This design comes from an exercise in tuning for small area on the open sky130 flow, not from production work.
At most, simulation tests tie the RTL to the original design; equivalence was not proved.
The series may have gaps, and a smaller design here may also do less where the tests do not look.
Only the layout flow was run in runs 2 to 4, 6 to 8 and 12; the RTL was not checked for function there.

==> flow/design.v <==
module cordic_pipelined #(
    parameter MODE                    = 0,      
    parameter STAGES                  = 16,
    parameter CORDIC_WIDTH            = 16,
    parameter CORDIC_INTERNAL_WIDTH   = 20,
    parameter SFIXED_ZERO             = 32'd0,
    parameter SFIXED_PI               = 32'h3243F6A8,
    parameter SFIXED_PI_OVER_2        = 32'h1921FB54,
    parameter SFIXED_TWO_PI           = 32'h6487ED51
)(
    input  wire                                clk,
    input  wire                                rst,
    input  wire                                valid_in,
    input  wire  signed [CORDIC_WIDTH-1:0]      x_in,
    input  wire  signed [CORDIC_WIDTH-1:0]      y_in,
    input  wire  signed [CORDIC_INTERNAL_WIDTH-1:0] z_in,
    output reg                                 valid_out,
    output wire signed [CORDIC_WIDTH-1:0]      x_out,
    output wire signed [CORDIC_WIDTH-1:0]      y_out,
    output wire signed [CORDIC_WIDTH-1:0]      z_out
);
    wire signed [31:0] ANGLES [0:31];
    assign ANGLES[0]  = 32'h0000C90F;
    assign ANGLES[1]  = 32'h000076B1;
    assign ANGLES[2]  = 32'h00003EB6;
    assign ANGLES[3]  = 32'h00001FD5;
    assign ANGLES[4]  = 32'h00000FFA;
	 assign ANGLES[5]  = 32'h000007FF;
    assign ANGLES[6]  = 32'h000003FF;
    assign ANGLES[7]  = 32'h000001FF;
    assign ANGLES[8]  = 32'h000000FF;
    assign ANGLES[9]  = 32'h0000007F;
    assign ANGLES[10] = 32'h0000003F;
    assign ANGLES[11] = 32'h0000001F;
	  assign ANGLES[12] = 32'h0000000F;
    assign ANGLES[13] = 32'h00000007;
    assign ANGLES[14] = 32'h00000003;
    assign ANGLES[15] = 32'h00000001;
    assign ANGLES[16] = 32'h00000000;
    assign ANGLES[17] = 32'h00000000;
    assign ANGLES[18] = 32'h00000000;
	  assign ANGLES[19] = 32'h00000000;
    assign ANGLES[20] = 32'h00000000;
    assign ANGLES[21] = 32'h00000000;
    assign ANGLES[22] = 32'h00000000;
    assign ANGLES[23] = 32'h00000000;
    assign ANGLES[24] = 32'h00000000;
    assign ANGLES[25] = 32'h00000000;
    assign ANGLES[26] = 32'h00000000;
    assign ANGLES[27] = 32'h00000000;
	  assign ANGLES[28] = 32'h00000000;
    assign ANGLES[29] = 32'h00000000;
    assign ANGLES[30] = 32'h00000000;
    assign ANGLES[31] = 32'h00000000;
	  reg signed [CORDIC_INTERNAL_WIDTH-1:0] x_pipe [0:STAGES];
    reg signed [CORDIC_INTERNAL_WIDTH-1:0] y_pipe [0:STAGES];
    reg signed [CORDIC_INTERNAL_WIDTH-1:0] z_pipe [0:STAGES];
    reg [1:0]  quadrant_stages [0:STAGES];
    reg        valid_pipe      [0:STAGES];
    reg signed [CORDIC_INTERNAL_WIDTH-1:0] x_corrected,y_corrected,z_wrapped;
    localparam [31:0] PI_SH         = SFIXED_PI        >> 12;
    localparam [31:0] PI_OVER_2_SH  = SFIXED_PI_OVER_2 >> 12;
    localparam [31:0] TWO_PI_SH     = SFIXED_TWO_PI    >> 12;
    localparam signed [CORDIC_INTERNAL_WIDTH-1:0] Z_ZERO      = 0;
    localparam signed [CORDIC_INTERNAL_WIDTH-1:0] Z_PI        = PI_SH[CORDIC_INTERNAL_WIDTH-1:0];
    localparam signed [CORDIC_INTERNAL_WIDTH-1:0] Z_PI_OVER_2 = PI_OVER_2_SH[CORDIC_INTERNAL_WIDTH-1:0];
    localparam signed [CORDIC_INTERNAL_WIDTH-1:0] Z_TWO_PI    = TWO_PI_SH[CORDIC_INTERNAL_WIDTH-1:0];
    always @(posedge clk) begin
      if (rst) begin
         x_pipe[0] <= 0; y_pipe[0] <= 0; z_pipe[0] <= 0;
         quadrant_stages[0] <= 2'b00;
         valid_pipe[0] <= 0;
      end else begin
         z_wrapped = z_in;
         if (z_wrapped >  Z_PI)   z_wrapped =  z_wrapped-Z_TWO_PI;
         else if (z_wrapped <= -Z_PI) z_wrapped =  z_wrapped+Z_TWO_PI;
         if((z_wrapped>=Z_ZERO)&&(z_wrapped<=Z_PI_OVER_2)) begin
            quadrant_stages[0]<=2'b00;  z_pipe[0]<=z_wrapped;
         end
			else if((z_wrapped>Z_PI_OVER_2)&&((z_wrapped<=Z_PI)||(z_wrapped>= -Z_PI_OVER_2))) begin
            quadrant_stages[0]<=2'b01;  z_pipe[0]<=Z_PI-z_wrapped;
         end
         else if((z_wrapped<Z_ZERO)&&(z_wrapped>=-Z_PI_OVER_2)) begin
            quadrant_stages[0]<=2'b11;  z_pipe[0]<= -z_wrapped;
         end
			else begin
            quadrant_stages[0]<=2'b10;  z_pipe[0]<= -(Z_PI+z_wrapped);
         end
         x_pipe[0] <= {{(CORDIC_INTERNAL_WIDTH-CORDIC_WIDTH){x_in[CORDIC_WIDTH-1]}},x_in};
         y_pipe[0] <= {{(CORDIC_INTERNAL_WIDTH-CORDIC_WIDTH){y_in[CORDIC_WIDTH-1]}},y_in};
         valid_pipe[0] <= valid_in;
      end
   end
   genvar i;
   generate
      for (i=0; i<STAGES; i=i+1) begin : STAGES_GEN
         reg signed [CORDIC_INTERNAL_WIDTH-1:0] angle, dx, dy;
         reg sigma;
         always @(posedge clk) begin
           angle = ANGLES[i];
           sigma = (MODE==0) ? z_pipe[i][CORDIC_INTERNAL_WIDTH-1] : y_pipe[i][CORDIC_INTERNAL_WIDTH-1];
            dx    = (y_pipe[i] >>> i);
            dy    = (x_pipe[i] >>> i);
            if (sigma==0) begin
               x_pipe[i+1] <= x_pipe[i] - dx;
               y_pipe[i+1] <= y_pipe[i] + dy;
               z_pipe[i+1] <= z_pipe[i] - angle;
            end else begin
              x_pipe[i+1] <= x_pipe[i] + dx;
               y_pipe[i+1] <= y_pipe[i] - dy;
               z_pipe[i+1] <= z_pipe[i] + angle;
            end
            valid_pipe[i+1]      <= rst ? 1'b0 : valid_pipe[i];
            quadrant_stages[i+1] <= quadrant_stages[i];
         end
      end
   endgenerate
	 always @(posedge clk) begin
      case(quadrant_stages[STAGES])
         2'b00:  begin x_corrected <=  x_pipe[STAGES]; y_corrected <= y_pipe[STAGES]; end
         2'b11:  begin x_corrected <=  x_pipe[STAGES]; y_corrected <= -y_pipe[STAGES];end
         default:begin x_corrected <= -x_pipe[STAGES]; y_corrected <=  y_pipe[STAGES];end
      endcase
      valid_out <= rst ? 1'b0 : valid_pipe[STAGES];
   end
   assign x_out = x_corrected[CORDIC_WIDTH-1:0];
   assign y_out = y_corrected[CORDIC_WIDTH-1:0];
   assign z_out = z_pipe[STAGES][CORDIC_WIDTH-1:0];
endmodule
module cordic_oscillator #(
    parameter SFIXED_WIDTH = 32,            
    parameter CORDIC_WIDTH = 16,            
    parameter SFIXED_TWO_PI = 32'h6487ED51,          
    parameter SFIXED_ZERO   = 32'd0,
    parameter CORDIC_GAIN   = 16'h26DD           
	 )(
    input  wire                      clk,
    input  wire                      rst,
    input  wire                      ce,
    input  wire signed [SFIXED_WIDTH-1:0] tuning_word,
    output wire signed [CORDIC_WIDTH-1:0] sin_out,
    output wire signed [CORDIC_WIDTH-1:0] cos_out,
    output wire                      valid_out
);
    reg signed [SFIXED_WIDTH-1:0] phase_acc;
    reg signed [SFIXED_WIDTH-1:0] next_phase;
    localparam signed [SFIXED_WIDTH-1:0] TWO_PI_S = SFIXED_TWO_PI;
    always @(posedge clk) begin
        if (rst) begin
            phase_acc <= {SFIXED_WIDTH{1'b0}};
        end
		  else if (ce) begin
            next_phase = phase_acc + tuning_word;
            if (next_phase >= TWO_PI_S)
                phase_acc <= next_phase - TWO_PI_S;
            else if (next_phase < 0)
                phase_acc <= next_phase + TWO_PI_S;
            else
                phase_acc <= next_phase;
        end
    end
    wire signed [CORDIC_WIDTH-1:0] x_fixed  = CORDIC_GAIN;   
    wire signed [CORDIC_WIDTH-1:0] y_fixed  = {CORDIC_WIDTH{1'b0}};
    wire signed [CORDIC_WIDTH-1:0] x_out;
    wire signed [CORDIC_WIDTH-1:0] y_out;
    wire        valid_pipe;
	 cordic_pipelined cordic_inst (
        .clk       (clk),
        .rst       (rst),
        .x_in      (x_fixed),
        .y_in      (y_fixed),
        .z_in      (phase_acc[31:12]),
        .x_out     (x_out),
        .y_out     (y_out),
        .z_out     (),           
        .valid_in  (1'b1),
        .valid_out (valid_pipe)
    );
    assign sin_out   = y_out;
    assign cos_out   = x_out;
    assign valid_out = valid_pipe;
endmodule
==> flow/run.sh <==
#!/bin/bash
# synth_recipe.tcl (not shown) runs the flow's synth.tcl, then flattens the netlist and writes it again
# the make line also repeats each setting of config.mk as NAME=value (left out here)
make -C /OpenROAD-flow-scripts/flow DESIGN_CONFIG=/design/flow/config.mk WORK_HOME=/design/flow/orfs CLKGATE_MAP_FILE= SYNTH_SCRIPT=/design/flow/synth_recipe.tcl finish
==> flow/config.mk <==
export PLATFORM = sky130hd
export DESIGN_NAME = cordic_oscillator
export DESIGN_NICKNAME = cordic_oscillator
export VERILOG_FILES = /design/flow/design.v
export SDC_FILE = /design/flow/constraint.sdc
export NUM_CORES = 4
export LEC_CHECK = 0
export CAP_MARGIN = 20
export CORE_MARGIN = 2
export CORE_UTILIZATION = 40
export SLEW_MARGIN = 20
==> flow/constraint.sdc <==
create_clock -name core_clock -period 5.5 [get_ports {clk}]
set_input_delay 1.1000 -clock core_clock [delete_from_list [all_inputs] [get_ports {clk}]]
set_output_delay 1.1000 -clock core_clock [all_outputs]
set_load 0.01 [all_outputs]
==> run_1/closeup.png <==
Scale bar: 5 um. Window x 304 to 324, y 95 to 115 um. Cells in grey, sequential cells in the stronger grey; small squares are vias.
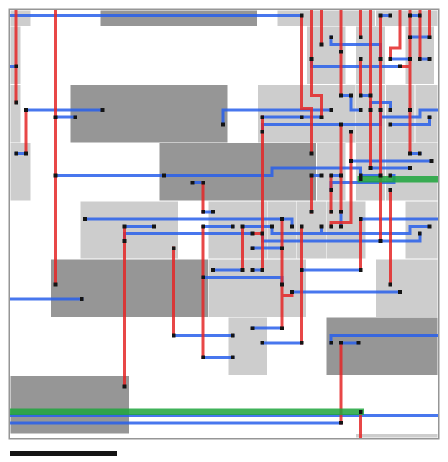
- green: M3
- blue: M1
- red: M2
- sequential cells in the window: 5
- netlist names of flops here include: cordic_inst.z_pipe (4), cordic_inst.quadrant_stages (1)
- cells with their middle in the window: 22
- most frequent: nor2_1 (6), dfxtp_1 (5), ha_1 (3)

==> run_1/ff_map.png <==
Other sequential cells in the stronger grey, the rest of the logic in the fainter grey.
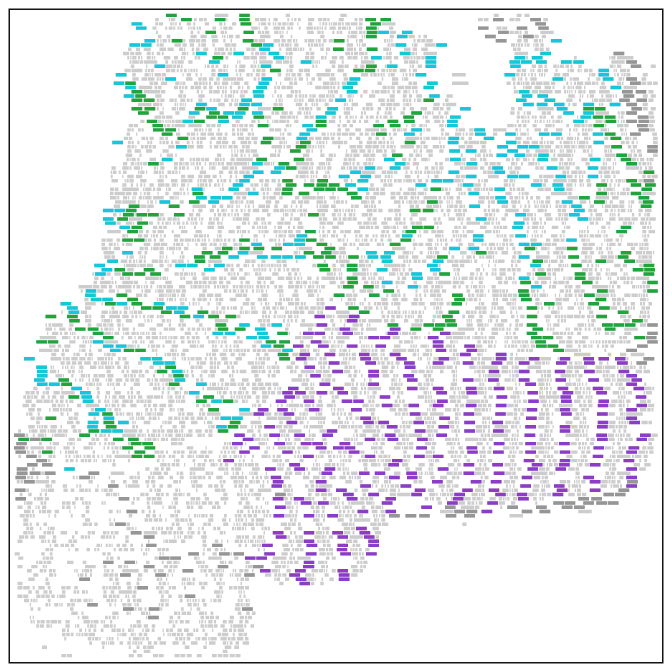
- green: cordic_inst.y_pipe (sequential cells 299)
- cyan: cordic_inst.x_pipe (sequential cells 296)
- purple: cordic_inst.z_pipe (sequential cells 301)

==> flow_metrics.py, run 1 <==
metrics = {
    "timing": {
        "max_slew_margin_pct": 35.67,
        "skew_ns": 0.07252,
        "max_freq_ghz": 0.2030,
        "setup_ws_ns": 0.5744,
        "worstMarginPinSlew_ns": 0.9581,
        "holdWs_ns": 0.3247,
        "setup_viol": 0,
        "finalMaxSlewViolations": 0,
        "min_period_ns": 4.926,
        "rsz0062_at_grt": "false",
    },
    "clocking": {
        "cts_tree": "done",
        "postCtsSetupRepairBufs": 0,
        "cts_hold_buf": 0,
        "clockBufferDepth": 3,
    },
    "grt": {
        "gr-usage-all-layers_pct": 18.38,
        "grt_util_met1_pct": 23.98,
        "gr-total-overflow": 0,
        "grt_max_degree": 43,
        "grt_pass1_wl_um": 268300,
        "met3_usage_pct": 2.236,
        "busiest_layer": "met2",
        "grtUsageMet2_pct": 31.89,
    },
    "setup_path": {
        "endpoint": "cordic_inst.z_pipe[0][3]$_SDFF_PP0_",
        "critPathLaunchType": "flop",
        "cp_cell_sequence": "o41ai_2, a32oi_1, a21oi_1, a2111oi_4, ha_1, and3_1, o2111ai_1, o2bb2ai_2, buf_4, a21oi_1, or3_1, a21oi_1",
        "end_kind": "flop",
        "cp.arrival_ns": 5.60,
        "critPathMostFrequentCell": "a21oi_1",
        "crit_start": "phase_acc[22]$_SDFFE_PP0P_",
        "r2r_end": "cordic_inst.z_pipe[0][3]$_SDFF_PP0_",
        "reg2regPathDepth": 12,
        "r2r_slack_ns": 0.57,
        "crit_type": "reg2reg",
        "critPathMaxStageDelay_ns": 0.82,
        "critPathBufInv": 1,
        "cp_num_cells": 12,
        "cp.required_ns": 6.17,
        "worstReg2RegStart": "phase_acc[22]$_SDFFE_PP0P_",
    },
    "placed_design": {
        "globalplace.congestion": 0.8837,
        "dpl_worst_slack_ns": -0.07431,
        "place.detailed.hpwl_um": 132500,
    },
    "route": {
        "drt_first_pass_iters": 5,
        "drt-met1-wl_um": 77600,
        "postRouteAntennaNets": 0,
        "vias": 55627,
        "routed-wl-met3_um": 5576,
        "top_layer_used": "met4",
        "wl_um": 164800,
        "wl_met2_um": 77630,
        "drc": 0,
        "drt_iter0_markers": 2998,
    },
    "final_layout": {
        "buf_share_pct": 2.024,
        "register_area_mm2": 0.02024,
        "area_growth_pct": 11.64,
        "layout_commonest_cell": "dfxtp_1",
        "buffers_excl_clock": 181,
        "final_nets": 9087,
        "n_antenna_cell": 1,
        "multi_input_area_mm2": 0.04632,
        "largestClassByArea": "multi-input gates",
        "clkbuf_count": 152,
        "clkCellAreaFrac_pct": 5.476,
        "largest_reg_flops": 301,
        "drive_gt1_share_pct": 5.285,
        "nMultiInputCombCells": 6379,
        "multi_input_area_share_pct": 60.45,
    },
    "synthesis": {
        "synth-simple-area-share_pct": 15.31,
        "synthTopCellsByCount": "dfxtp_1 (1,011), ha_1 (914), nor2_1 (729)",
        "netlist_instances": 7932,
        "syn_avg_cell_area_um2": 8.654,
        "synthMuxAreaShare_pct": 1.165,
        "synth_cell_type_count": 100,
        "synth_nets": 8925,
        "synth-compound-area-share_pct": 19.85,
        "async_flop_share_pct": 0,
        "yosysMostFrequentCell": "dfxtp_1",
        "synth_xor_area_share_pct": 13.21,
        "yosysTopAreaCell": "dfxtp_1",
        "ys_seq_area_share_pct": 29.48,
        "synthTopCellsByArea": "dfxtp_1 (29%), ha_1 (17%), xnor2_1 (9.0%)",
    },
    "floorplan": {
        "io_pins": 68,
        "n_tap_cell": 2233,
        "start_util_pct": 40.15,
        "dieArea_mm2": 0.1749,
        "die_x_um": 418.3,
    },
    "hold_path": {
        "hold_depth": 0,
        "min-delay-start": "cordic_inst.quadrant_stages[2][0]$_DFF_P_",
        "hp-class": "reg2reg",
        "hold_end": "cordic_inst.quadrant_stages[3][0]$_DFF_P_",
    },
    "run_status": {
        "outcome": "timing/DRC/antenna clean",
    },
}
==> run_1/cts.png <==
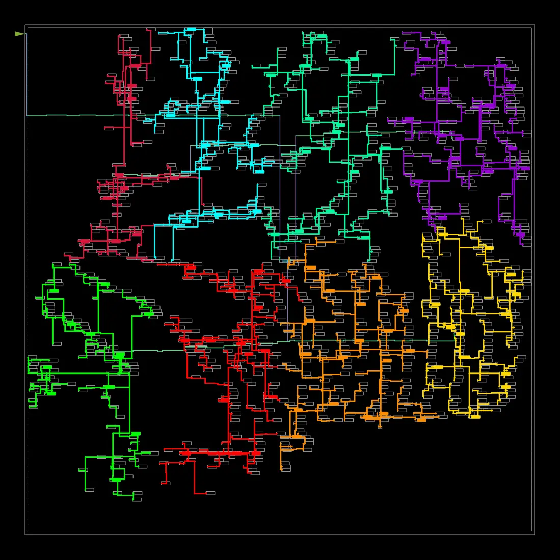
clk sinks: 1,011
sequential cells: 1,011
CTS Buf Count: 114
Clock Tree Root: clkbuf_16
H-tree depth: 3

==> run_1/class_map.png <==
Scale bar: 100 um.
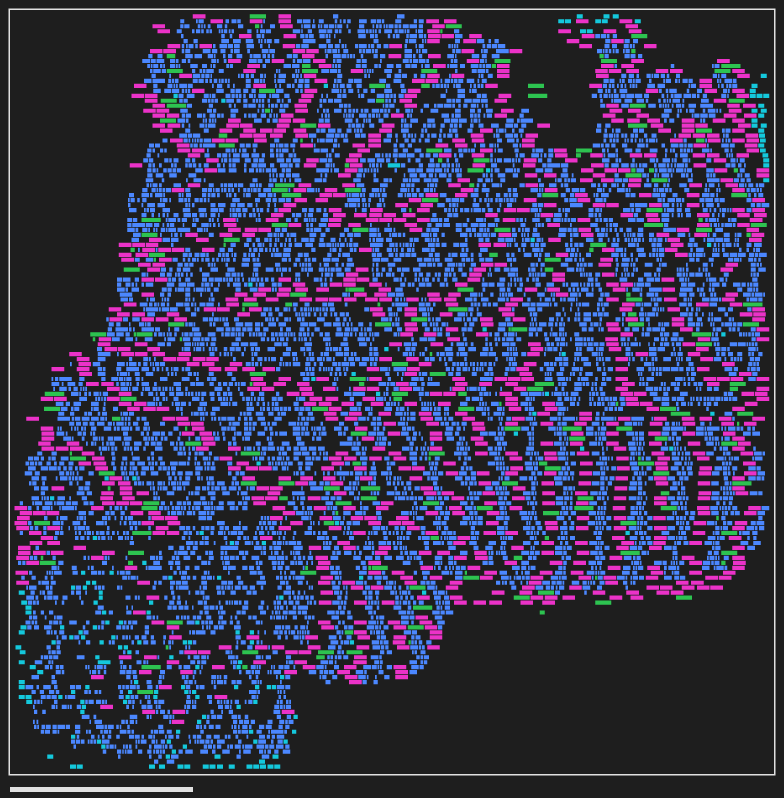
- green: clock drivers and dummy loads (cells 215; share of their area 5.7%)
- magenta: registers (cells 1,011; share of their area 27%)
- blue: remaining logic cells (cells 6,786; share of their area 65%)
- cyan: remaining buffers and delay cells (cells 181; share of their area 2.1%)
Core Rows: 152
Seq area share: 26.41%
Core Area: 0.1710 mm2
Finished Cell Area: 0.07664 mm2
fin util: 44.82%

==> run 2: a larger rewrite; changed files in full <==
==> flow/design.v <==
module cordic_pipelined (
    input  wire        clk,
    input  wire        rst,
    input  wire [19:0] z_in,
    output reg  [15:0] x_out,
    output reg  [15:0] y_out,
    output wire        valid_out
);
    reg signed [15:0] z_2_q1;
    reg signed [12:0] z_5_q2;
    reg signed [10:0] z_8_q3;
    reg signed [7:0] z_11_q4;
    reg signed [4:0] z_14_q5;
    reg [0:0] d_4_q2;
    reg [0:0] d_3_q2;
    reg [0:0] d_2_q2;
    reg [0:0] d_1_q1;
    reg [0:0] d_1_q2;
    reg [0:0] d_0_q1;
    reg [0:0] d_0_q2;
    reg signed [15:0] x_5_q3;
    reg signed [15:0] y_5_q3;
    reg [0:0] d_5_q3;
    reg [0:0] d_6_q3;
    reg signed [15:0] x_7_q4;
    reg signed [15:0] y_7_q4;
    reg [0:0] d_7_q3;
    reg [0:0] d_7_q4;
    reg [0:0] d_8_q4;
    reg signed [15:0] x_9_q5;
    reg signed [15:0] y_9_q5;
    reg [0:0] d_9_q4;
    reg [0:0] d_9_q5;
    reg [0:0] d_10_q4;
    reg [0:0] d_10_q5;
    reg signed [15:0] x_11_q6;
    reg signed [15:0] y_11_q6;
    reg [0:0] d_11_q5;
    reg [0:0] d_11_q6;
    reg [0:0] d_12_q5;
    reg [0:0] d_12_q6;
    reg signed [15:0] x_13_q7;
    reg signed [15:0] y_13_q7;
    reg [0:0] d_13_q5;
    reg [0:0] d_13_q6;
    reg [0:0] d_13_q7;
    reg [0:0] d_14_q6;
    reg [0:0] d_14_q7;
    reg signed [15:0] x_15_q8;
    reg signed [15:0] y_15_q8;
    reg [0:0] d_15_q6;
    reg [0:0] d_15_q7;
    reg [0:0] d_15_q8;
    reg [0:0] negx_q1;
    reg [0:0] negx_q2;
    reg [0:0] negx_q3;
    reg [0:0] negx_q4;
    reg [0:0] negx_q5;
    reg [0:0] negx_q6;
    reg [0:0] negx_q7;
    reg [0:0] negx_q8;
    reg [0:0] negy_q1;
    reg [0:0] negy_q2;
    reg [0:0] negy_q3;
    reg [0:0] negy_q4;
    reg [0:0] negy_q5;
    reg [0:0] negy_q6;
    reg [0:0] negy_q7;
    reg [0:0] negy_q8;
    always @(posedge clk) begin   
        z_2_q1 <= z_2;
        d_1_q1 <= d_1;
        d_0_q1 <= d_0;
        negx_q1 <= negx;
        negy_q1 <= negy;
    end
    always @(posedge clk) begin   
        z_5_q2 <= z_5;
        d_4_q2 <= d_4;
        d_3_q2 <= d_3;
        d_2_q2 <= d_2;
        d_1_q2 <= d_1_q1;
        d_0_q2 <= d_0_q1;
        negx_q2 <= negx_q1;
        negy_q2 <= negy_q1;
    end
    always @(posedge clk) begin   
        z_8_q3 <= z_8;
        x_5_q3 <= x_5;
        y_5_q3 <= y_5;
        d_5_q3 <= d_5;
        d_6_q3 <= d_6;
        d_7_q3 <= d_7;
        negx_q3 <= negx_q2;
        negy_q3 <= negy_q2;
    end
    always @(posedge clk) begin   
        z_11_q4 <= z_11;
        x_7_q4 <= x_7;
        y_7_q4 <= y_7;
        d_7_q4 <= d_7_q3;
        d_8_q4 <= d_8;
        d_9_q4 <= d_9;
        d_10_q4 <= d_10;
        negx_q4 <= negx_q3;
        negy_q4 <= negy_q3;
    end
    always @(posedge clk) begin   
        z_14_q5 <= z_14;
        x_9_q5 <= x_9;
        y_9_q5 <= y_9;
        d_9_q5 <= d_9_q4;
        d_10_q5 <= d_10_q4;
        d_11_q5 <= d_11;
        d_12_q5 <= d_12;
        d_13_q5 <= d_13;
        negx_q5 <= negx_q4;
        negy_q5 <= negy_q4;
    end
    always @(posedge clk) begin   
        x_11_q6 <= x_11;
        y_11_q6 <= y_11;
        d_11_q6 <= d_11_q5;
        d_12_q6 <= d_12_q5;
        d_13_q6 <= d_13_q5;
        d_14_q6 <= d_14;
        d_15_q6 <= d_15;
        negx_q6 <= negx_q5;
        negy_q6 <= negy_q5;
    end
    always @(posedge clk) begin   
        x_13_q7 <= x_13;
        y_13_q7 <= y_13;
        d_13_q7 <= d_13_q6;
        d_14_q7 <= d_14_q6;
        d_15_q7 <= d_15_q6;
        negx_q7 <= negx_q6;
        negy_q7 <= negy_q6;
    end
    always @(posedge clk) begin   
        x_15_q8 <= x_15;
        y_15_q8 <= y_15;
        d_15_q8 <= d_15_q7;
        negx_q8 <= negx_q7;
        negy_q8 <= negy_q7;
    end
    localparam signed [19:0] Z_PI = 20'h3243F, Z_PI2 = 20'h1921F, Z_2PI = 20'h6487E;
    reg signed [19:0] zw, zf;
    reg [1:0] qf;
    always @* begin
        zw = z_in;
        if (zw > Z_PI) zw = zw - Z_2PI;
        else if (zw <= -Z_PI) zw = zw + Z_2PI;
        if (zw >= 0 && zw <= Z_PI2) begin qf = 2'b00; zf = zw; end
        else if (zw > Z_PI2) begin qf = 2'b01; zf = Z_PI - zw; end
        else if (zw >= -Z_PI2) begin qf = 2'b11; zf = -zw; end
        else begin qf = 2'b10; zf = -(Z_PI + zw); end
    end
    wire signed [17:0] z_0 = zf[17:0];
    wire negx = qf == 2'b01 || qf == 2'b10;
    wire negy = qf == 2'b11;
    wire [0:0] d_0 = z_0[17];
    wire signed [16:0] z_1 = z_0 + (d_0 ? 17'sd51471 : -17'sd51471);
    wire [0:0] d_1 = z_1[16];
    wire signed [15:0] z_2 = z_1 + (d_1 ? 16'sd30385 : -16'sd30385);
    wire [0:0] d_2 = z_2_q1[15];
    wire signed [14:0] z_3 = z_2_q1 + (d_2 ? 15'sd16054 : -15'sd16054);
    wire [0:0] d_3 = z_3[14];
    wire signed [13:0] z_4 = z_3 + (d_3 ? 14'sd8149 : -14'sd8149);
    wire [0:0] d_4 = z_4[13];
    wire signed [12:0] z_5 = z_4 + (d_4 ? 13'sd4090 : -13'sd4090);
    wire [0:0] d_5 = z_5_q2[12];
    wire signed [11:0] z_6 = z_5_q2 + (d_5 ? 12'sd2047 : -12'sd2047);
    wire [0:0] d_6 = z_6[11];
    wire signed [10:0] z_7 = z_6 + (d_6 ? 11'sd1023 : -11'sd1023);
    wire [0:0] d_7 = z_7[10];
    wire signed [10:0] z_8 = z_7 + (d_7 ? 11'sd511 : -11'sd511);
    wire [0:0] d_8 = z_8_q3[10];
    wire signed [9:0] z_9 = z_8_q3 + (d_8 ? 10'sd255 : -10'sd255);
    wire [0:0] d_9 = z_9[9];
    wire signed [8:0] z_10 = z_9 + (d_9 ? 9'sd127 : -9'sd127);
    wire [0:0] d_10 = z_10[8];
    wire signed [7:0] z_11 = z_10 + (d_10 ? 8'sd63 : -8'sd63);
    wire [0:0] d_11 = z_11_q4[7];
    wire signed [6:0] z_12 = z_11_q4 + (d_11 ? 7'sd31 : -7'sd31);
    wire [0:0] d_12 = z_12[6];
    wire signed [5:0] z_13 = z_12 + (d_12 ? 6'sd15 : -6'sd15);
    wire [0:0] d_13 = z_13[5];
    wire signed [4:0] z_14 = z_13 + (d_13 ? 5'sd7 : -5'sd7);
    wire [0:0] d_14 = z_14_q5[4];
    wire signed [4:0] z_15 = z_14_q5 + (d_14 ? 5'sd3 : -5'sd3);
    wire [0:0] d_15 = z_15[4];
    function [31:0] xy_table(input [4:0] d);
        case (d)
            5'd0: xy_table = {16'hf8fd, 16'h3f90};
            5'd1: xy_table = {16'h3f94, 16'h0705};
            5'd2: xy_table = {16'h2ea6, 16'h2bc2};
            5'd3: xy_table = {16'h2bc2, 16'hd15a};
            5'd4: xy_table = {16'h17b8, 16'h3b65};
            5'd5: xy_table = {16'h3b67, 16'he847};
            5'd6: xy_table = {16'h3dbf, 16'h10a9};
            5'd7: xy_table = {16'h10a9, 16'hc241};
            5'd8: xy_table = {16'h08d9, 16'h3f57};
            5'd9: xy_table = {16'h3f59, 16'hf727};
            5'd10: xy_table = {16'h37fb, 16'h1eee};
            5'd11: xy_table = {16'h1eee, 16'hc805};
            5'd12: xy_table = {16'h259c, 16'h33ba};
            5'd13: xy_table = {16'h33ba, 16'hda62};
            5'd14: xy_table = {16'h3ff2, 16'h00f5};
            5'd15: xy_table = {16'h00f3, 16'hc00e};
            5'd16: xy_table = {16'h00f5, 16'h3ff2};
            5'd17: xy_table = {16'h3ff4, 16'hff0d};
            5'd18: xy_table = {16'h33ba, 16'h259c};
            5'd19: xy_table = {16'h259c, 16'hcc46};
            5'd20: xy_table = {16'h1eee, 16'h37fb};
            5'd21: xy_table = {16'h37fb, 16'he111};
            5'd22: xy_table = {16'h3f57, 16'h08d9};
            5'd23: xy_table = {16'h08d7, 16'hc0a9};
            5'd24: xy_table = {16'h10a9, 16'h3dbf};
            5'd25: xy_table = {16'h3dbf, 16'hef57};
            5'd26: xy_table = {16'h3b65, 16'h17b8};
            5'd27: xy_table = {16'h17b8, 16'hc49b};
            5'd28: xy_table = {16'h2bc2, 16'h2ea6};
            5'd29: xy_table = {16'h2ea4, 16'hd43e};
            5'd30: xy_table = {16'h3f90, 16'hf8fd};
            5'd31: xy_table = {16'hf8f9, 16'hc070};
        endcase
    endfunction
    wire [31:0] tab = xy_table({d_4_q2, d_3_q2, d_2_q2, d_1_q2, d_0_q2});
    wire signed [15:0] x_5 = tab[31:16];
    wire signed [15:0] y_5 = tab[15:0];
    wire signed [15:0] xo_5 = (y_5_q3 >>> 5) ^ $signed({16{~d_5_q3}});
    wire signed [15:0] yo_5 = (x_5_q3 >>> 5) ^ $signed({16{d_5_q3}});
    wire signed [15:0] x_6 = x_5_q3 + xo_5 + $signed({15'd0, ~d_5_q3});
    wire signed [15:0] y_6 = y_5_q3 + yo_5 + $signed({15'd0, d_5_q3});
    wire signed [15:0] xo_6 = (y_6 >>> 6) ^ $signed({16{~d_6_q3}});
    wire signed [15:0] yo_6 = (x_6 >>> 6) ^ $signed({16{d_6_q3}});
    wire signed [15:0] x_7 = x_6 + xo_6 + $signed({15'd0, ~d_6_q3});
    wire signed [15:0] y_7 = y_6 + yo_6 + $signed({15'd0, d_6_q3});
    wire signed [15:0] xo_7 = (y_7_q4 >>> 7) ^ $signed({16{~d_7_q4}});
    wire signed [15:0] yo_7 = (x_7_q4 >>> 7) ^ $signed({16{d_7_q4}});
    wire signed [15:0] x_8 = x_7_q4 + xo_7 + $signed({15'd0, ~d_7_q4});
    wire signed [15:0] y_8 = y_7_q4 + yo_7 + $signed({15'd0, d_7_q4});
    wire signed [15:0] xo_8 = (y_8 >>> 8) ^ $signed({16{~d_8_q4}});
    wire signed [15:0] yo_8 = (x_8 >>> 8) ^ $signed({16{d_8_q4}});
    wire signed [15:0] x_9 = x_8 + xo_8 + $signed({15'd0, ~d_8_q4});
    wire signed [15:0] y_9 = y_8 + yo_8 + $signed({15'd0, d_8_q4});
    wire signed [15:0] xo_9 = (y_9_q5 >>> 9) ^ $signed({16{~d_9_q5}});
    wire signed [15:0] yo_9 = (x_9_q5 >>> 9) ^ $signed({16{d_9_q5}});
    wire signed [15:0] x_10 = x_9_q5 + xo_9 + $signed({15'd0, ~d_9_q5});
    wire signed [15:0] y_10 = y_9_q5 + yo_9 + $signed({15'd0, d_9_q5});
    wire signed [15:0] xo_10 = (y_10 >>> 10) ^ $signed({16{~d_10_q5}});
    wire signed [15:0] yo_10 = (x_10 >>> 10) ^ $signed({16{d_10_q5}});
    wire signed [15:0] x_11 = x_10 + xo_10 + $signed({15'd0, ~d_10_q5});
    wire signed [15:0] y_11 = y_10 + yo_10 + $signed({15'd0, d_10_q5});
    wire signed [15:0] xo_11 = (y_11_q6 >>> 11) ^ $signed({16{~d_11_q6}});
    wire signed [15:0] yo_11 = (x_11_q6 >>> 11) ^ $signed({16{d_11_q6}});
    wire signed [15:0] x_12 = x_11_q6 + xo_11 + $signed({15'd0, ~d_11_q6});
    wire signed [15:0] y_12 = y_11_q6 + yo_11 + $signed({15'd0, d_11_q6});
    wire signed [15:0] xo_12 = (y_12 >>> 12) ^ $signed({16{~d_12_q6}});
    wire signed [15:0] yo_12 = (x_12 >>> 12) ^ $signed({16{d_12_q6}});
    wire signed [15:0] x_13 = x_12 + xo_12 + $signed({15'd0, ~d_12_q6});
    wire signed [15:0] y_13 = y_12 + yo_12 + $signed({15'd0, d_12_q6});
    wire signed [15:0] xo_13 = (y_13_q7 >>> 13) ^ $signed({16{~d_13_q7}});
    wire signed [15:0] yo_13 = (x_13_q7 >>> 13) ^ $signed({16{d_13_q7}});
    wire signed [15:0] x_14 = x_13_q7 + xo_13 + $signed({15'd0, ~d_13_q7});
    wire signed [15:0] y_14 = y_13_q7 + yo_13 + $signed({15'd0, d_13_q7});
    wire signed [15:0] xo_14 = (y_14 >>> 14) ^ $signed({16{~d_14_q7}});
    wire signed [15:0] yo_14 = (x_14 >>> 14) ^ $signed({16{d_14_q7}});
    wire signed [15:0] x_15 = x_14 + xo_14 + $signed({15'd0, ~d_14_q7});
    wire signed [15:0] y_15 = y_14 + yo_14 + $signed({15'd0, d_14_q7});
    wire signed [15:0] xo_15 = (y_15_q8 >>> 15) ^ $signed({16{~d_15_q8}});
    wire signed [15:0] yo_15 = (x_15_q8 >>> 15) ^ $signed({16{d_15_q8}});
    wire signed [15:0] x_16 = x_15_q8 + xo_15 + $signed({15'd0, ~d_15_q8});
    wire signed [15:0] y_16 = y_15_q8 + yo_15 + $signed({15'd0, d_15_q8});
    always @(posedge clk) begin
        x_out <= negx_q8 ? -x_16 : x_16;
        y_out <= negy_q8 ? -y_16 : y_16;
    end
    reg [3:0] vcnt;
    always @(posedge clk)
        if (rst) vcnt <= 0;
        else if (vcnt != 9) vcnt <= vcnt + 1'b1;
    assign valid_out = vcnt == 9;
endmodule
module add_rca #(parameter W = 16) (
    input  wire [W-1:0] a,
    input  wire [W-1:0] b,
    input  wire         ci,
    output wire [W-1:0] s
);
    wire [W:0] c;
    assign c[0] = ci;
    genvar i;
    generate
        for (i = 0; i < W; i = i + 1) begin : bit_
            assign s[i]   = a[i] ^ b[i] ^ c[i];
            assign c[i+1] = (a[i] & b[i]) | (c[i] & (a[i] ^ b[i]));
        end
    endgenerate
endmodule
module add_csel #(parameter W = 16, parameter LO = 8) (
    input  wire [W-1:0] a,
    input  wire [W-1:0] b,
    input  wire         ci,
    output wire [W-1:0] s
);
    wire [LO:0] c;
    assign c[0] = ci;
    wire [W-1:LO] h0, h1;
    wire [W:LO] c0, c1;
    assign c0[LO] = 1'b0;
    assign c1[LO] = 1'b1;
    genvar i;
    generate
        for (i = 0; i < LO; i = i + 1) begin : lo_
            assign s[i]   = a[i] ^ b[i] ^ c[i];
            assign c[i+1] = (a[i] & b[i]) | (c[i] & (a[i] ^ b[i]));
        end
        for (i = LO; i < W; i = i + 1) begin : hi_
            assign h0[i]   = a[i] ^ b[i] ^ c0[i];
            assign c0[i+1] = (a[i] & b[i]) | (c0[i] & (a[i] ^ b[i]));
            assign h1[i]   = a[i] ^ b[i] ^ c1[i];
            assign c1[i+1] = (a[i] & b[i]) | (c1[i] & (a[i] ^ b[i]));
        end
    endgenerate
    assign s[W-1:LO] = c[LO] ? h1 : h0;
endmodule
module add_cla2 #(parameter W = 16) (
    input  wire [W-1:0] a,
    input  wire [W-1:0] b,
    input  wire         ci,
    output wire [W-1:0] s
);
    wire [W-1:0] g = a & b;
    wire [W-1:0] p = a ^ b;
    wire [W:0] c;
    assign c[0] = ci;
    genvar i;
    generate
        for (i = 0; i < W; i = i + 1) begin : bit_
            if (i % 2 == 0)
                assign c[i+1] = g[i] | (p[i] & c[i]);
            else
                assign c[i+1] = g[i] | (p[i] & g[i-1]) | (p[i] & p[i-1] & c[i-1]);
        end
    endgenerate
    assign s = p ^ c[W-1:0];
endmodule
module cordic_oscillator (
    input  wire               clk,
    input  wire               rst,
    input  wire               ce,
    input  wire signed [31:0] tuning_word,
    output wire signed [15:0] sin_out,
    output wire signed [15:0] cos_out,
    output wire               valid_out
);
    localparam signed [31:0] TWO_PI = 32'h6487ED51;
    reg  signed [31:0] phase_acc;
    wire signed [31:0] n = phase_acc + tuning_word;
    wire signed [31:0] corr = (n >= TWO_PI) ? -TWO_PI : (n < 0) ? TWO_PI : 32'sd0;
    always @(posedge clk) begin
        if (rst)
            phase_acc <= 32'd0;
        else if (ce)
            phase_acc <= n + corr;
    end
    cordic_pipelined core (
        .clk(clk), .rst(rst), .z_in(phase_acc[31:12]),
        .x_out(cos_out), .y_out(sin_out), .valid_out(valid_out));
endmodule
==> flow_metrics.py, run 2 <==
metrics = {
    "synthesis": {
        "yosysTopAreaCell": "dfxtp_1",
        "synth_cell_type_count": 109,
        "synthTopCellsByCount": "ha_1 (520), xnor2_1 (488), a21oi_1 (365)",
        "synth-simple-area-share_pct": 12.50,
        "ys_warn_count": 2,
        "synth-compound-area-share_pct": 21.72,
        "async_flop_share_pct": 0,
        "synthTopCellsByArea": "dfxtp_1 (21%), ha_1 (19%), xnor2_1 (13%)",
        "ys_seq_area_share_pct": 20.93,
        "synth_nets": 4582,
        "netlist_instances": 3996,
        "synthMuxAreaShare_pct": 1.769,
        "synth_xor_area_share_pct": 17.85,
        "syn_avg_cell_area_um2": 8.498,
        "yosysMostFrequentCell": "ha_1",
    },
    "route": {
        "wl_met2_um": 46080,
        "drt-met1-wl_um": 39960,
        "drt_first_pass_iters": 5,
        "postRouteAntennaNets": 0,
        "routed-wl-met3_um": 2424,
        "wl_um": 90520,
        "vias": 31670,
        "drt_iter0_markers": 1498,
        "top_layer_used": "met4",
        "drc": 0,
    },
    "timing": {
        "min_period_ns": 8.467,
        "worstMarginPinSlew_ns": 1.080,
        "holdWs_ns": 0.3245,
        "skew_ns": 0.03239,
        "max_slew_margin_pct": 27.78,
        "finalMaxSlewViolations": 0,
        "setup_viol": 62,
        "max_freq_ghz": 0.1181,
        "setup_ws_ns": -2.967,
    },
    "final_layout": {
        "design_area_mm2": 0.04857,
        "clkCellAreaFrac_pct": 3.282,
        "n_antenna_cell": 4,
        "regMostFlops": "phase_acc",
        "clkbuf_count": 55,
        "drive_gt1_share_pct": 32.64,
        "layout_commonest_cell": "buf_4",
        "final_nets": 5691,
        "multi_input_area_share_pct": 58.18,
        "register_area_mm2": 0.007146,
        "nMultiInputCombCells": 3269,
        "buffers_excl_clock": 1146,
        "final_core_util_pct": 57.94,
        "sh_seq_area_pct": 14.71,
        "multi_input_area_mm2": 0.02826,
        "largestClassByArea": "multi-input gates",
        "buf_share_pct": 18.62,
        "area_growth_pct": 43.03,
    },
    "grt": {
        "grt_max_degree": 57,
        "met3_usage_pct": 2.022,
        "grt_pass1_wl_um": 146000,
        "busiest_layer": "met2",
        "gr-total-overflow": 0,
        "grtUsageMet2_pct": 36.97,
        "grt_util_met1_pct": 24.18,
    },
    "floorplan": {
        "n_tap_cell": 1134,
        "die_x_um": 295.4,
        "start_util_pct": 40.51,
        "rows": 106,
        "io_pins": 68,
        "coreArea_mm2": 0.08382,
    },
    "setup_path": {
        "cp_num_cells": 44,
        "crit_start": "tuning_word[0]",
        "cp.required_ns": 6.01,
        "critPathBufInv": 4,
        "reg2regPathDepth": 43,
        "cp.arrival_ns": 8.97,
        "critPathMaxStageDelay_ns": 0.56,
        "endpoint": "phase_acc[29]$_SDFFE_PP0P_",
        "crit_type": "in2reg",
        "end_kind": "flop",
        "r2r_end": "phase_acc[29]$_SDFFE_PP0P_",
        "worstReg2RegStart": "phase_acc[0]$_SDFFE_PP0P_",
        "critPathMostFrequentCell": "a21oi_2",
    },
    "clocking": {
        "clkSinkCount": 355,
        "htreeDepth": 2,
        "cts_hold_buf": 0,
        "postCtsSetupRepairBufs": 173,
        "root_buffer": "clkbuf_16",
        "cts_tree": "done",
        "clockBufferDepth": 3,
    },
    "placed_design": {
        "globalplace.congestion": 0.8818,
        "place.detailed.hpwl_um": 67990,
        "dpl_worst_slack_ns": -4.087,
    },
    "run_status": {
        "outcome": "failed layout checks",
        "so_faults": "setup timing",
    },
    "hold_path": {
        "hp-class": "reg2reg",
        "hold_depth": 0,
        "min-delay-start": "core.negx_q2$_DFF_P_",
        "hold_end": "core.negx_q3$_DFF_P_",
    },
}
==> run_2/closeup.png <==
Scale bar: 5 um. Window x 212 to 232, y 64 to 84 um. Cells in grey, sequential cells in the stronger grey; small squares are vias.
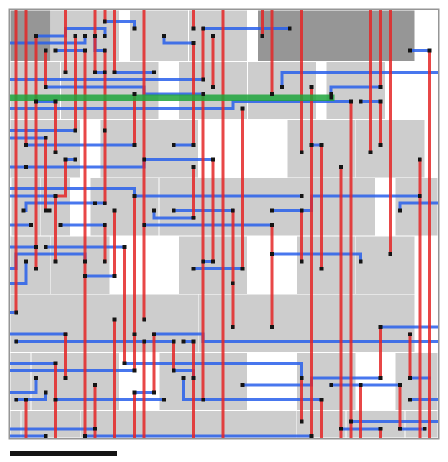
- blue: M1
- green: M3
- red: M2
- sequential cells in the window: 1
- cells with their middle in the window: 26
- most frequent: buf_4 (7), xnor2_1 (4), ha_1 (3)
- netlist names of flops here include: core.negx_q7 (1)

==> run_2/cts.png <==
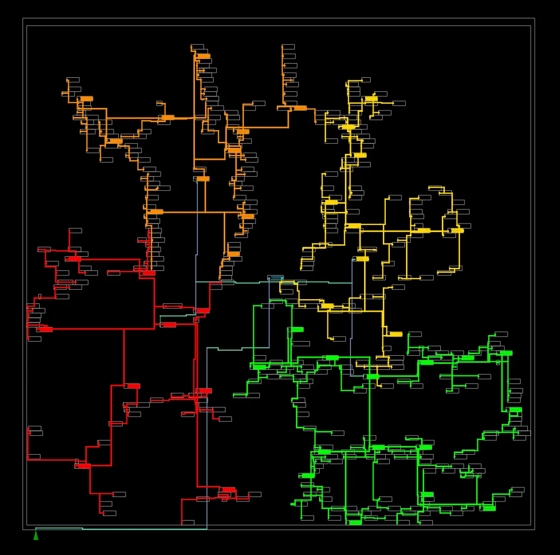
sequential cells: 355
CTS Buf Count: 46

## Run 3: files that changed since run 2, shown whole
==> flow/design.v <==
module cordic_pipelined (
    input  wire        clk,
    input  wire        rst,
    input  wire [19:0] z_in,
    output reg  [15:0] x_out,
    output reg  [15:0] y_out,
    output wire        valid_out
);
    reg signed [16:0] z_1_q1;
    reg signed [12:0] z_5_q2;
    reg signed [9:0] z_9_q3;
    reg signed [5:0] z_13_q4;
    reg [0:0] d_4_q2;
    reg [0:0] d_3_q2;
    reg [0:0] d_2_q2;
    reg [0:0] d_1_q2;
    reg [0:0] d_0_q1;
    reg [0:0] d_0_q2;
    reg signed [15:0] x_5_q3;
    reg signed [15:0] y_5_q3;
    reg [0:0] d_5_q3;
    reg [0:0] d_6_q3;
    reg signed [15:0] x_7_q4;
    reg signed [15:0] y_7_q4;
    reg [0:0] d_7_q3;
    reg [0:0] d_7_q4;
    reg [0:0] d_8_q3;
    reg [0:0] d_8_q4;
    reg signed [15:0] x_9_q5;
    reg signed [15:0] y_9_q5;
    reg [0:0] d_9_q4;
    reg [0:0] d_9_q5;
    reg [0:0] d_10_q4;
    reg [0:0] d_10_q5;
    reg signed [15:0] x_11_q6;
    reg signed [15:0] y_11_q6;
    reg [0:0] d_11_q4;
    reg [0:0] d_11_q5;
    reg [0:0] d_11_q6;
    reg [0:0] d_12_q4;
    reg [0:0] d_12_q5;
    reg [0:0] d_12_q6;
    reg signed [15:0] x_13_q7;
    reg signed [15:0] y_13_q7;
    reg [0:0] d_13_q5;
    reg [0:0] d_13_q6;
    reg [0:0] d_13_q7;
    reg [0:0] d_14_q5;
    reg [0:0] d_14_q6;
    reg [0:0] d_14_q7;
    reg signed [15:0] x_15_q8;
    reg signed [15:0] y_15_q8;
    reg [0:0] d_15_q5;
    reg [0:0] d_15_q6;
    reg [0:0] d_15_q7;
    reg [0:0] d_15_q8;
    reg [0:0] negx_q1;
    reg [0:0] negx_q2;
    reg [0:0] negx_q3;
    reg [0:0] negx_q4;
    reg [0:0] negx_q5;
    reg [0:0] negx_q6;
    reg [0:0] negx_q7;
    reg [0:0] negx_q8;
    reg [0:0] negy_q1;
    reg [0:0] negy_q2;
    reg [0:0] negy_q3;
    reg [0:0] negy_q4;
    reg [0:0] negy_q5;
    reg [0:0] negy_q6;
    reg [0:0] negy_q7;
    reg [0:0] negy_q8;
    always @(posedge clk) begin   
        z_1_q1 <= z_1;
        d_0_q1 <= d_0;
        negx_q1 <= negx;
        negy_q1 <= negy;
    end
    always @(posedge clk) begin   
        z_5_q2 <= z_5;
        d_4_q2 <= d_4;
        d_3_q2 <= d_3;
        d_2_q2 <= d_2;
        d_1_q2 <= d_1;
        d_0_q2 <= d_0_q1;
        negx_q2 <= negx_q1;
        negy_q2 <= negy_q1;
    end
    always @(posedge clk) begin   
        z_9_q3 <= z_9;
        x_5_q3 <= x_5;
        y_5_q3 <= y_5;
        d_5_q3 <= d_5;
        d_6_q3 <= d_6;
        d_7_q3 <= d_7;
        d_8_q3 <= d_8;
        negx_q3 <= negx_q2;
        negy_q3 <= negy_q2;
    end
    always @(posedge clk) begin   
        z_13_q4 <= z_13;
        x_7_q4 <= x_7;
        y_7_q4 <= y_7;
        d_7_q4 <= d_7_q3;
        d_8_q4 <= d_8_q3;
        d_9_q4 <= d_9;
        d_10_q4 <= d_10;
        d_11_q4 <= d_11;
        d_12_q4 <= d_12;
        negx_q4 <= negx_q3;
        negy_q4 <= negy_q3;
    end
    always @(posedge clk) begin   
        x_9_q5 <= x_9;
        y_9_q5 <= y_9;
        d_9_q5 <= d_9_q4;
        d_10_q5 <= d_10_q4;
        d_11_q5 <= d_11_q4;
        d_12_q5 <= d_12_q4;
        d_13_q5 <= d_13;
        d_14_q5 <= d_14;
        d_15_q5 <= d_15;
        negx_q5 <= negx_q4;
        negy_q5 <= negy_q4;
    end
    always @(posedge clk) begin   
        x_11_q6 <= x_11;
        y_11_q6 <= y_11;
        d_11_q6 <= d_11_q5;
        d_12_q6 <= d_12_q5;
        d_13_q6 <= d_13_q5;
        d_14_q6 <= d_14_q5;
        d_15_q6 <= d_15_q5;
        negx_q6 <= negx_q5;
        negy_q6 <= negy_q5;
    end
    always @(posedge clk) begin   
        x_13_q7 <= x_13;
        y_13_q7 <= y_13;
        d_13_q7 <= d_13_q6;
        d_14_q7 <= d_14_q6;
        d_15_q7 <= d_15_q6;
        negx_q7 <= negx_q6;
        negy_q7 <= negy_q6;
    end
    always @(posedge clk) begin   
        x_15_q8 <= x_15;
        y_15_q8 <= y_15;
        d_15_q8 <= d_15_q7;
        negx_q8 <= negx_q7;
        negy_q8 <= negy_q7;
    end
    wire signed [19:0] z = z_in;
    wire w_dn = z > 20'sd205887;             
    wire w_up = z <= -20'sd205887;           
    wire ge0   = w_dn ? z >= 20'sd411774 : w_up ? z >= -20'sd411774 : z >= 20'sd0;
    wire lepi2 = w_dn ? z <= 20'sd514717 : w_up ? z <= -20'sd308831 : z <= 20'sd102943;
    wire gempi2 = w_dn ? z >= 20'sd308831 : w_up ? z >= -20'sd514717 : z >= -20'sd102943;
    wire [1:0] qf = !ge0 ? (gempi2 ? 2'b11 : 2'b10) : (lepi2 ? 2'b00 : 2'b01);
    wire negz = qf != 2'b00;
    reg [16:0] c1;
    always @* begin
        case ({w_dn, w_up, qf})
            4'b0000: c1 = 17'h136f1;
            4'b0001: c1 = 17'h05b30;
            4'b0010: c1 = 17'h1a4d0;
            4'b0011: c1 = 17'h136f1;
            4'b1000: c1 = 17'h0ee73;
            4'b1001: c1 = 17'h0a3ae;
            4'b1010: c1 = 17'h1ed4e;
            4'b1011: c1 = 17'h17f6f;
            4'b0100: c1 = 17'h17f6f;
            4'b0101: c1 = 17'h012b2;
            4'b0110: c1 = 17'h15c52;
            4'b0111: c1 = 17'h0ee73;
            default: c1 = 17'h00000;
        endcase
    end
    wire d_0 = qf == 2'b10;
    wire negx = qf == 2'b01 || qf == 2'b10;
    wire negy = qf == 2'b11;
    wire [16:0] zn = z[16:0] ^ {17{negz}};
    wire [16:0] zn1 = {16'd0, negz};
    wire signed [16:0] z_1 = zn + c1 + zn1;
    wire [0:0] d_1 = z_1_q1[16];
    wire signed [15:0] z_2 = z_1_q1 + (d_1 ? 16'sd30385 : -16'sd30385);
    wire [0:0] d_2 = z_2[15];
    wire signed [14:0] z_3 = z_2 + (d_2 ? 15'sd16054 : -15'sd16054);
    wire [0:0] d_3 = z_3[14];
    wire signed [13:0] z_4 = z_3 + (d_3 ? 14'sd8149 : -14'sd8149);
    wire [0:0] d_4 = z_4[13];
    wire signed [12:0] z_5 = z_4 + (d_4 ? 13'sd4090 : -13'sd4090);
    wire [0:0] d_5 = z_5_q2[12];
    wire signed [11:0] z_6 = z_5_q2 + (d_5 ? 12'sd2047 : -12'sd2047);
    wire [0:0] d_6 = z_6[11];
    wire signed [10:0] z_7 = z_6 + (d_6 ? 11'sd1023 : -11'sd1023);
    wire [0:0] d_7 = z_7[10];
    wire signed [10:0] z_8 = z_7 + (d_7 ? 11'sd511 : -11'sd511);
    wire [0:0] d_8 = z_8[10];
    wire signed [9:0] z_9 = z_8 + (d_8 ? 10'sd255 : -10'sd255);
    wire [0:0] d_9 = z_9_q3[9];
    wire signed [8:0] z_10 = z_9_q3 + (d_9 ? 9'sd127 : -9'sd127);
    wire [0:0] d_10 = z_10[8];
    wire signed [7:0] z_11 = z_10 + (d_10 ? 8'sd63 : -8'sd63);
    wire [0:0] d_11 = z_11[7];
    wire signed [6:0] z_12 = z_11 + (d_11 ? 7'sd31 : -7'sd31);
    wire [0:0] d_12 = z_12[6];
    wire signed [5:0] z_13 = z_12 + (d_12 ? 6'sd15 : -6'sd15);
    wire [0:0] d_13 = z_13_q4[5];
    wire signed [4:0] z_14 = z_13_q4 + (d_13 ? 5'sd7 : -5'sd7);
    wire [0:0] d_14 = z_14[4];
    wire signed [4:0] z_15 = z_14 + (d_14 ? 5'sd3 : -5'sd3);
    wire [0:0] d_15 = z_15[4];
    function [31:0] xy_table(input [4:0] d);
        case (d)
            5'd0: xy_table = {16'hf8fd, 16'h3f90};
            5'd1: xy_table = {16'h3f94, 16'h0705};
            5'd2: xy_table = {16'h2ea6, 16'h2bc2};
            5'd3: xy_table = {16'h2bc2, 16'hd15a};
            5'd4: xy_table = {16'h17b8, 16'h3b65};
            5'd5: xy_table = {16'h3b67, 16'he847};
            5'd6: xy_table = {16'h3dbf, 16'h10a9};
            5'd7: xy_table = {16'h10a9, 16'hc241};
            5'd8: xy_table = {16'h08d9, 16'h3f57};
            5'd9: xy_table = {16'h3f59, 16'hf727};
            5'd10: xy_table = {16'h37fb, 16'h1eee};
            5'd11: xy_table = {16'h1eee, 16'hc805};
            5'd12: xy_table = {16'h259c, 16'h33ba};
            5'd13: xy_table = {16'h33ba, 16'hda62};
            5'd14: xy_table = {16'h3ff2, 16'h00f5};
            5'd15: xy_table = {16'h00f3, 16'hc00e};
            5'd16: xy_table = {16'h00f5, 16'h3ff2};
            5'd17: xy_table = {16'h3ff4, 16'hff0d};
            5'd18: xy_table = {16'h33ba, 16'h259c};
            5'd19: xy_table = {16'h259c, 16'hcc46};
            5'd20: xy_table = {16'h1eee, 16'h37fb};
            5'd21: xy_table = {16'h37fb, 16'he111};
            5'd22: xy_table = {16'h3f57, 16'h08d9};
            5'd23: xy_table = {16'h08d7, 16'hc0a9};
            5'd24: xy_table = {16'h10a9, 16'h3dbf};
            5'd25: xy_table = {16'h3dbf, 16'hef57};
            5'd26: xy_table = {16'h3b65, 16'h17b8};
            5'd27: xy_table = {16'h17b8, 16'hc49b};
            5'd28: xy_table = {16'h2bc2, 16'h2ea6};
            5'd29: xy_table = {16'h2ea4, 16'hd43e};
            5'd30: xy_table = {16'h3f90, 16'hf8fd};
            5'd31: xy_table = {16'hf8f9, 16'hc070};
        endcase
    endfunction
    wire [31:0] tab = xy_table({d_4_q2, d_3_q2, d_2_q2, d_1_q2, d_0_q2});
    wire signed [15:0] x_5 = tab[31:16];
    wire signed [15:0] y_5 = tab[15:0];
    wire signed [15:0] mx_5 = {16{~d_5_q3}}, my_5 = {16{d_5_q3}};
    wire signed [15:0] xo_5 = (y_5_q3 >>> 5) ^ mx_5;
    wire signed [15:0] yo_5 = (x_5_q3 >>> 5) ^ my_5;
    wire signed [15:0] cx_5 = {15'd0, ~d_5_q3}, cy_5 = {15'd0, d_5_q3};
    wire signed [15:0] x_6 = x_5_q3 + xo_5 + cx_5;
    wire signed [15:0] y_6 = y_5_q3 + yo_5 + cy_5;
    wire signed [15:0] mx_6 = {16{~d_6_q3}}, my_6 = {16{d_6_q3}};
    wire signed [15:0] xo_6 = (y_6 >>> 6) ^ mx_6;
    wire signed [15:0] yo_6 = (x_6 >>> 6) ^ my_6;
    wire signed [15:0] cx_6 = {15'd0, ~d_6_q3}, cy_6 = {15'd0, d_6_q3};
    wire signed [15:0] x_7 = x_6 + xo_6 + cx_6;
    wire signed [15:0] y_7 = y_6 + yo_6 + cy_6;
    wire signed [15:0] mx_7 = {16{~d_7_q4}}, my_7 = {16{d_7_q4}};
    wire signed [15:0] xo_7 = (y_7_q4 >>> 7) ^ mx_7;
    wire signed [15:0] yo_7 = (x_7_q4 >>> 7) ^ my_7;
    wire signed [15:0] cx_7 = {15'd0, ~d_7_q4}, cy_7 = {15'd0, d_7_q4};
    wire signed [15:0] x_8 = x_7_q4 + xo_7 + cx_7;
    wire signed [15:0] y_8 = y_7_q4 + yo_7 + cy_7;
    wire signed [15:0] mx_8 = {16{~d_8_q4}}, my_8 = {16{d_8_q4}};
    wire signed [15:0] xo_8 = (y_8 >>> 8) ^ mx_8;
    wire signed [15:0] yo_8 = (x_8 >>> 8) ^ my_8;
    wire signed [15:0] cx_8 = {15'd0, ~d_8_q4}, cy_8 = {15'd0, d_8_q4};
    wire signed [15:0] x_9 = x_8 + xo_8 + cx_8;
    wire signed [15:0] y_9 = y_8 + yo_8 + cy_8;
    wire signed [15:0] mx_9 = {16{~d_9_q5}}, my_9 = {16{d_9_q5}};
    wire signed [15:0] xo_9 = (y_9_q5 >>> 9) ^ mx_9;
    wire signed [15:0] yo_9 = (x_9_q5 >>> 9) ^ my_9;
    wire signed [15:0] cx_9 = {15'd0, ~d_9_q5}, cy_9 = {15'd0, d_9_q5};
    wire signed [15:0] x_10 = x_9_q5 + xo_9 + cx_9;
    wire signed [15:0] y_10 = y_9_q5 + yo_9 + cy_9;
    wire signed [15:0] mx_10 = {16{~d_10_q5}}, my_10 = {16{d_10_q5}};
    wire signed [15:0] xo_10 = (y_10 >>> 10) ^ mx_10;
    wire signed [15:0] yo_10 = (x_10 >>> 10) ^ my_10;
    wire signed [15:0] cx_10 = {15'd0, ~d_10_q5}, cy_10 = {15'd0, d_10_q5};
    wire signed [15:0] x_11 = x_10 + xo_10 + cx_10;
    wire signed [15:0] y_11 = y_10 + yo_10 + cy_10;
    wire signed [15:0] mx_11 = {16{~d_11_q6}}, my_11 = {16{d_11_q6}};
    wire signed [15:0] xo_11 = (y_11_q6 >>> 11) ^ mx_11;
    wire signed [15:0] yo_11 = (x_11_q6 >>> 11) ^ my_11;
    wire signed [15:0] cx_11 = {15'd0, ~d_11_q6}, cy_11 = {15'd0, d_11_q6};
    wire signed [15:0] x_12 = x_11_q6 + xo_11 + cx_11;
    wire signed [15:0] y_12 = y_11_q6 + yo_11 + cy_11;
    wire signed [15:0] mx_12 = {16{~d_12_q6}}, my_12 = {16{d_12_q6}};
    wire signed [15:0] xo_12 = (y_12 >>> 12) ^ mx_12;
    wire signed [15:0] yo_12 = (x_12 >>> 12) ^ my_12;
    wire signed [15:0] cx_12 = {15'd0, ~d_12_q6}, cy_12 = {15'd0, d_12_q6};
    wire signed [15:0] x_13 = x_12 + xo_12 + cx_12;
    wire signed [15:0] y_13 = y_12 + yo_12 + cy_12;
    wire signed [15:0] mx_13 = {16{~d_13_q7}}, my_13 = {16{d_13_q7}};
    wire signed [15:0] xo_13 = (y_13_q7 >>> 13) ^ mx_13;
    wire signed [15:0] yo_13 = (x_13_q7 >>> 13) ^ my_13;
    wire signed [15:0] cx_13 = {15'd0, ~d_13_q7}, cy_13 = {15'd0, d_13_q7};
    wire signed [15:0] x_14 = x_13_q7 + xo_13 + cx_13;
    wire signed [15:0] y_14 = y_13_q7 + yo_13 + cy_13;
    wire signed [15:0] mx_14 = {16{~d_14_q7}}, my_14 = {16{d_14_q7}};
    wire signed [15:0] xo_14 = (y_14 >>> 14) ^ mx_14;
    wire signed [15:0] yo_14 = (x_14 >>> 14) ^ my_14;
    wire signed [15:0] cx_14 = {15'd0, ~d_14_q7}, cy_14 = {15'd0, d_14_q7};
    wire signed [15:0] x_15 = x_14 + xo_14 + cx_14;
    wire signed [15:0] y_15 = y_14 + yo_14 + cy_14;
    wire signed [15:0] mx_15 = {16{~d_15_q8}}, my_15 = {16{d_15_q8}};
    wire signed [15:0] xo_15 = (y_15_q8 >>> 15) ^ mx_15;
    wire signed [15:0] yo_15 = (x_15_q8 >>> 15) ^ my_15;
    wire signed [15:0] cx_15 = {15'd0, ~d_15_q8}, cy_15 = {15'd0, d_15_q8};
    wire signed [15:0] x_16 = x_15_q8 + xo_15 + cx_15;
    wire signed [15:0] y_16 = y_15_q8 + yo_15 + cy_15;
    always @(posedge clk) begin
        x_out <= negx_q8 ? -x_16 : x_16;
        y_out <= negy_q8 ? -y_16 : y_16;
    end
    reg [3:0] vcnt;
    always @(posedge clk)
        if (rst) vcnt <= 0;
        else if (vcnt != 9) vcnt <= vcnt + 1'b1;
    assign valid_out = vcnt == 9;
endmodule
module add_rca #(parameter W = 16) (
    input  wire [W-1:0] a,
    input  wire [W-1:0] b,
    input  wire         ci,
    output wire [W-1:0] s
);
    wire [W:0] c;
    assign c[0] = ci;
    genvar i;
    generate
        for (i = 0; i < W; i = i + 1) begin : bit_
            assign s[i]   = a[i] ^ b[i] ^ c[i];
            assign c[i+1] = (a[i] & b[i]) | (c[i] & (a[i] ^ b[i]));
        end
    endgenerate
endmodule
module add_csel #(parameter W = 16, parameter LO = 8) (
    input  wire [W-1:0] a,
    input  wire [W-1:0] b,
    input  wire         ci,
    output wire [W-1:0] s
);
    wire [LO:0] c;
    assign c[0] = ci;
    wire [W-1:LO] h0, h1;
    wire [W:LO] c0, c1;
    assign c0[LO] = 1'b0;
    assign c1[LO] = 1'b1;
    genvar i;
    generate
        for (i = 0; i < LO; i = i + 1) begin : lo_
            assign s[i]   = a[i] ^ b[i] ^ c[i];
            assign c[i+1] = (a[i] & b[i]) | (c[i] & (a[i] ^ b[i]));
        end
        for (i = LO; i < W; i = i + 1) begin : hi_
            assign h0[i]   = a[i] ^ b[i] ^ c0[i];
            assign c0[i+1] = (a[i] & b[i]) | (c0[i] & (a[i] ^ b[i]));
            assign h1[i]   = a[i] ^ b[i] ^ c1[i];
            assign c1[i+1] = (a[i] & b[i]) | (c1[i] & (a[i] ^ b[i]));
        end
    endgenerate
    assign s[W-1:LO] = c[LO] ? h1 : h0;
endmodule
module add_cla2 #(parameter W = 16) (
    input  wire [W-1:0] a,
    input  wire [W-1:0] b,
    input  wire         ci,
    output wire [W-1:0] s
);
    wire [W-1:0] g = a & b;
    wire [W-1:0] p = a ^ b;
    wire [W:0] c;
    assign c[0] = ci;
    genvar i;
    generate
        for (i = 0; i < W; i = i + 1) begin : bit_
            if (i % 2 == 0)
                assign c[i+1] = g[i] | (p[i] & c[i]);
            else
                assign c[i+1] = g[i] | (p[i] & g[i-1]) | (p[i] & p[i-1] & c[i-1]);
        end
    endgenerate
    assign s = p ^ c[W-1:0];
endmodule
module cordic_oscillator (
    input  wire               clk,
    input  wire               rst,
    input  wire               ce,
    input  wire signed [31:0] tuning_word,
    output wire signed [15:0] sin_out,
    output wire signed [15:0] cos_out,
    output wire               valid_out
);
    localparam [31:0] TWO_PI = 32'h6487ED51;
    reg  [31:0] phase_acc;
    wire [31:0] n  = phase_acc + tuning_word;
    wire [31:0] n1 = phase_acc + tuning_word - TWO_PI;
    wire [31:0] n2 = phase_acc + tuning_word + TWO_PI;
    always @(posedge clk) begin
        if (rst)
            phase_acc <= 32'd0;
        else if (ce)
            phase_acc <= (!n[31] && !n1[31]) ? n1 : n[31] ? n2 : n;
    end
    cordic_pipelined core (
        .clk(clk), .rst(rst), .z_in(phase_acc[31:12]),
        .x_out(cos_out), .y_out(sin_out), .valid_out(valid_out));
endmodule
==> flow/config.mk <==
export PLATFORM = sky130hd
export DESIGN_NAME = cordic_oscillator
export DESIGN_NICKNAME = cordic_oscillator
export VERILOG_FILES = /design/flow/design.v
export SDC_FILE = /design/flow/constraint.sdc
export NUM_CORES = 4
export LEC_CHECK = 0
export ABC_AREA = 1
export CAP_MARGIN = 20
export CORE_MARGIN = 2
export CORE_UTILIZATION = 40
export GPL_TIMING_DRIVEN = 0
export SLEW_MARGIN = 20
==> flow_metrics.py, run 3 <==
metrics = {
    "run_status": {
        "outcome": "failed layout checks",
        "so_faults": "setup timing",
    },
    "timing": {
        "worstMarginPinSlew_ns": 0.8724,
        "skew_ns": 0.04337,
        "setup_ws_ns": -1.019,
        "finalMaxSlewViolations": 0,
        "holdWs_ns": 0.3237,
        "setup_viol": 8,
        "max_slew_margin_pct": 41.64,
        "max_freq_ghz": 0.1534,
    },
    "setup_path": {
        "crit_type": "reg2reg",
        "end_kind": "flop",
        "cp.arrival_ns": 7.03,
        "r2r_slack_ns": -1.02,
        "critPathMaxStageDelay_ns": 0.38,
        "cp_num_cells": 40,
        "worstReg2RegStart": "core.z_5_q2[12]$_DFF_P_",
        "cp.required_ns": 6.02,
        "reg2regPathDepth": 40,
        "critPathBufInv": 4,
        "endpoint": "core.z_9_q3[9]$_DFF_P_",
        "crit_start": "core.z_5_q2[12]$_DFF_P_",
    },
    "synthesis": {
        "synth_xor_area_share_pct": 16.42,
        "netlist_instances": 4586,
        "synth-compound-area-share_pct": 16.27,
        "synthAdderAreaFrac_pct": 19.20,
        "synth_nets": 5117,
        "ys_warn_count": 2,
        "synthTopCellsByArea": "dfxtp_1 (21%), ha_1 (18%), xor2_1 (12%)",
        "ys_seq_area_share_pct": 21.08,
        "yosysTopAreaCell": "dfxtp_1",
        "synthTopCellsByCount": "nand2_1 (776), inv_1 (646), ha_1 (468)",
        "synthMuxAreaShare_pct": 0.1011,
        "yosysMostFrequentCell": "nand2_1",
        "synth_cell_type_count": 61,
        "async_flop_share_pct": 0,
        "synth-simple-area-share_pct": 18.91,
    },
    "grt": {
        "gr-usage-all-layers_pct": 18.44,
        "gr-total-overflow": 0,
        "grt_max_degree": 17,
        "busiest_layer": "met2",
        "grtUsageMet2_pct": 33.52,
    },
    "route": {
        "drt_iter0_markers": 1416,
        "drc": 0,
        "wl_met2_um": 40710,
        "postRouteAntennaNets": 0,
        "drt_first_pass_iters": 5,
        "drt-met1-wl_um": 37530,
        "top_layer_used": "met4",
        "routed-wl-met3_um": 3048,
    },
    "final_layout": {
        "largest_reg_flops": 32,
        "n_antenna_cell": 0,
        "largestClassByArea": "multi-input gates",
        "area_growth_pct": 22.51,
        "multi_input_area_share_pct": 63.20,
        "nMultiInputCombCells": 3523,
        "regMostFlops": "phase_acc",
        "drive_gt1_share_pct": 14.87,
        "layout_commonest_cell": "nand2_1",
        "clkCellAreaFrac_pct": 3.982,
        "design_area_mm2": 0.04095,
        "multi_input_area_mm2": 0.02588,
    },
    "floorplan": {
        "die-height_um": 293.1,
        "dieArea_mm2": 0.08588,
        "coreArea_mm2": 0.08316,
        "rows": 106,
        "n_tap_cell": 1080,
        "die_x_um": 293.1,
        "start_util_pct": 40.19,
    },
    "placed_design": {
        "globalplace.congestion": 0.8806,
        "placement.io_buffers": 67,
    },
    "hold_path": {
        "hold_depth": 0,
        "min-delay-start": "core.d_7_q3$_DFF_P_",
        "hold_end": "core.d_7_q4$_DFF_P_",
        "hp-class": "reg2reg",
    },
    "clocking": {
        "root_buffer": "clkbuf_16",
        "cts_tree": "done",
        "clockBufferDepth": 3,
        "cts_hold_buf": 0,
        "postCtsSetupRepairBufs": 84,
    },
}
==> run_3/cts.png <==
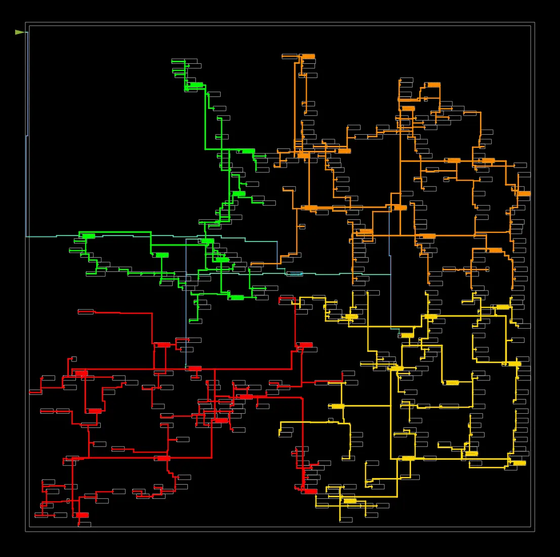
CTS Buf Count: 44
sequential cells: 352
clk sinks: 352
H-tree depth: 2

==> run_3/closeup.png <==
Scale bar: 5 um. Window x 210 to 230, y 63 to 83 um. Cells in grey, sequential cells in the stronger grey; small squares are vias.
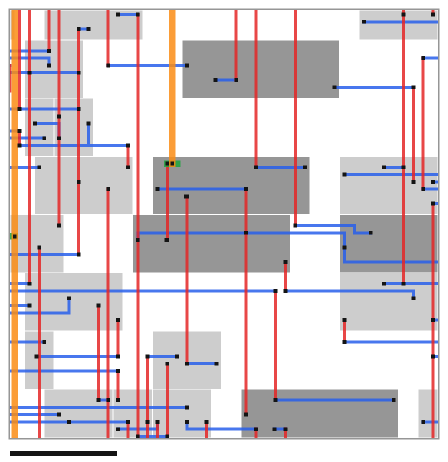
- orange: M4
- blue: M1
- red: M2
- green: M3
- cells with their middle in the window: 20
- sequential cells in the window: 5
- most frequent: ha_1 (7), dfxtp_1 (5)
- netlist names of flops here include: core.x_13_q7 (3), core.x_7_q4 (2)

==> run 4: changes to the inputs <==
--- a/flow/config.mk
+++ b/flow/config.mk
@@ -6,8 +6,8 @@
 export NUM_CORES = 4
 export LEC_CHECK = 0
 export ABC_AREA = 1
-export CAP_MARGIN = 20
+export CAP_MARGIN = 0
 export CORE_MARGIN = 2
 export CORE_UTILIZATION = 40
 export GPL_TIMING_DRIVEN = 0
-export SLEW_MARGIN = 20
+export SLEW_MARGIN = 0
==> flow_metrics.py, run 4 <==
metrics = {
    "run_status": {
        "outcome": "failed layout checks",
        "so_faults": "setup timing",
    },
    "setup_path": {
        "critPathMostFrequentCell": "o21bai_1",
        "crit_start": "core.z_5_q2[12]$_DFF_P_",
        "r2r_end": "core.z_9_q3[9]$_DFF_P_",
        "critPathLaunchType": "flop",
        "critPathMaxStageDelay_ns": 0.38,
        "worstReg2RegStart": "core.z_5_q2[12]$_DFF_P_",
    },
    "final_layout": {
        "n_antenna_cell": 0,
        "area_growth_pct": 21.71,
        "final_core_util_pct": 48.92,
        "sh_seq_area_pct": 17.39,
        "drive_gt1_share_pct": 14.10,
        "clkCellAreaFrac_pct": 4.014,
        "nMultiInputCombCells": 3523,
    },
    "synthesis": {
        "synthTopCellsByCount": "nand2_1 (776), inv_1 (646), ha_1 (468)",
        "syn_avg_cell_area_um2": 7.288,
        "synth-simple-area-share_pct": 18.91,
        "synthTopCellsByArea": "dfxtp_1 (21%), ha_1 (18%), xor2_1 (12%)",
        "synth-compound-area-share_pct": 16.27,
        "yosysMostFrequentCell": "nand2_1",
    },
    "placed_design": {
        "placement.io_buffers": 67,
    },
    "grt": {
        "busiest_layer": "met2",
        "met3_usage_pct": 2.148,
        "grt_pass1_wl_um": 133100,
        "grtUsageMet2_pct": 33.89,
        "grt_max_degree": 17,
    },
    "timing": {
        "rsz0062_at_grt": "true",
        "skew_ns": 0.03709,
        "holdWs_ns": 0.3204,
        "setup_viol": 7,
        "finalMaxSlewViolations": 0,
        "max_freq_ghz": 0.1584,
        "setup_ws_ns": -0.8121,
    },
    "clocking": {
        "numCtsBuffers": 44,
    },
    "route": {
        "wl_um": 82470,
        "wl_met2_um": 40470,
        "drt-met1-wl_um": 37660,
    },
    "floorplan": {
        "coreArea_mm2": 0.08316,
        "die-height_um": 293.1,
        "start_util_pct": 40.19,
    },
    "hold_path": {
        "min-delay-start": "core.d_11_q5$_DFF_P_",
    },
}
==> run_4/closeup.png <==
Scale bar: 5 um. Window x 210 to 230, y 63 to 83 um. Cells in grey, sequential cells in the stronger grey; small squares are vias.
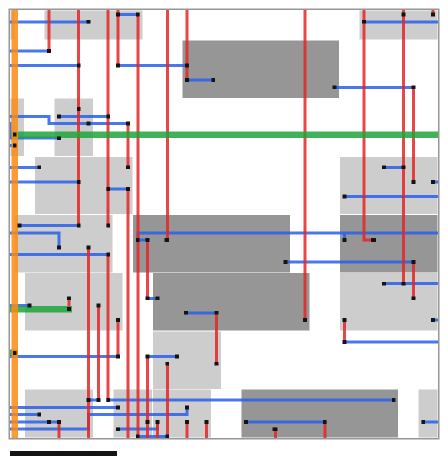
- red: M2
- orange: M4
- blue: M1
- green: M3
- most frequent: ha_1 (7), dfxtp_1 (5)
- sequential cells in the window: 5
- netlist names of flops here include: core.x_13_q7 (3), core.x_7_q4 (2)
- cells with their middle in the window: 17

==> run_4/util_map.png <==
Scale bar: 100 um. The die is cut into 29 by 29 equal tiles; dark blue is low, red is high, 0 to 100% covered.
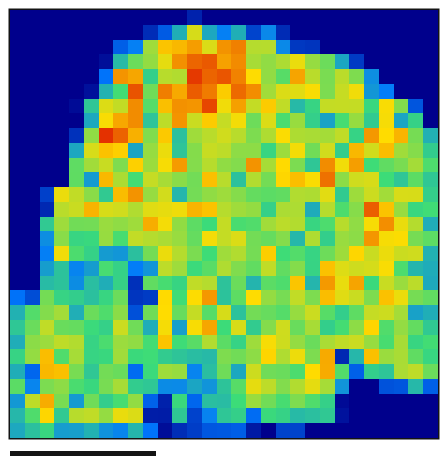
- mean over tiles: 46%
- fullest tile: 94%
- emptiest ninth of the die: north-west
- tiles over 75% full: 11%

==> run 5: changes to the inputs <==
--- a/flow/design.v
+++ b/flow/design.v
@@ -150,38 +150,23 @@
         negx_q8 <= negx_q7;
         negy_q8 <= negy_q7;
     end
-    wire signed [19:0] z = z_in;
-    wire w_dn = z > 20'sd205887;             
-    wire w_up = z <= -20'sd205887;           
-    wire ge0   = w_dn ? z >= 20'sd411774 : w_up ? z >= -20'sd411774 : z >= 20'sd0;
-    wire lepi2 = w_dn ? z <= 20'sd514717 : w_up ? z <= -20'sd308831 : z <= 20'sd102943;
-    wire gempi2 = w_dn ? z >= 20'sd308831 : w_up ? z >= -20'sd514717 : z >= -20'sd102943;
-    wire [1:0] qf = !ge0 ? (gempi2 ? 2'b11 : 2'b10) : (lepi2 ? 2'b00 : 2'b01);
-    wire negz = qf != 2'b00;
-    reg [16:0] c1;
+    localparam signed [19:0] Z_PI = 20'h3243F, Z_PI2 = 20'h1921F, Z_2PI = 20'h6487E;
+    reg signed [19:0] zw, zf;
+    reg [1:0] qf;
     always @* begin
-        case ({w_dn, w_up, qf})
-            4'b0000: c1 = 17'h136f1;
-            4'b0001: c1 = 17'h05b30;
-            4'b0010: c1 = 17'h1a4d0;
-            4'b0011: c1 = 17'h136f1;
-            4'b1000: c1 = 17'h0ee73;
-            4'b1001: c1 = 17'h0a3ae;
-            4'b1010: c1 = 17'h1ed4e;
-            4'b1011: c1 = 17'h17f6f;
-            4'b0100: c1 = 17'h17f6f;
-            4'b0101: c1 = 17'h012b2;
-            4'b0110: c1 = 17'h15c52;
-            4'b0111: c1 = 17'h0ee73;
-            default: c1 = 17'h00000;
-        endcase
+        zw = z_in;
+        if (zw > Z_PI) zw = zw - Z_2PI;
+        else if (zw <= -Z_PI) zw = zw + Z_2PI;
+        if (zw >= 0 && zw <= Z_PI2) begin qf = 2'b00; zf = zw; end
+        else if (zw > Z_PI2) begin qf = 2'b01; zf = Z_PI - zw; end
+        else if (zw >= -Z_PI2) begin qf = 2'b11; zf = -zw; end
+        else begin qf = 2'b10; zf = -(Z_PI + zw); end
     end
-    wire d_0 = qf == 2'b10;
+    wire signed [17:0] z_0 = zf[17:0];
     wire negx = qf == 2'b01 || qf == 2'b10;
     wire negy = qf == 2'b11;
-    wire [16:0] zn = z[16:0] ^ {17{negz}};
-    wire [16:0] zn1 = {16'd0, negz};
-    wire signed [16:0] z_1 = zn + c1 + zn1;
+    wire [0:0] d_0 = z_0[17];
+    wire signed [16:0] z_1 = z_0 + (d_0 ? 17'sd51471 : -17'sd51471);
     wire [0:0] d_1 = z_1_q1[16];
     wire signed [15:0] z_2 = z_1_q1 + (d_1 ? 16'sd30385 : -16'sd30385);
     wire [0:0] d_2 = z_2[15];
--- a/flow/config.mk
+++ b/flow/config.mk
@@ -6,8 +6,7 @@
 export NUM_CORES = 4
 export LEC_CHECK = 0
 export ABC_AREA = 1
-export CAP_MARGIN = 0
+export CAP_MARGIN = 20
 export CORE_MARGIN = 2
 export CORE_UTILIZATION = 40
-export GPL_TIMING_DRIVEN = 0
-export SLEW_MARGIN = 0
+export SLEW_MARGIN = 20
==> flow_metrics.py, run 5 <==
metrics = {
    "timing": {
        "finalMaxSlewViolations": 0,
        "skew_ns": 0.05671,
        "setup_viol": 2,
        "worstMarginPinSlew_ns": 0.8906,
        "rsz0062_at_grt": "true",
        "setup_ws_ns": -0.2079,
    },
    "final_layout": {
        "design_area_mm2": 0.04481,
        "design.seq.count": 352,
        "buffers_excl_clock": 694,
        "clkbuf_count": 59,
        "multi_input_area_share_pct": 59.38,
        "drive_gt1_share_pct": 20.09,
        "final_core_util_pct": 52.46,
        "register_area_mm2": 0.007089,
        "layout_commonest_cell": "nand2_1",
        "n_antenna_cell": 0,
        "area_growth_pct": 29.40,
    },
    "floorplan": {
        "n_tap_cell": 1144,
        "rows": 107,
        "io_pins": 68,
        "coreArea_mm2": 0.08541,
    },
    "grt": {
        "met3_usage_pct": 2.246,
        "gr-usage-all-layers_pct": 19.69,
        "grt_util_met1_pct": 25.53,
        "grtUsageMet2_pct": 34.40,
        "busiest_layer": "met2",
    },
    "synthesis": {
        "synth-simple-area-share_pct": 20.20,
        "synthAdderAreaFrac_pct": 18.89,
        "synth-compound-area-share_pct": 15.97,
        "synth_xor_area_share_pct": 16.17,
        "async_flop_share_pct": 0,
        "synthMuxAreaShare_pct": 0.09033,
        "netlist_instances": 4873,
        "yosysMostFrequentCell": "nand2_1",
        "ys_warn_count": 2,
        "syn_avg_cell_area_um2": 7.106,
    },
    "route": {
        "postRouteAntennaNets": 0,
        "wl_um": 90500,
        "routed-wl-met3_um": 3442,
        "drc": 0,
        "drt_iter0_markers": 1811,
        "wl_met2_um": 42930,
    },
    "placed_design": {
        "place.detailed.hpwl_um": 72300,
    },
    "run_status": {
        "so_faults": "setup timing",
        "outcome": "failed layout checks",
    },
    "setup_path": {
        "crit_start": "core.z_5_q2[12]$_DFF_P_",
        "end_kind": "flop",
        "cp.arrival_ns": 6.25,
        "critPathMostFrequentCell": "a21oi_2",
        "cp_num_cells": 38,
        "reg2regPathDepth": 38,
        "worstReg2RegStart": "core.z_5_q2[12]$_DFF_P_",
        "r2r_end": "core.z_9_q3[9]$_DFF_P_",
    },
    "clocking": {
        "postCtsSetupRepairBufs": 14,
        "htreeDepth": 2,
        "clockBufferDepth": 3,
    },
    "hold_path": {
        "hold_end": "core.d_11_q6$_DFF_P_",
        "hold_depth": 0,
    },
}
==> run_5/class_map.png <==
Scale bar: 100 um.
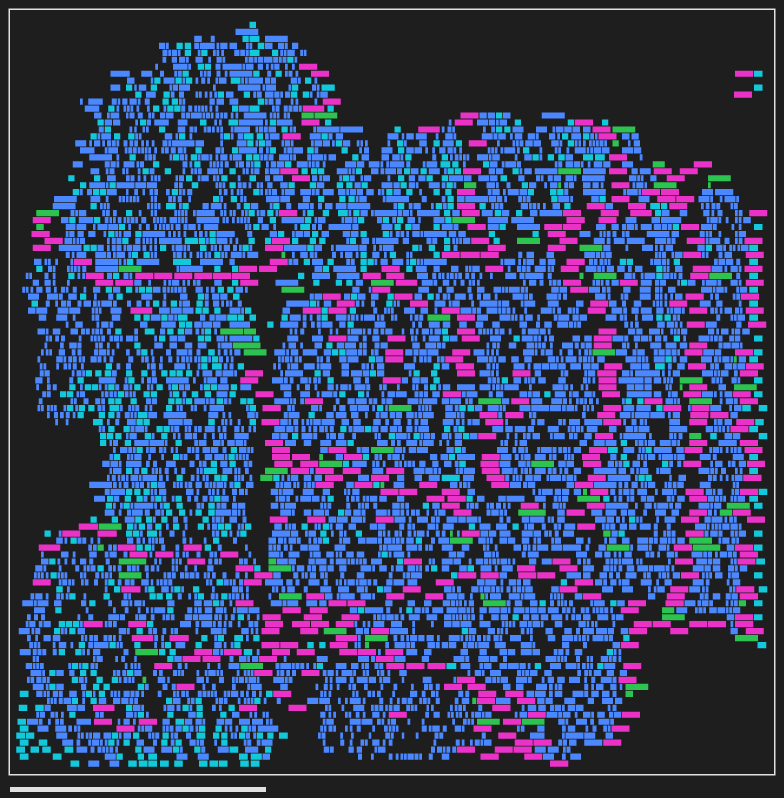
- blue: remaining logic cells (cells 4,465; share of their area 67%)
- magenta: registers (cells 352; share of their area 16%)
- cyan: remaining buffers and delay cells (cells 694; share of their area 13%)
- green: clock drivers and dummy loads (cells 79; share of their area 3.5%)

==> run_5/util_map.png <==
Scale bar: 100 um. The die is cut into 30 by 30 equal tiles; dark blue is low, red is high, 0 to 100% covered.
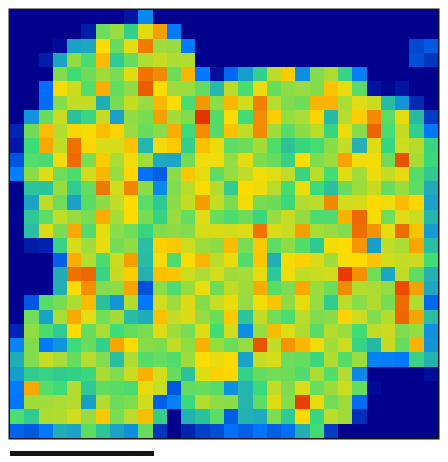
- tiles over 75% full: 13%
- emptiest ninth of the die: north-east
- mean over tiles: 49%

==> run 6: too many edits to list; what changed since run 5 <==
flow/design.v: 401 -> 448 lines; modules unchanged: 4
  cordic_pipelined: edited, 313 -> 360 lines
--- a/flow/config.mk
+++ b/flow/config.mk
@@ -9,4 +9,4 @@
 export CAP_MARGIN = 20
 export CORE_MARGIN = 2
-export CORE_UTILIZATION = 40
+export CORE_UTILIZATION = 70
 export SLEW_MARGIN = 20
==> flow_metrics.py, run 6 <==
metrics = {
    "run_status": {
        "outcome": "failed layout checks",
        "so_faults": "setup timing",
    },
    "timing": {
        "setup_viol": 37,
        "finalMaxSlewViolations": 0,
        "rsz0062_at_grt": "true",
        "setup_ws_ns": -2.341,
        "worstMarginPinSlew_ns": 1.100,
        "holdWs_ns": 0.3218,
    },
    "final_layout": {
        "final_core_util_pct": 81.82,
        "clkCellAreaFrac_pct": 3.441,
        "clkbuf_count": 50,
        "drive_gt1_share_pct": 12.38,
        "n_antenna_cell": 0,
        "layout_commonest_cell": "nand2_1",
        "buf_share_pct": 6.649,
        "buffers_excl_clock": 332,
    },
    "grt": {
        "met3_usage_pct": 4.638,
        "grt_pass1_wl_um": 162600,
        "grtUsageMet2_pct": 66.40,
        "gr-usage-all-layers_pct": 36.80,
        "grt_util_met1_pct": 43.65,
    },
    "synthesis": {
        "synthTopCellsByCount": "nand2_1 (1,238), inv_1 (729), xor2_1 (437)",
        "async_flop_share_pct": 0,
        "synthMuxAreaShare_pct": 0.02851,
        "synthAdderAreaFrac_pct": 16.02,
        "yosysMostFrequentCell": "nand2_1",
        "synth-simple-area-share_pct": 26.94,
        "ys_warn_count": 2,
        "synth_cell_type_count": 63,
        "synth-compound-area-share_pct": 14.67,
        "syn_avg_cell_area_um2": 6.600,
    },
    "hold_path": {
        "hold_depth": 0,
        "hp-class": "reg2reg",
    },
    "route": {
        "drc": 0,
        "drt-met1-wl_um": 41470,
        "vias": 37123,
    },
    "placed_design": {
        "placement.io_buffers": 67,
    },
    "floorplan": {
        "die-height_um": 228.0,
        "rows": 82,
        "n_tap_cell": 672,
    },
    "setup_path": {
        "crit_type": "reg2out",
        "worstReg2RegStart": "core.y_12_q7[15]$_DFF_P_",
        "critPathBufInv": 8,
        "endpoint": "sin_out[10]",
        "cp.arrival_ns": 6.74,
        "critPathLaunchType": "flop",
        "r2r_end": "core.y_14_q8[12]$_DFF_P_",
        "reg2regPathDepth": 28,
        "end_kind": "primary output",
    },
    "clocking": {
        "cts_hold_buf": 0,
        "cts_tree": "done",
    },
}
==> run_6/cts.png <==
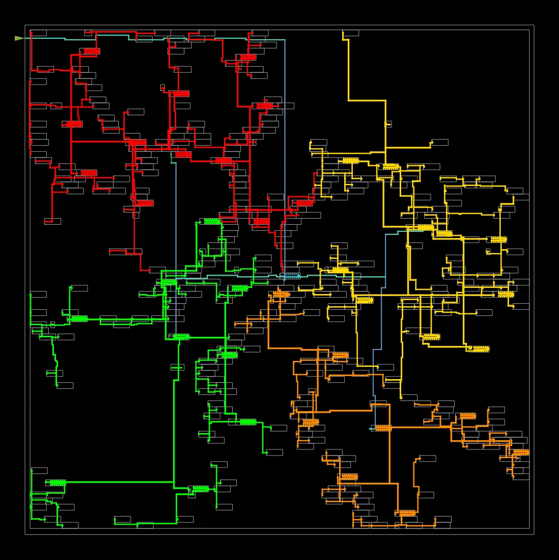
clk sinks: 327
CTS Buf Count: 40
sequential cells: 327

==> run_6/class_map.png <==
Scale bar: 50 um.
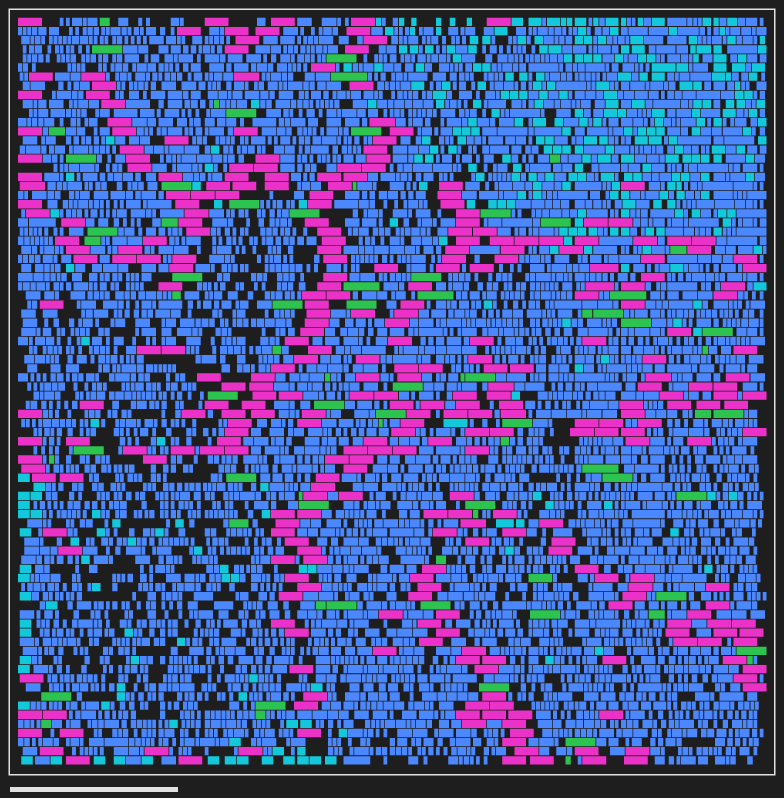
- cyan: remaining buffers and delay cells (cells 332; share of their area 6.8%)
- green: clock drivers and dummy loads (cells 74; share of their area 3.5%)
- blue: remaining logic cells (cells 4,898; share of their area 73%)
- magenta: registers (cells 327; share of their area 16%)
Seq area share: 16.09%
Finished Cell Area: 0.04080 mm2
Core Area: 0.04986 mm2

==> run 7: changes to the inputs <==
--- a/flow/config.mk
+++ b/flow/config.mk
@@ -9,4 +9,5 @@
 export CAP_MARGIN = 20
 export CORE_MARGIN = 2
 export CORE_UTILIZATION = 70
+export GPL_TIMING_DRIVEN = 0
 export SLEW_MARGIN = 20
==> flow_metrics.py, run 7 <==
metrics = {
    "placed_design": {
        "post_dp_cell_area_mm2": 0.03662,
        "placement.io_buffers": 66,
        "dpl_worst_slack_ns": -1.587,
        "place.detailed.hpwl_um": 74530,
        "globalplace.congestion": 0.9864,
    },
    "synthesis": {
        "synthMuxAreaShare_pct": 0.02851,
        "yosysTopAreaCell": "dfxtp_1",
        "synthTopCellsByArea": "dfxtp_1 (19%), ha_1 (14%), nand2_1 (13%)",
        "ys_seq_area_share_pct": 18.64,
        "yosysMostFrequentCell": "nand2_1",
        "synth-compound-area-share_pct": 14.67,
        "synthAdderAreaFrac_pct": 16.02,
        "synth-simple-area-share_pct": 26.94,
        "synth_nets": 5786,
        "ys_warn_count": 2,
        "synthTopCellsByCount": "nand2_1 (1,238), inv_1 (729), xor2_1 (437)",
        "synth_edf_count": 0,
        "netlist_instances": 5320,
        "syn_avg_cell_area_um2": 6.600,
        "async_flop_share_pct": 0,
        "synth_area_mm2": 0.03511,
        "synth_cell_type_count": 63,
    },
    "timing": {
        "grt_repair_worst_endpoint": "sin_out[15]",
    },
    "clocking": {
        "clockBufferDepth": 3,
        "numCtsBuffers": 39,
        "clkSinkCount": 327,
        "cts_hold_buf": 0,
        "htreeDepth": 2,
        "postCtsSetupRepairBufs": 98,
        "root_buffer": "clkbuf_16",
    },
    "run_status": {
        "lastStage": "global routing",
        "error_line": "[ERROR GRT-0232] Routing congestion too high. Check the congestion heatmap in the GUI.",
        "outcome": "stopped before the end",
    },
    "grt": {
        "busiest_layer": "met2",
        "grt_util_met1_pct": 80.25,
        "gr-total-overflow": 768,
        "met3_usage_pct": 65.06,
        "gr-usage-all-layers_pct": 77.95,
        "grt_max_degree": 19,
        "grtUsageMet2_pct": 92.85,
    },
    "floorplan": {
        "io_pins": 68,
        "rows": 82,
        "die_x_um": 228.0,
        "start_util_pct": 70.42,
    },
}
==> run 8: changes to the inputs <==
--- a/flow/config.mk
+++ b/flow/config.mk
@@ -8,6 +8,5 @@
 export ABC_AREA = 1
 export CAP_MARGIN = 20
 export CORE_MARGIN = 2
-export CORE_UTILIZATION = 70
-export GPL_TIMING_DRIVEN = 0
+export CORE_UTILIZATION = 55
 export SLEW_MARGIN = 20
==> flow_metrics.py, run 8 <==
metrics = {
    "synthesis": {
        "synth_cell_type_count": 63,
        "ys_seq_area_share_pct": 18.64,
        "synthTopCellsByCount": "nand2_1 (1,238), inv_1 (729), xor2_1 (437)",
        "synth_nets": 5786,
        "netlist.area_leader.share_pct": 18.64,
        "synth-compound-area-share_pct": 14.67,
        "ys_warn_count": 2,
        "synthMuxAreaShare_pct": 0.02851,
        "syn_avg_cell_area_um2": 6.600,
        "yosysMostFrequentCell": "nand2_1",
        "synth_area_mm2": 0.03511,
        "synthAdderAreaFrac_pct": 16.02,
        "synth_edf_count": 0,
        "netlist_instances": 5320,
        "synth-simple-area-share_pct": 26.94,
        "async_flop_share_pct": 0,
    },
    "placed_design": {
        "dpl_worst_slack_ns": -0.6667,
        "place.detailed.hpwl_um": 74530,
        "placement.io_buffers": 67,
        "post_dp_cell_area_mm2": 0.03817,
        "globalplace.congestion": 0.9534,
    },
    "setup_path": {
        "endpoint": "sin_out[10]",
        "crit_type": "reg2out",
        "critPathLaunchType": "flop",
        "critPathBufInv": 6,
        "critPathMaxStageDelay_ns": 0.40,
        "cp.required_ns": 4.40,
        "worstReg2RegStart": "core.d_12_q7$_DFF_P_",
        "critPathMostFrequentCell": "nand2_1",
        "r2r_slack_ns": 0.42,
        "crit_start": "core.d_14_q8$_DFF_P_",
        "reg2regPathDepth": 32,
    },
    "route": {
        "wl_um": 94870,
        "drt-met1-wl_um": 42330,
        "wl_met2_um": 46580,
        "top_layer_used": "met4",
        "drt_first_pass_iters": 7,
        "drt_iter0_markers": 1977,
        "postRouteAntennaNets": 0,
    },
    "final_layout": {
        "largestClassByArea": "multi-input gates",
        "multi_input_area_mm2": 0.02643,
        "multi_input_area_share_pct": 64.06,
        "area_growth_pct": 17.49,
        "buffers_excl_clock": 378,
        "clkbuf_count": 47,
        "drive_gt1_share_pct": 12.91,
        "register_area_mm2": 0.006564,
        "design.seq.count": 327,
        "sh_seq_area_pct": 15.91,
        "design_area_mm2": 0.04125,
        "regMostFlops": "phase_acc",
        "final_nets": 6112,
        "largest_reg_flops": 32,
        "n_antenna_cell": 0,
    },
    "grt": {
        "gr-total-overflow": 0,
        "grt_max_degree": 38,
        "met3_usage_pct": 2.580,
        "grtUsageMet2_pct": 50.73,
        "grt_pass1_wl_um": 156400,
        "gr-usage-all-layers_pct": 27.98,
        "busiest_layer": "met2",
    },
    "timing": {
        "min_period_ns": 6.368,
        "setup_ws_ns": -0.8682,
        "rsz0062_at_grt": "true",
        "finalMaxSlewViolations": 0,
        "setup_viol": 22,
        "max_freq_ghz": 0.1570,
        "skew_ns": 0.01399,
        "max_slew_margin_pct": 39.80,
        "holdWs_ns": 0.3180,
    },
    "hold_path": {
        "hp-class": "reg2reg",
        "min-delay-start": "core.d_12_q6$_DFF_P_",
        "hold_end": "core.d_12_q7$_DFF_P_",
    },
    "clocking": {
        "clkSinkCount": 327,
        "numCtsBuffers": 40,
        "cts_tree": "done",
        "clockBufferDepth": 3,
        "postCtsSetupRepairBufs": 58,
        "root_buffer": "clkbuf_16",
        "cts_hold_buf": 0,
        "htreeDepth": 2,
    },
    "floorplan": {
        "io_pins": 68,
        "die-height_um": 256.7,
        "dieArea_mm2": 0.06588,
        "die_x_um": 256.7,
    },
    "run": {
        "maxCapViolations": 0,
    },
    "run_status": {
        "so_faults": "setup timing",
        "outcome": "failed layout checks",
    },
}
==> run_8/class_map.png <==
Scale bar: 100 um.
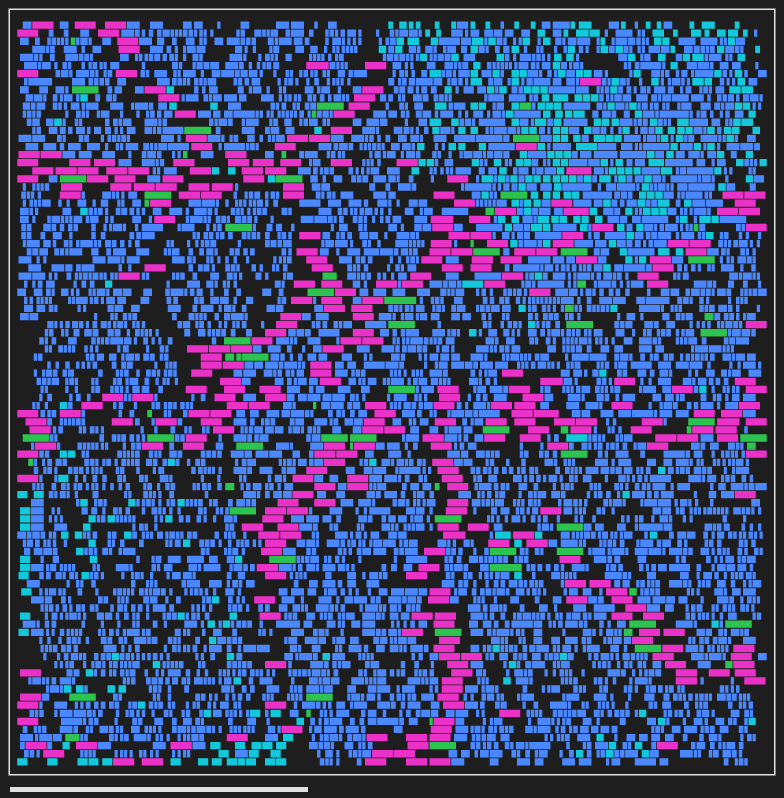
- cyan: remaining buffers and delay cells (cells 378; share of their area 7.6%)
- green: clock drivers and dummy loads (cells 73; share of their area 3.2%)
- magenta: registers (cells 327; share of their area 16%)
- blue: remaining logic cells (cells 4,899; share of their area 73%)

==> run_8/util_map.png <==
Scale bar: 100 um. The die is cut into 26 by 26 equal tiles; dark blue is low, red is high, 0 to 100% covered.
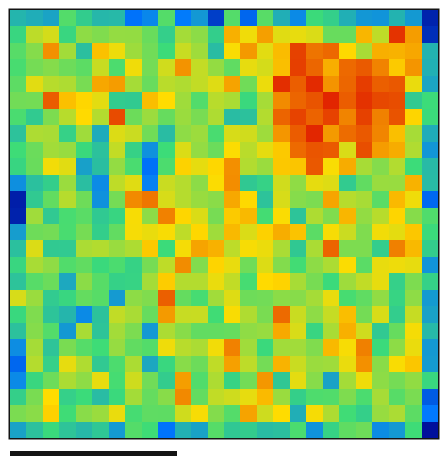
- tiles over 75% full: 20%
- fullest tile: 96%
- mean over tiles: 61%
Core Area: 0.06308 mm2
starting density of the core: 55.66%
fin util: 65.40%

==> run 9: changes to the inputs <==
--- a/flow/design.v
+++ b/flow/design.v
@@ -348,15 +348,15 @@
     wire signed [7:0] ys_16 = ry_16[9] ? yh_m8 : ry_16[8] ? yh_p8 : yh8;
     wire signed [15:0] x_16 = {xs_16, rx_16[7:0]};
     wire signed [15:0] y_16 = {ys_16, ry_16[7:0]};
-    always @* begin
-        x_out = negx_q8 ? -x_16 : x_16;
-        y_out = negy_q8 ? -y_16 : y_16;
+    always @(posedge clk) begin
+        x_out <= negx_q8 ? -x_16 : x_16;
+        y_out <= negy_q8 ? -y_16 : y_16;
     end
     reg [3:0] vcnt;
     always @(posedge clk)
         if (rst) vcnt <= 0;
-        else if (vcnt != 8) vcnt <= vcnt + 1'b1;
-    assign valid_out = vcnt == 8;
+        else if (vcnt != 9) vcnt <= vcnt + 1'b1;
+    assign valid_out = vcnt == 9;
 endmodule
 module add_rca #(parameter W = 16) (
     input  wire [W-1:0] a,
--- a/flow/config.mk
+++ b/flow/config.mk
@@ -9,4 +9,5 @@
 export CAP_MARGIN = 20
 export CORE_MARGIN = 2
 export CORE_UTILIZATION = 55
+export CTS_BUF_LIST = sky130_fd_sc_hd__clkbuf_8
 export SLEW_MARGIN = 20
==> flow_metrics.py, run 9 <==
metrics = {
    "floorplan": {
        "io_pins": 68,
        "coreArea_mm2": 0.06446,
        "dieArea_mm2": 0.06733,
    },
    "synthesis": {
        "netlist_instances": 5352,
        "synth_cell_type_count": 66,
        "synth_area_mm2": 0.03590,
        "netlist.area_leader.share_pct": 20.02,
        "synth-simple-area-share_pct": 27.13,
        "synthMuxAreaShare_pct": 0.05576,
        "ys_seq_area_share_pct": 20.02,
        "ys_warn_count": 2,
        "syn_avg_cell_area_um2": 6.708,
        "yosysMostFrequentCell": "nand2_1",
    },
    "timing": {
        "max_freq_ghz": 0.1966,
        "holdWs_ns": 0.3082,
        "finalMaxSlewViolations": 0,
        "skew_ns": 0.04206,
        "setup_ws_ns": 0.4138,
    },
    "final_layout": {
        "clkbuf_count": 80,
        "register_area_mm2": 0.007198,
        "drive_gt1_share_pct": 6.291,
        "n_antenna_cell": 1,
        "multi_input_area_mm2": 0.02561,
        "final_core_util_pct": 60.64,
        "clkCellAreaFrac_pct": 3.678,
        "multi_input_area_share_pct": 65.51,
        "largestClassByArea": "multi-input gates",
        "sh_seq_area_pct": 18.41,
    },
    "clocking": {
        "htreeDepth": 3,
        "cts_tree": "done",
        "numCtsBuffers": 69,
        "clkSinkCount": 359,
    },
    "grt": {
        "gr-total-overflow": 0,
        "grt_util_met1_pct": 36.22,
        "grtUsageMet2_pct": 45.56,
        "grt_max_degree": 40,
        "met3_usage_pct": 3.359,
    },
    "hold_path": {
        "min-delay-start": "core.negy_q5$_DFF_P_",
        "hold_end": "core.negy_q6$_DFF_P_",
        "hp-class": "reg2reg",
    },
    "run_status": {
        "outcome": "timing/DRC/antenna clean",
    },
    "placed_design": {
        "placement.io_buffers": 67,
        "globalplace.congestion": 0.9569,
        "post_dp_cell_area_mm2": 0.03754,
        "place.detailed.hpwl_um": 74690,
    },
    "route": {
        "postRouteAntennaNets": 0,
        "vias": 33284,
        "routed-wl-met3_um": 3844,
        "wl_um": 91790,
        "top_layer_used": "met4",
        "drt_iter0_markers": 2126,
        "drt-met1-wl_um": 44120,
        "drt_first_pass_iters": 6,
    },
    "setup_path": {
        "crit_type": "reg2reg",
        "crit_start": "core.x_12_q7[15]$_DFF_P_",
        "cp_num_cells": 28,
        "reg2regPathDepth": 28,
        "critPathMostFrequentCell": "nand2_1",
        "cp.required_ns": 6.12,
        "r2r_slack_ns": 0.41,
        "cp.arrival_ns": 5.71,
    },
}
==> run_9/m1.png <==
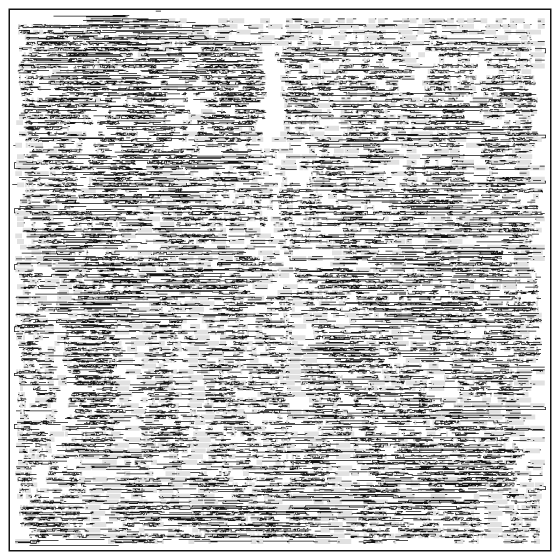
- share of all routed wire: 48%
- nets with wire on the layer: 5,651
- wire length on this layer: 44.1 mm
- main direction: horizontal
- longest straight run: 58.0 um

==> run_9/class_map.png <==
Scale bar: 100 um.
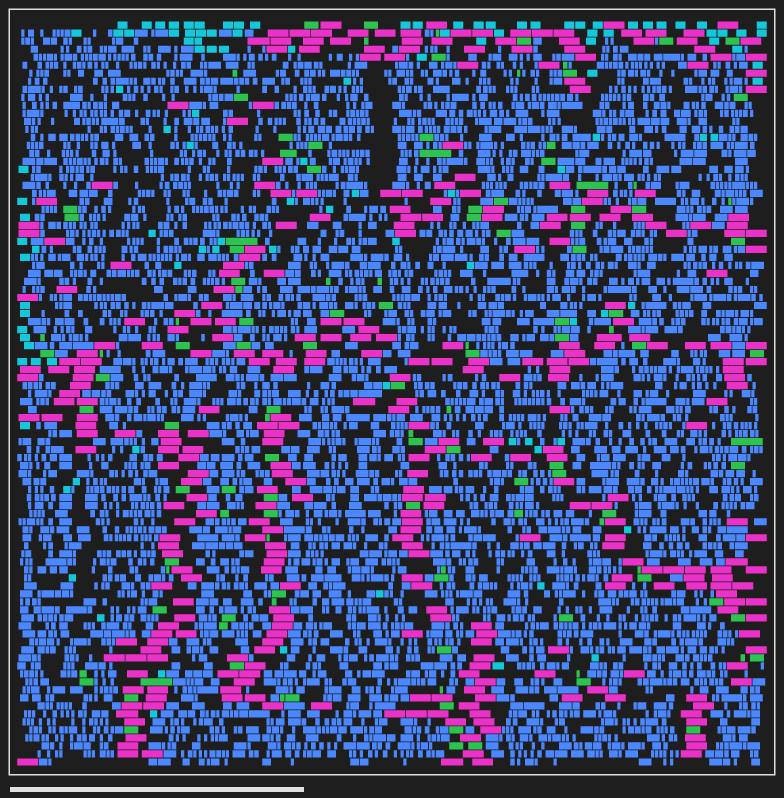
- magenta: registers (cells 359; share of their area 19%)
- blue: remaining logic cells (cells 4,893; share of their area 75%)
- cyan: remaining buffers and delay cells (cells 113; share of their area 2.7%)
- green: clock drivers and dummy loads (cells 119; share of their area 3.8%)

==> run 10: changes to the inputs <==
--- a/flow/config.mk
+++ b/flow/config.mk
@@ -9,5 +9,4 @@
 export CAP_MARGIN = 20
 export CORE_MARGIN = 2
 export CORE_UTILIZATION = 55
-export CTS_BUF_LIST = sky130_fd_sc_hd__clkbuf_8
 export SLEW_MARGIN = 20
==> flow_metrics.py, run 10 <==
metrics = {
    "run_status": {
        "outcome": "timing/DRC/antenna clean",
    },
    "final_layout": {
        "sh_seq_area_pct": 18.35,
        "multi_input_area_mm2": 0.02560,
        "clkbuf_count": 59,
        "nMultiInputCombCells": 4159,
        "design_area_mm2": 0.03922,
        "drive_gt1_share_pct": 5.765,
        "largest_reg_flops": 32,
        "largestClassByArea": "multi-input gates",
        "regMostFlops": "phase_acc",
        "register_area_mm2": 0.007199,
        "final_nets": 5877,
        "area_growth_pct": 9.257,
        "buf_share_pct": 2.600,
        "layout_commonest_cell": "nand2_1",
        "clkCellAreaFrac_pct": 4.022,
        "buffers_excl_clock": 113,
        "multi_input_area_share_pct": 65.27,
        "design.seq.count": 359,
    },
    "synthesis": {
        "yosysMostFrequentCell": "nand2_1",
        "async_flop_share_pct": 0,
        "synthTopCellsByArea": "dfxtp_1 (20%), ha_1 (14%), nand2_1 (13%)",
        "yosysTopAreaCell": "dfxtp_1",
        "syn_avg_cell_area_um2": 6.708,
        "synth-simple-area-share_pct": 27.13,
        "synth-compound-area-share_pct": 13.97,
        "synthTopCellsByCount": "nand2_1 (1,258), inv_1 (696), xor2_1 (431)",
        "synthAdderAreaFrac_pct": 15.67,
        "synth_cell_type_count": 66,
        "synth_area_mm2": 0.03590,
        "ys_warn_count": 2,
        "synth_xor_area_share_pct": 14.23,
        "netlist_instances": 5352,
        "synth_nets": 5818,
        "ys_seq_area_share_pct": 20.02,
    },
    "timing": {
        "max_freq_ghz": 0.1949,
        "setup_ws_ns": 0.3684,
        "worstMarginPinSlew_ns": 0.9115,
        "setup_viol": 0,
        "min_period_ns": 5.132,
        "holdWs_ns": 0.3242,
        "finalMaxSlewViolations": 0,
        "skew_ns": 0.02542,
    },
    "floorplan": {
        "n_tap_cell": 855,
        "die_x_um": 259.5,
        "rows": 93,
        "io_pins": 68,
    },
    "clocking": {
        "cts_tree": "done",
        "clockBufferDepth": 3,
        "cts_hold_buf": 0,
        "postCtsSetupRepairBufs": 0,
        "clkSinkCount": 359,
        "root_buffer": "clkbuf_16",
    },
    "hold_path": {
        "hold_depth": 0,
        "hp-class": "reg2reg",
        "min-delay-start": "core.negx_q6$_DFF_P_",
        "hold_end": "core.negx_q7$_DFF_P_",
    },
    "grt": {
        "grt_max_degree": 40,
        "grt_util_met1_pct": 36.36,
        "gr-total-overflow": 0,
        "gr-usage-all-layers_pct": 26.93,
        "busiest_layer": "met2",
        "grtUsageMet2_pct": 45.55,
        "grt_pass1_wl_um": 151700,
    },
    "setup_path": {
        "end_kind": "flop",
        "critPathBufInv": 5,
        "critPathMostFrequentCell": "nand2_1",
        "crit_type": "reg2reg",
        "path_max_fanout": 12,
        "crit_start": "core.x_12_q7[15]$_DFF_P_",
        "critPathLaunchType": "flop",
        "critPathMaxStageDelay_ns": 0.55,
        "worstReg2RegStart": "core.x_12_q7[15]$_DFF_P_",
        "r2r_end": "core.x_14_q8[12]$_DFF_P_",
        "cp.required_ns": 6.01,
        "cp.arrival_ns": 5.65,
    },
    "placed_design": {
        "globalplace.congestion": 0.9569,
        "place.detailed.hpwl_um": 74690,
        "dpl_worst_slack_ns": 0.07605,
        "post_dp_cell_area_mm2": 0.03754,
        "placement.io_buffers": 67,
    },
    "route": {
        "wl_um": 91540,
        "top_layer_used": "met4",
        "drc": 0,
        "drt-met1-wl_um": 44350,
        "drt_iter0_markers": 2021,
        "routed-wl-met3_um": 3467,
    },
    "run": {
        "maxCapViolations": 0,
    },
}
==> run_10/util_map.png <==
Scale bar: 100 um. The die is cut into 26 by 26 equal tiles; dark blue is low, red is high, 0 to 100% covered.
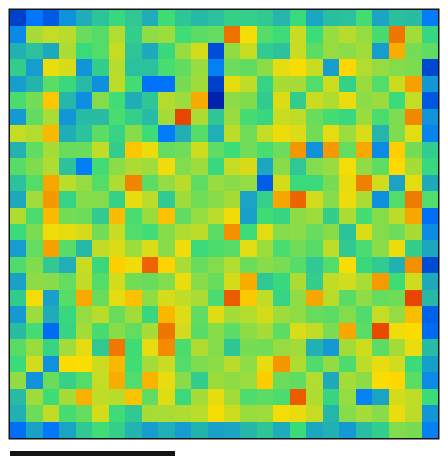
- mean over tiles: 57%
- fullest tile: 92%
- tiles over 75% full: 8.4%
starting density of the core: 55.69%
Core Area: 0.06446 mm2
fin util: 60.85%

==> run_10/closeup.png <==
Scale bar: 5 um. Window x 185 to 205, y 55 to 75 um. Cells in grey, sequential cells in the stronger grey; small squares are vias.
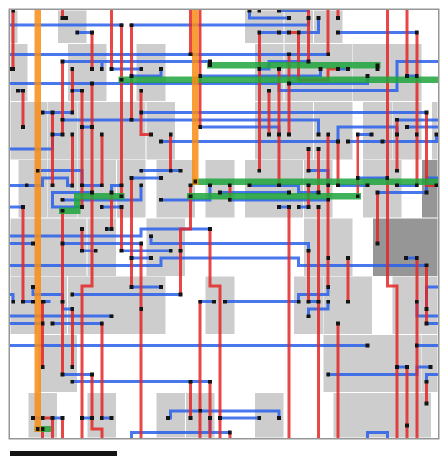
- blue: M1
- red: M2
- orange: M4
- green: M3
- cells with their middle in the window: 46
- most frequent: nand2_1 (14), inv_1 (8)
- sequential cells in the window: 0

==> run 11: changes to the inputs <==
--- a/flow/config.mk
+++ b/flow/config.mk
@@ -9,4 +9,6 @@
 export CAP_MARGIN = 20
 export CORE_MARGIN = 2
 export CORE_UTILIZATION = 55
+export CTS_BUF_LIST = sky130_fd_sc_hd__clkbuf_8 sky130_fd_sc_hd__clkbuf_16
+export CTS_CLUSTER_SIZE = 20
 export SLEW_MARGIN = 20
==> flow_metrics.py, run 11 <==
metrics = {
    "synthesis": {
        "synth_edf_count": 0,
        "yosysMostFrequentCell": "nand2_1",
        "synth_cell_type_count": 66,
        "netlist_instances": 5352,
        "synth-compound-area-share_pct": 13.97,
        "synth_area_mm2": 0.03590,
        "ys_warn_count": 2,
        "synth_xor_area_share_pct": 14.23,
        "synthMuxAreaShare_pct": 0.05576,
        "synth-simple-area-share_pct": 27.13,
        "yosysTopAreaCell": "dfxtp_1",
    },
    "setup_path": {
        "reg2regPathDepth": 28,
        "cp.required_ns": 6.01,
        "end_kind": "flop",
        "critPathLaunchType": "flop",
        "endpoint": "core.x_14_q8[12]$_DFF_P_",
        "worstReg2RegStart": "core.x_12_q7[15]$_DFF_P_",
        "r2r_slack_ns": 0.37,
        "critPathBufInv": 5,
    },
    "placed_design": {
        "post_dp_cell_area_mm2": 0.03754,
        "dpl_worst_slack_ns": 0.07605,
        "placement.io_buffers": 67,
    },
    "route": {
        "wl_um": 91490,
        "drt-met1-wl_um": 44320,
        "vias": 33116,
        "routed-wl-met3_um": 3488,
    },
    "final_layout": {
        "n_antenna_cell": 0,
        "buffers_excl_clock": 113,
        "register_area_mm2": 0.007199,
        "layout_commonest_cell": "nand2_1",
        "clkCellAreaFrac_pct": 4.022,
        "largestClassByArea": "multi-input gates",
        "final_nets": 5877,
        "buf_share_pct": 2.600,
        "sh_seq_area_pct": 18.35,
    },
    "floorplan": {
        "start_util_pct": 55.69,
        "dieArea_mm2": 0.06733,
        "die_x_um": 259.5,
        "io_pins": 68,
        "n_tap_cell": 855,
        "coreArea_mm2": 0.06446,
    },
    "hold_path": {
        "min-delay-start": "core.negx_q6$_DFF_P_",
        "hold_depth": 0,
    },
    "clocking": {
        "clockBufferDepth": 3,
        "root_buffer": "clkbuf_16",
        "cts_hold_buf": 0,
        "cts_tree": "done",
    },
    "run_status": {
        "outcome": "timing/DRC/antenna clean",
    },
    "timing": {
        "worstMarginPinSlew_ns": 0.9086,
        "max_freq_ghz": 0.1950,
    },
    "run": {
        "maxCapViolations": 0,
    },
    "grt": {
        "grtUsageMet2_pct": 45.55,
        "busiest_layer": "met2",
        "grt_pass1_wl_um": 151700,
        "gr-total-overflow": 0,
    },
}
==> run_11/cts.png <==
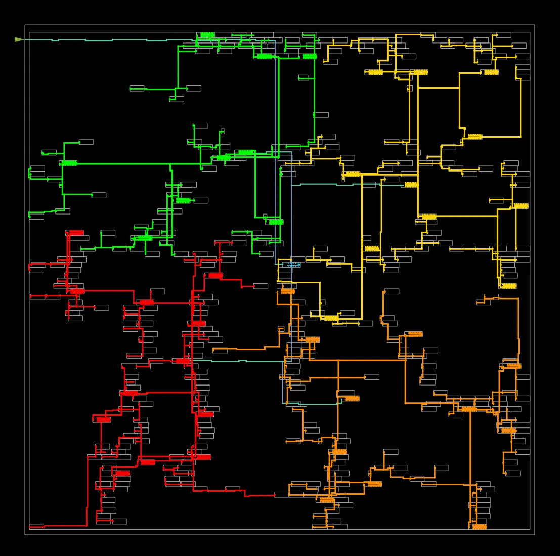
clk sinks: 359
sequential cells: 359

==> run_11/m1.png <==
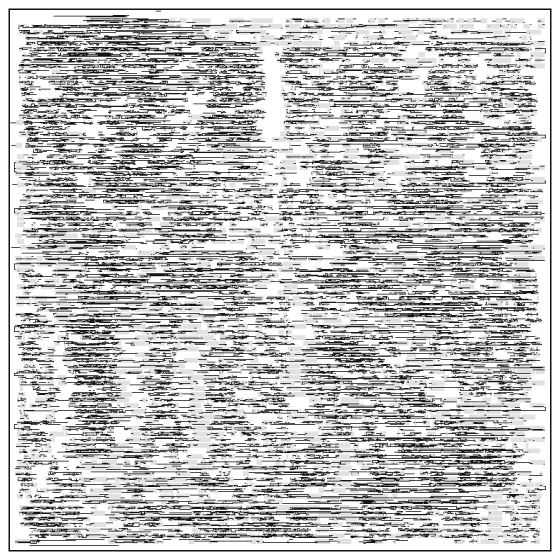
- wire length on this layer: 44.3 mm
- share of all routed wire: 48%
- longest straight run: 58.0 um

## Run 12: large edit since run 11, in outline
flow/design.v: 448 -> 512 lines; modules unchanged: 4
  cordic_pipelined: edited, 360 -> 424 lines
--- a/flow/config.mk
+++ b/flow/config.mk
@@ -10,5 +10,4 @@
 export CORE_MARGIN = 2
 export CORE_UTILIZATION = 55
-export CTS_BUF_LIST = sky130_fd_sc_hd__clkbuf_8 sky130_fd_sc_hd__clkbuf_16
-export CTS_CLUSTER_SIZE = 20
+export CTS_BUF_LIST = sky130_fd_sc_hd__clkbuf_8
 export SLEW_MARGIN = 20
==> flow_metrics.py, run 12 <==
metrics = {
    "run_status": {
        "outcome": "failed layout checks",
        "so_faults": "setup timing",
    },
    "timing": {
        "min_period_ns": 5.834,
        "holdWs_ns": 0.3122,
        "skew_ns": 0.05123,
        "setup_viol": 46,
        "setup_ws_ns": -0.3345,
        "worstMarginPinSlew_ns": 1.061,
        "max_freq_ghz": 0.1714,
    },
    "route": {
        "drt-met1-wl_um": 45960,
        "drt_first_pass_iters": 6,
        "routed-wl-met3_um": 7464,
        "wl_um": 108100,
        "drc": 0,
        "wl_met2_um": 49770,
        "postRouteAntennaNets": 0,
        "top_layer_used": "met4",
        "drt_iter0_markers": 2828,
    },
    "final_layout": {
        "layout_commonest_cell": "nand2_1",
        "buf_share_pct": 10.74,
        "regMostFlops": "phase_acc",
        "design_area_mm2": 0.03895,
        "design.seq.count": 297,
        "clkCellAreaFrac_pct": 3.533,
        "largest_reg_flops": 32,
        "drive_gt1_share_pct": 16.78,
        "n_antenna_cell": 1,
        "largestClassByArea": "multi-input gates",
        "register_area_mm2": 0.005963,
        "buffers_excl_clock": 497,
        "multi_input_area_share_pct": 61.18,
        "final_nets": 5600,
        "area_growth_pct": 22.23,
        "sh_seq_area_pct": 15.31,
        "clkbuf_count": 64,
        "nMultiInputCombCells": 3695,
    },
    "hold_path": {
        "hold_end": "core.negx_q6$_DFF_P_",
        "min-delay-start": "core.negx_q5$_DFF_P_",
        "hp-class": "reg2reg",
    },
    "setup_path": {
        "critPathMostFrequentCell": "nand2_1",
        "endpoint": "core.x_out[7]$_DFF_P_",
        "path_max_fanout": 5,
        "critPathBufInv": 10,
        "cp.arrival_ns": 6.48,
        "cp_num_cells": 45,
        "critPathLaunchType": "flop",
        "end_kind": "flop",
        "cp.required_ns": 6.15,
    },
    "run": {
        "maxCapViolations": 0,
    },
    "floorplan": {
        "io_pins": 68,
        "dieArea_mm2": 0.05988,
        "start_util_pct": 55.44,
        "rows": 88,
        "n_tap_cell": 765,
        "die_x_um": 244.7,
    },
    "clocking": {
        "postCtsSetupRepairBufs": 18,
        "htreeDepth": 2,
        "clkSinkCount": 297,
        "clockBufferDepth": 3,
        "root_buffer": "clkbuf_8",
        "cts_hold_buf": 0,
        "numCtsBuffers": 56,
    },
    "synthesis": {
        "synthTopCellsByCount": "nand2_1 (916), inv_1 (664), nand3_1 (400)",
        "synth_area_mm2": 0.03187,
        "synth-simple-area-share_pct": 27.19,
        "synth_edf_count": 0,
        "yosysTopAreaCell": "dfxtp_1",
        "synthTopCellsByArea": "dfxtp_1 (19%), ha_1 (12%), nand2_1 (11%)",
        "netlist.area_leader.share_pct": 18.66,
        "synthMuxAreaShare_pct": 0.09816,
        "ys_seq_area_share_pct": 18.66,
        "synth_cell_type_count": 72,
        "netlist_instances": 4835,
        "async_flop_share_pct": 0,
        "yosysMostFrequentCell": "nand2_1",
        "ys_warn_count": 2,
        "synth_xor_area_share_pct": 13.02,
        "synth_nets": 5195,
    },
    "grt": {
        "grt_pass1_wl_um": 166600,
        "gr-total-overflow": 0,
        "met3_usage_pct": 4.942,
        "busiest_layer": "met2",
        "gr-usage-all-layers_pct": 34.13,
        "grt_max_degree": 76,
        "grtUsageMet2_pct": 56.72,
    },
    "placed_design": {
        "placement.io_buffers": 67,
        "dpl_worst_slack_ns": -0.3474,
        "post_dp_cell_area_mm2": 0.03567,
        "place.detailed.hpwl_um": 80970,
    },
}
==> run_12/class_map.png <==
Scale bar: 50 um.
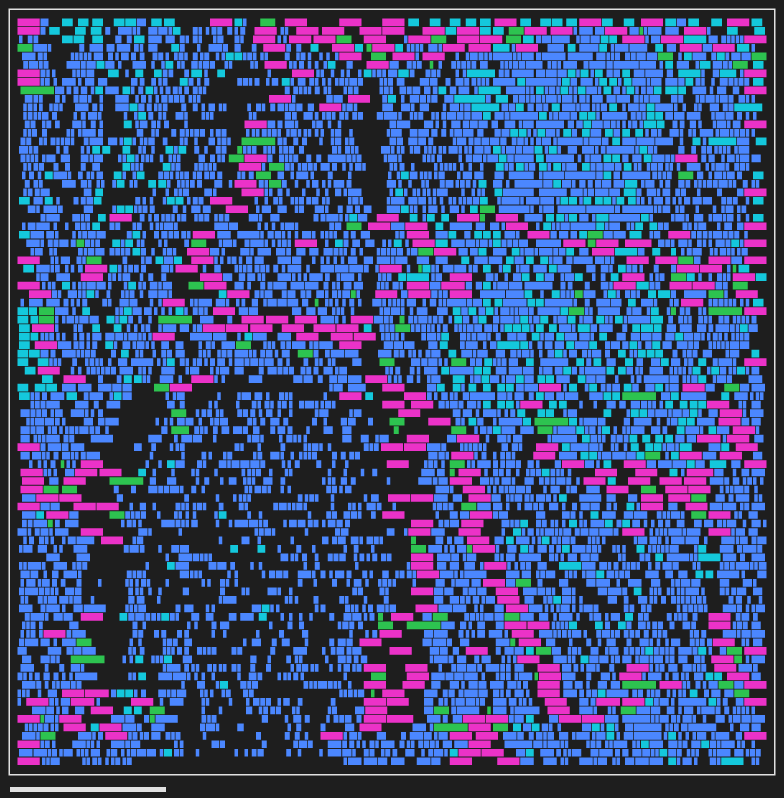
- cyan: remaining buffers and delay cells (cells 497; share of their area 11%)
- blue: remaining logic cells (cells 4,388; share of their area 70%)
- green: clock drivers and dummy loads (cells 105; share of their area 3.6%)
- magenta: registers (cells 297; share of their area 16%)

==> run_12/util_map.png <==
Scale bar: 50 um. The die is cut into 24 by 24 equal tiles; dark blue is low, red is high, 0 to 100% covered.
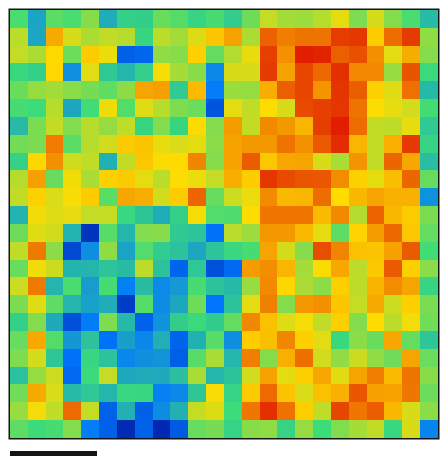
- fullest tile: 97%
- tiles over 75% full: 33%
- emptiest ninth of the die: south-west
- mean over tiles: 63%
fin util: 67.77%
Core Area: 0.05748 mm2


==> layout pictures side by side <==
M1 wires.
picture 1
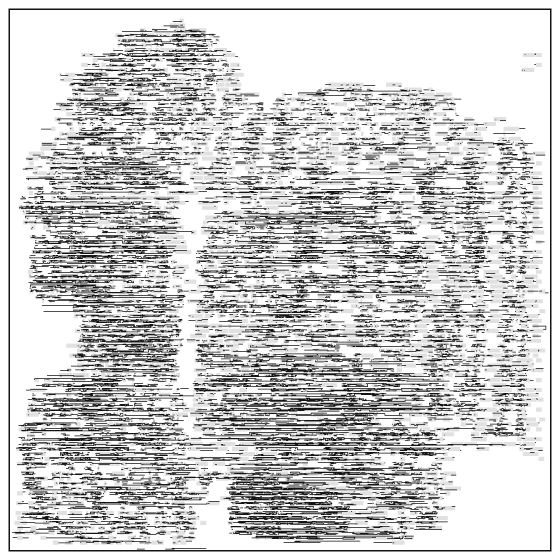
picture 2
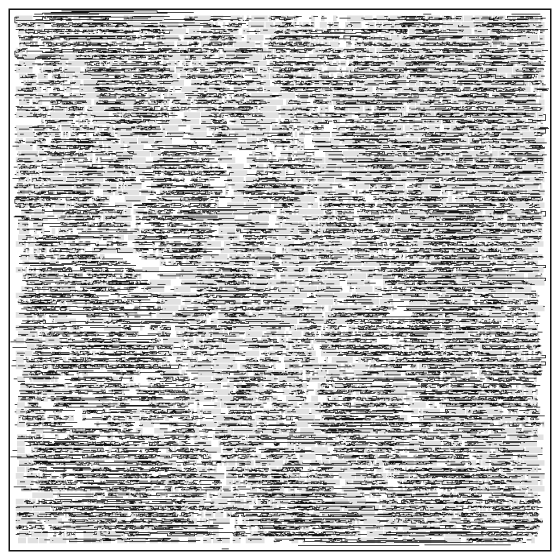
picture 3
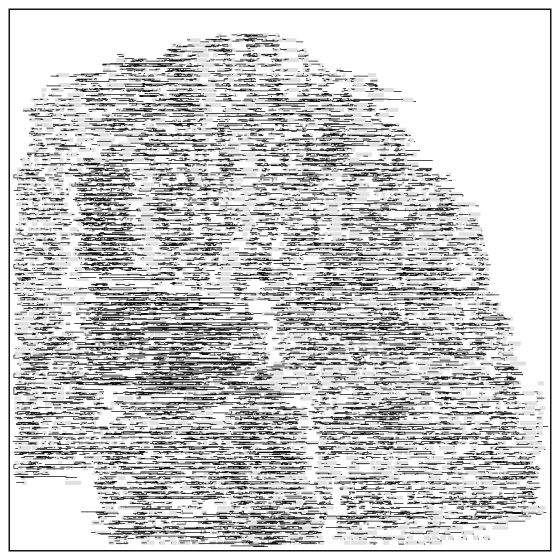
- run 5 = picture 1
- run 2 = picture 3
- run 6 = picture 2


==> notes/layouts.md <==
Pictures saved along the way, in no particular order.

Cells coloured by class.
Scale bar: 100 um.
shot_01.png
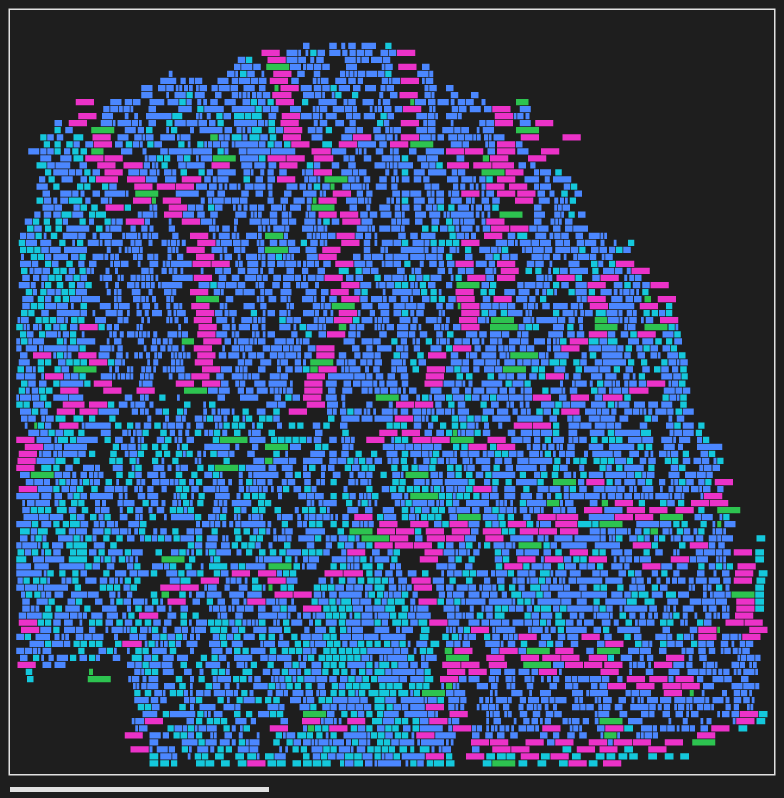
shot_02.png
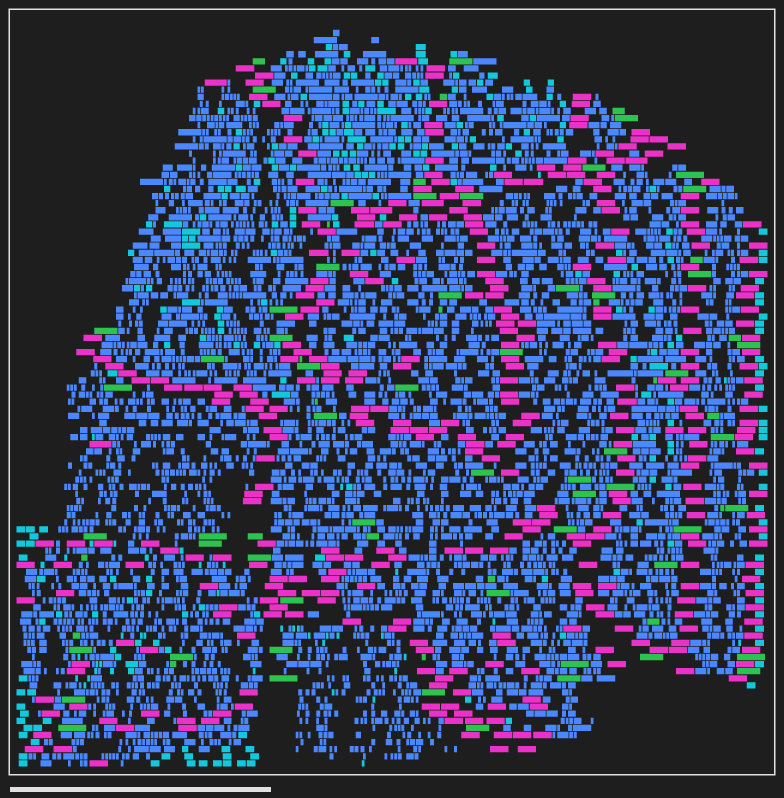
shot_03.png
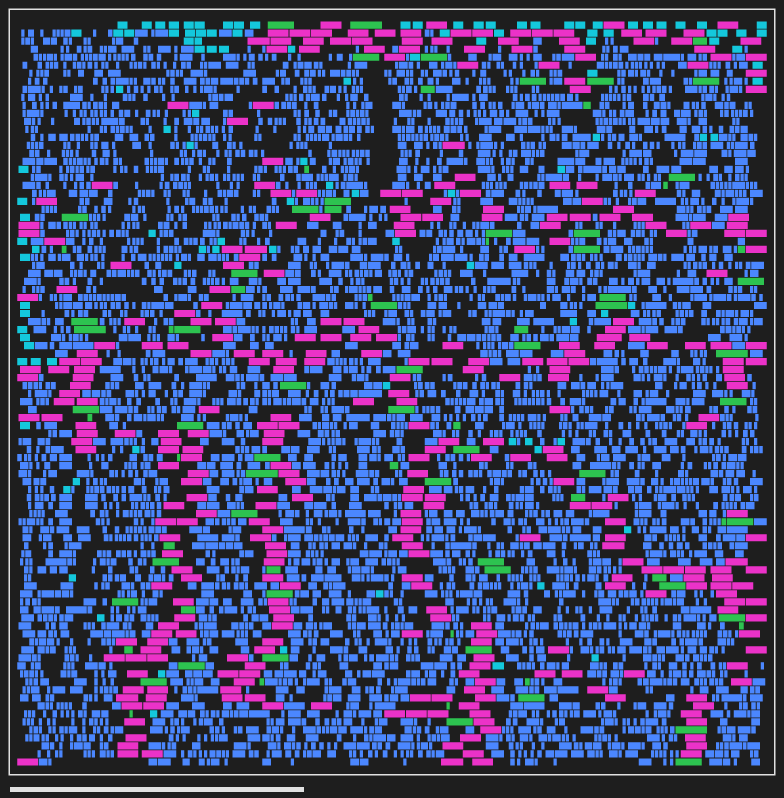
| picture | from |
|---|---|
| shot_03.png | run 11 |
| shot_02.png | run 4 |
| shot_01.png | run 2 |
- lowest utilization: shot_02.png

Key to shot_01.png:
- green: clock drivers and dummy loads (cells 84; share of their area 3.4%)
- cyan: remaining buffers and delay cells (cells 1,146; share of their area 19%)
- blue: remaining logic cells (cells 3,556; share of their area 62%)
- magenta: registers (cells 355; share of their area 15%)

## static timing again, ports no longer ideal
In the flow no input, the clock included, has a driving cell. The finished layouts below were timed again as built, in two steps. Step 1 assumes that a clkbuf_16 drives the clock port and a buf_2 every other input. Step 2 times the ports against the registers' clock, not the clock port: input delays grow and output delays shrink by t, the midpoint of the rising clock arrivals with the driver on. Three values: no drivers, after step 1, after step 2; two values: the first two.
run | t, ns | setup slack, ns | worst register clock-pin slew, ns
run 1 | 0.801 | 0.574 / 0.574 / -0.066 | 0.07 / 0.07
run 2 | 0.657 | -2.967 / -2.937 / -3.594 | 0.06 / 0.06
run 3 | 0.639 | -1.019 / -1.019 / -1.019 | 0.06 / 0.06
run 4 | 0.637 | -0.812 / -0.812 / -0.812 | 0.07 / 0.07
run 5 | 0.648 | -0.208 / -0.208 / -0.208 | 0.06 / 0.06
run 6 | 0.647 | -2.341 / -2.409 / -1.762 | 0.07 / 0.07
run 8 | 0.626 | -0.868 / -0.937 / -0.311 | 0.07 / 0.07
run 9 | 0.722 | 0.414 / 0.414 / 0.255 | 0.07 / 0.07
run 10 | 0.639 | 0.368 / 0.368 / 0.247 | 0.06 / 0.06
run 11 | 0.639 | 0.372 / 0.372 / 0.245 | 0.06 / 0.06
run 12 | 0.732 | -0.334 / -0.334 / -0.334 | 0.07 / 0.07
With both steps, setup timing fails in run 1, where it was met with ideal ports. For run 1, which loses most, drivers alone change the setup slack by 0.000 ns; drivers and shift together by -0.640 ns.
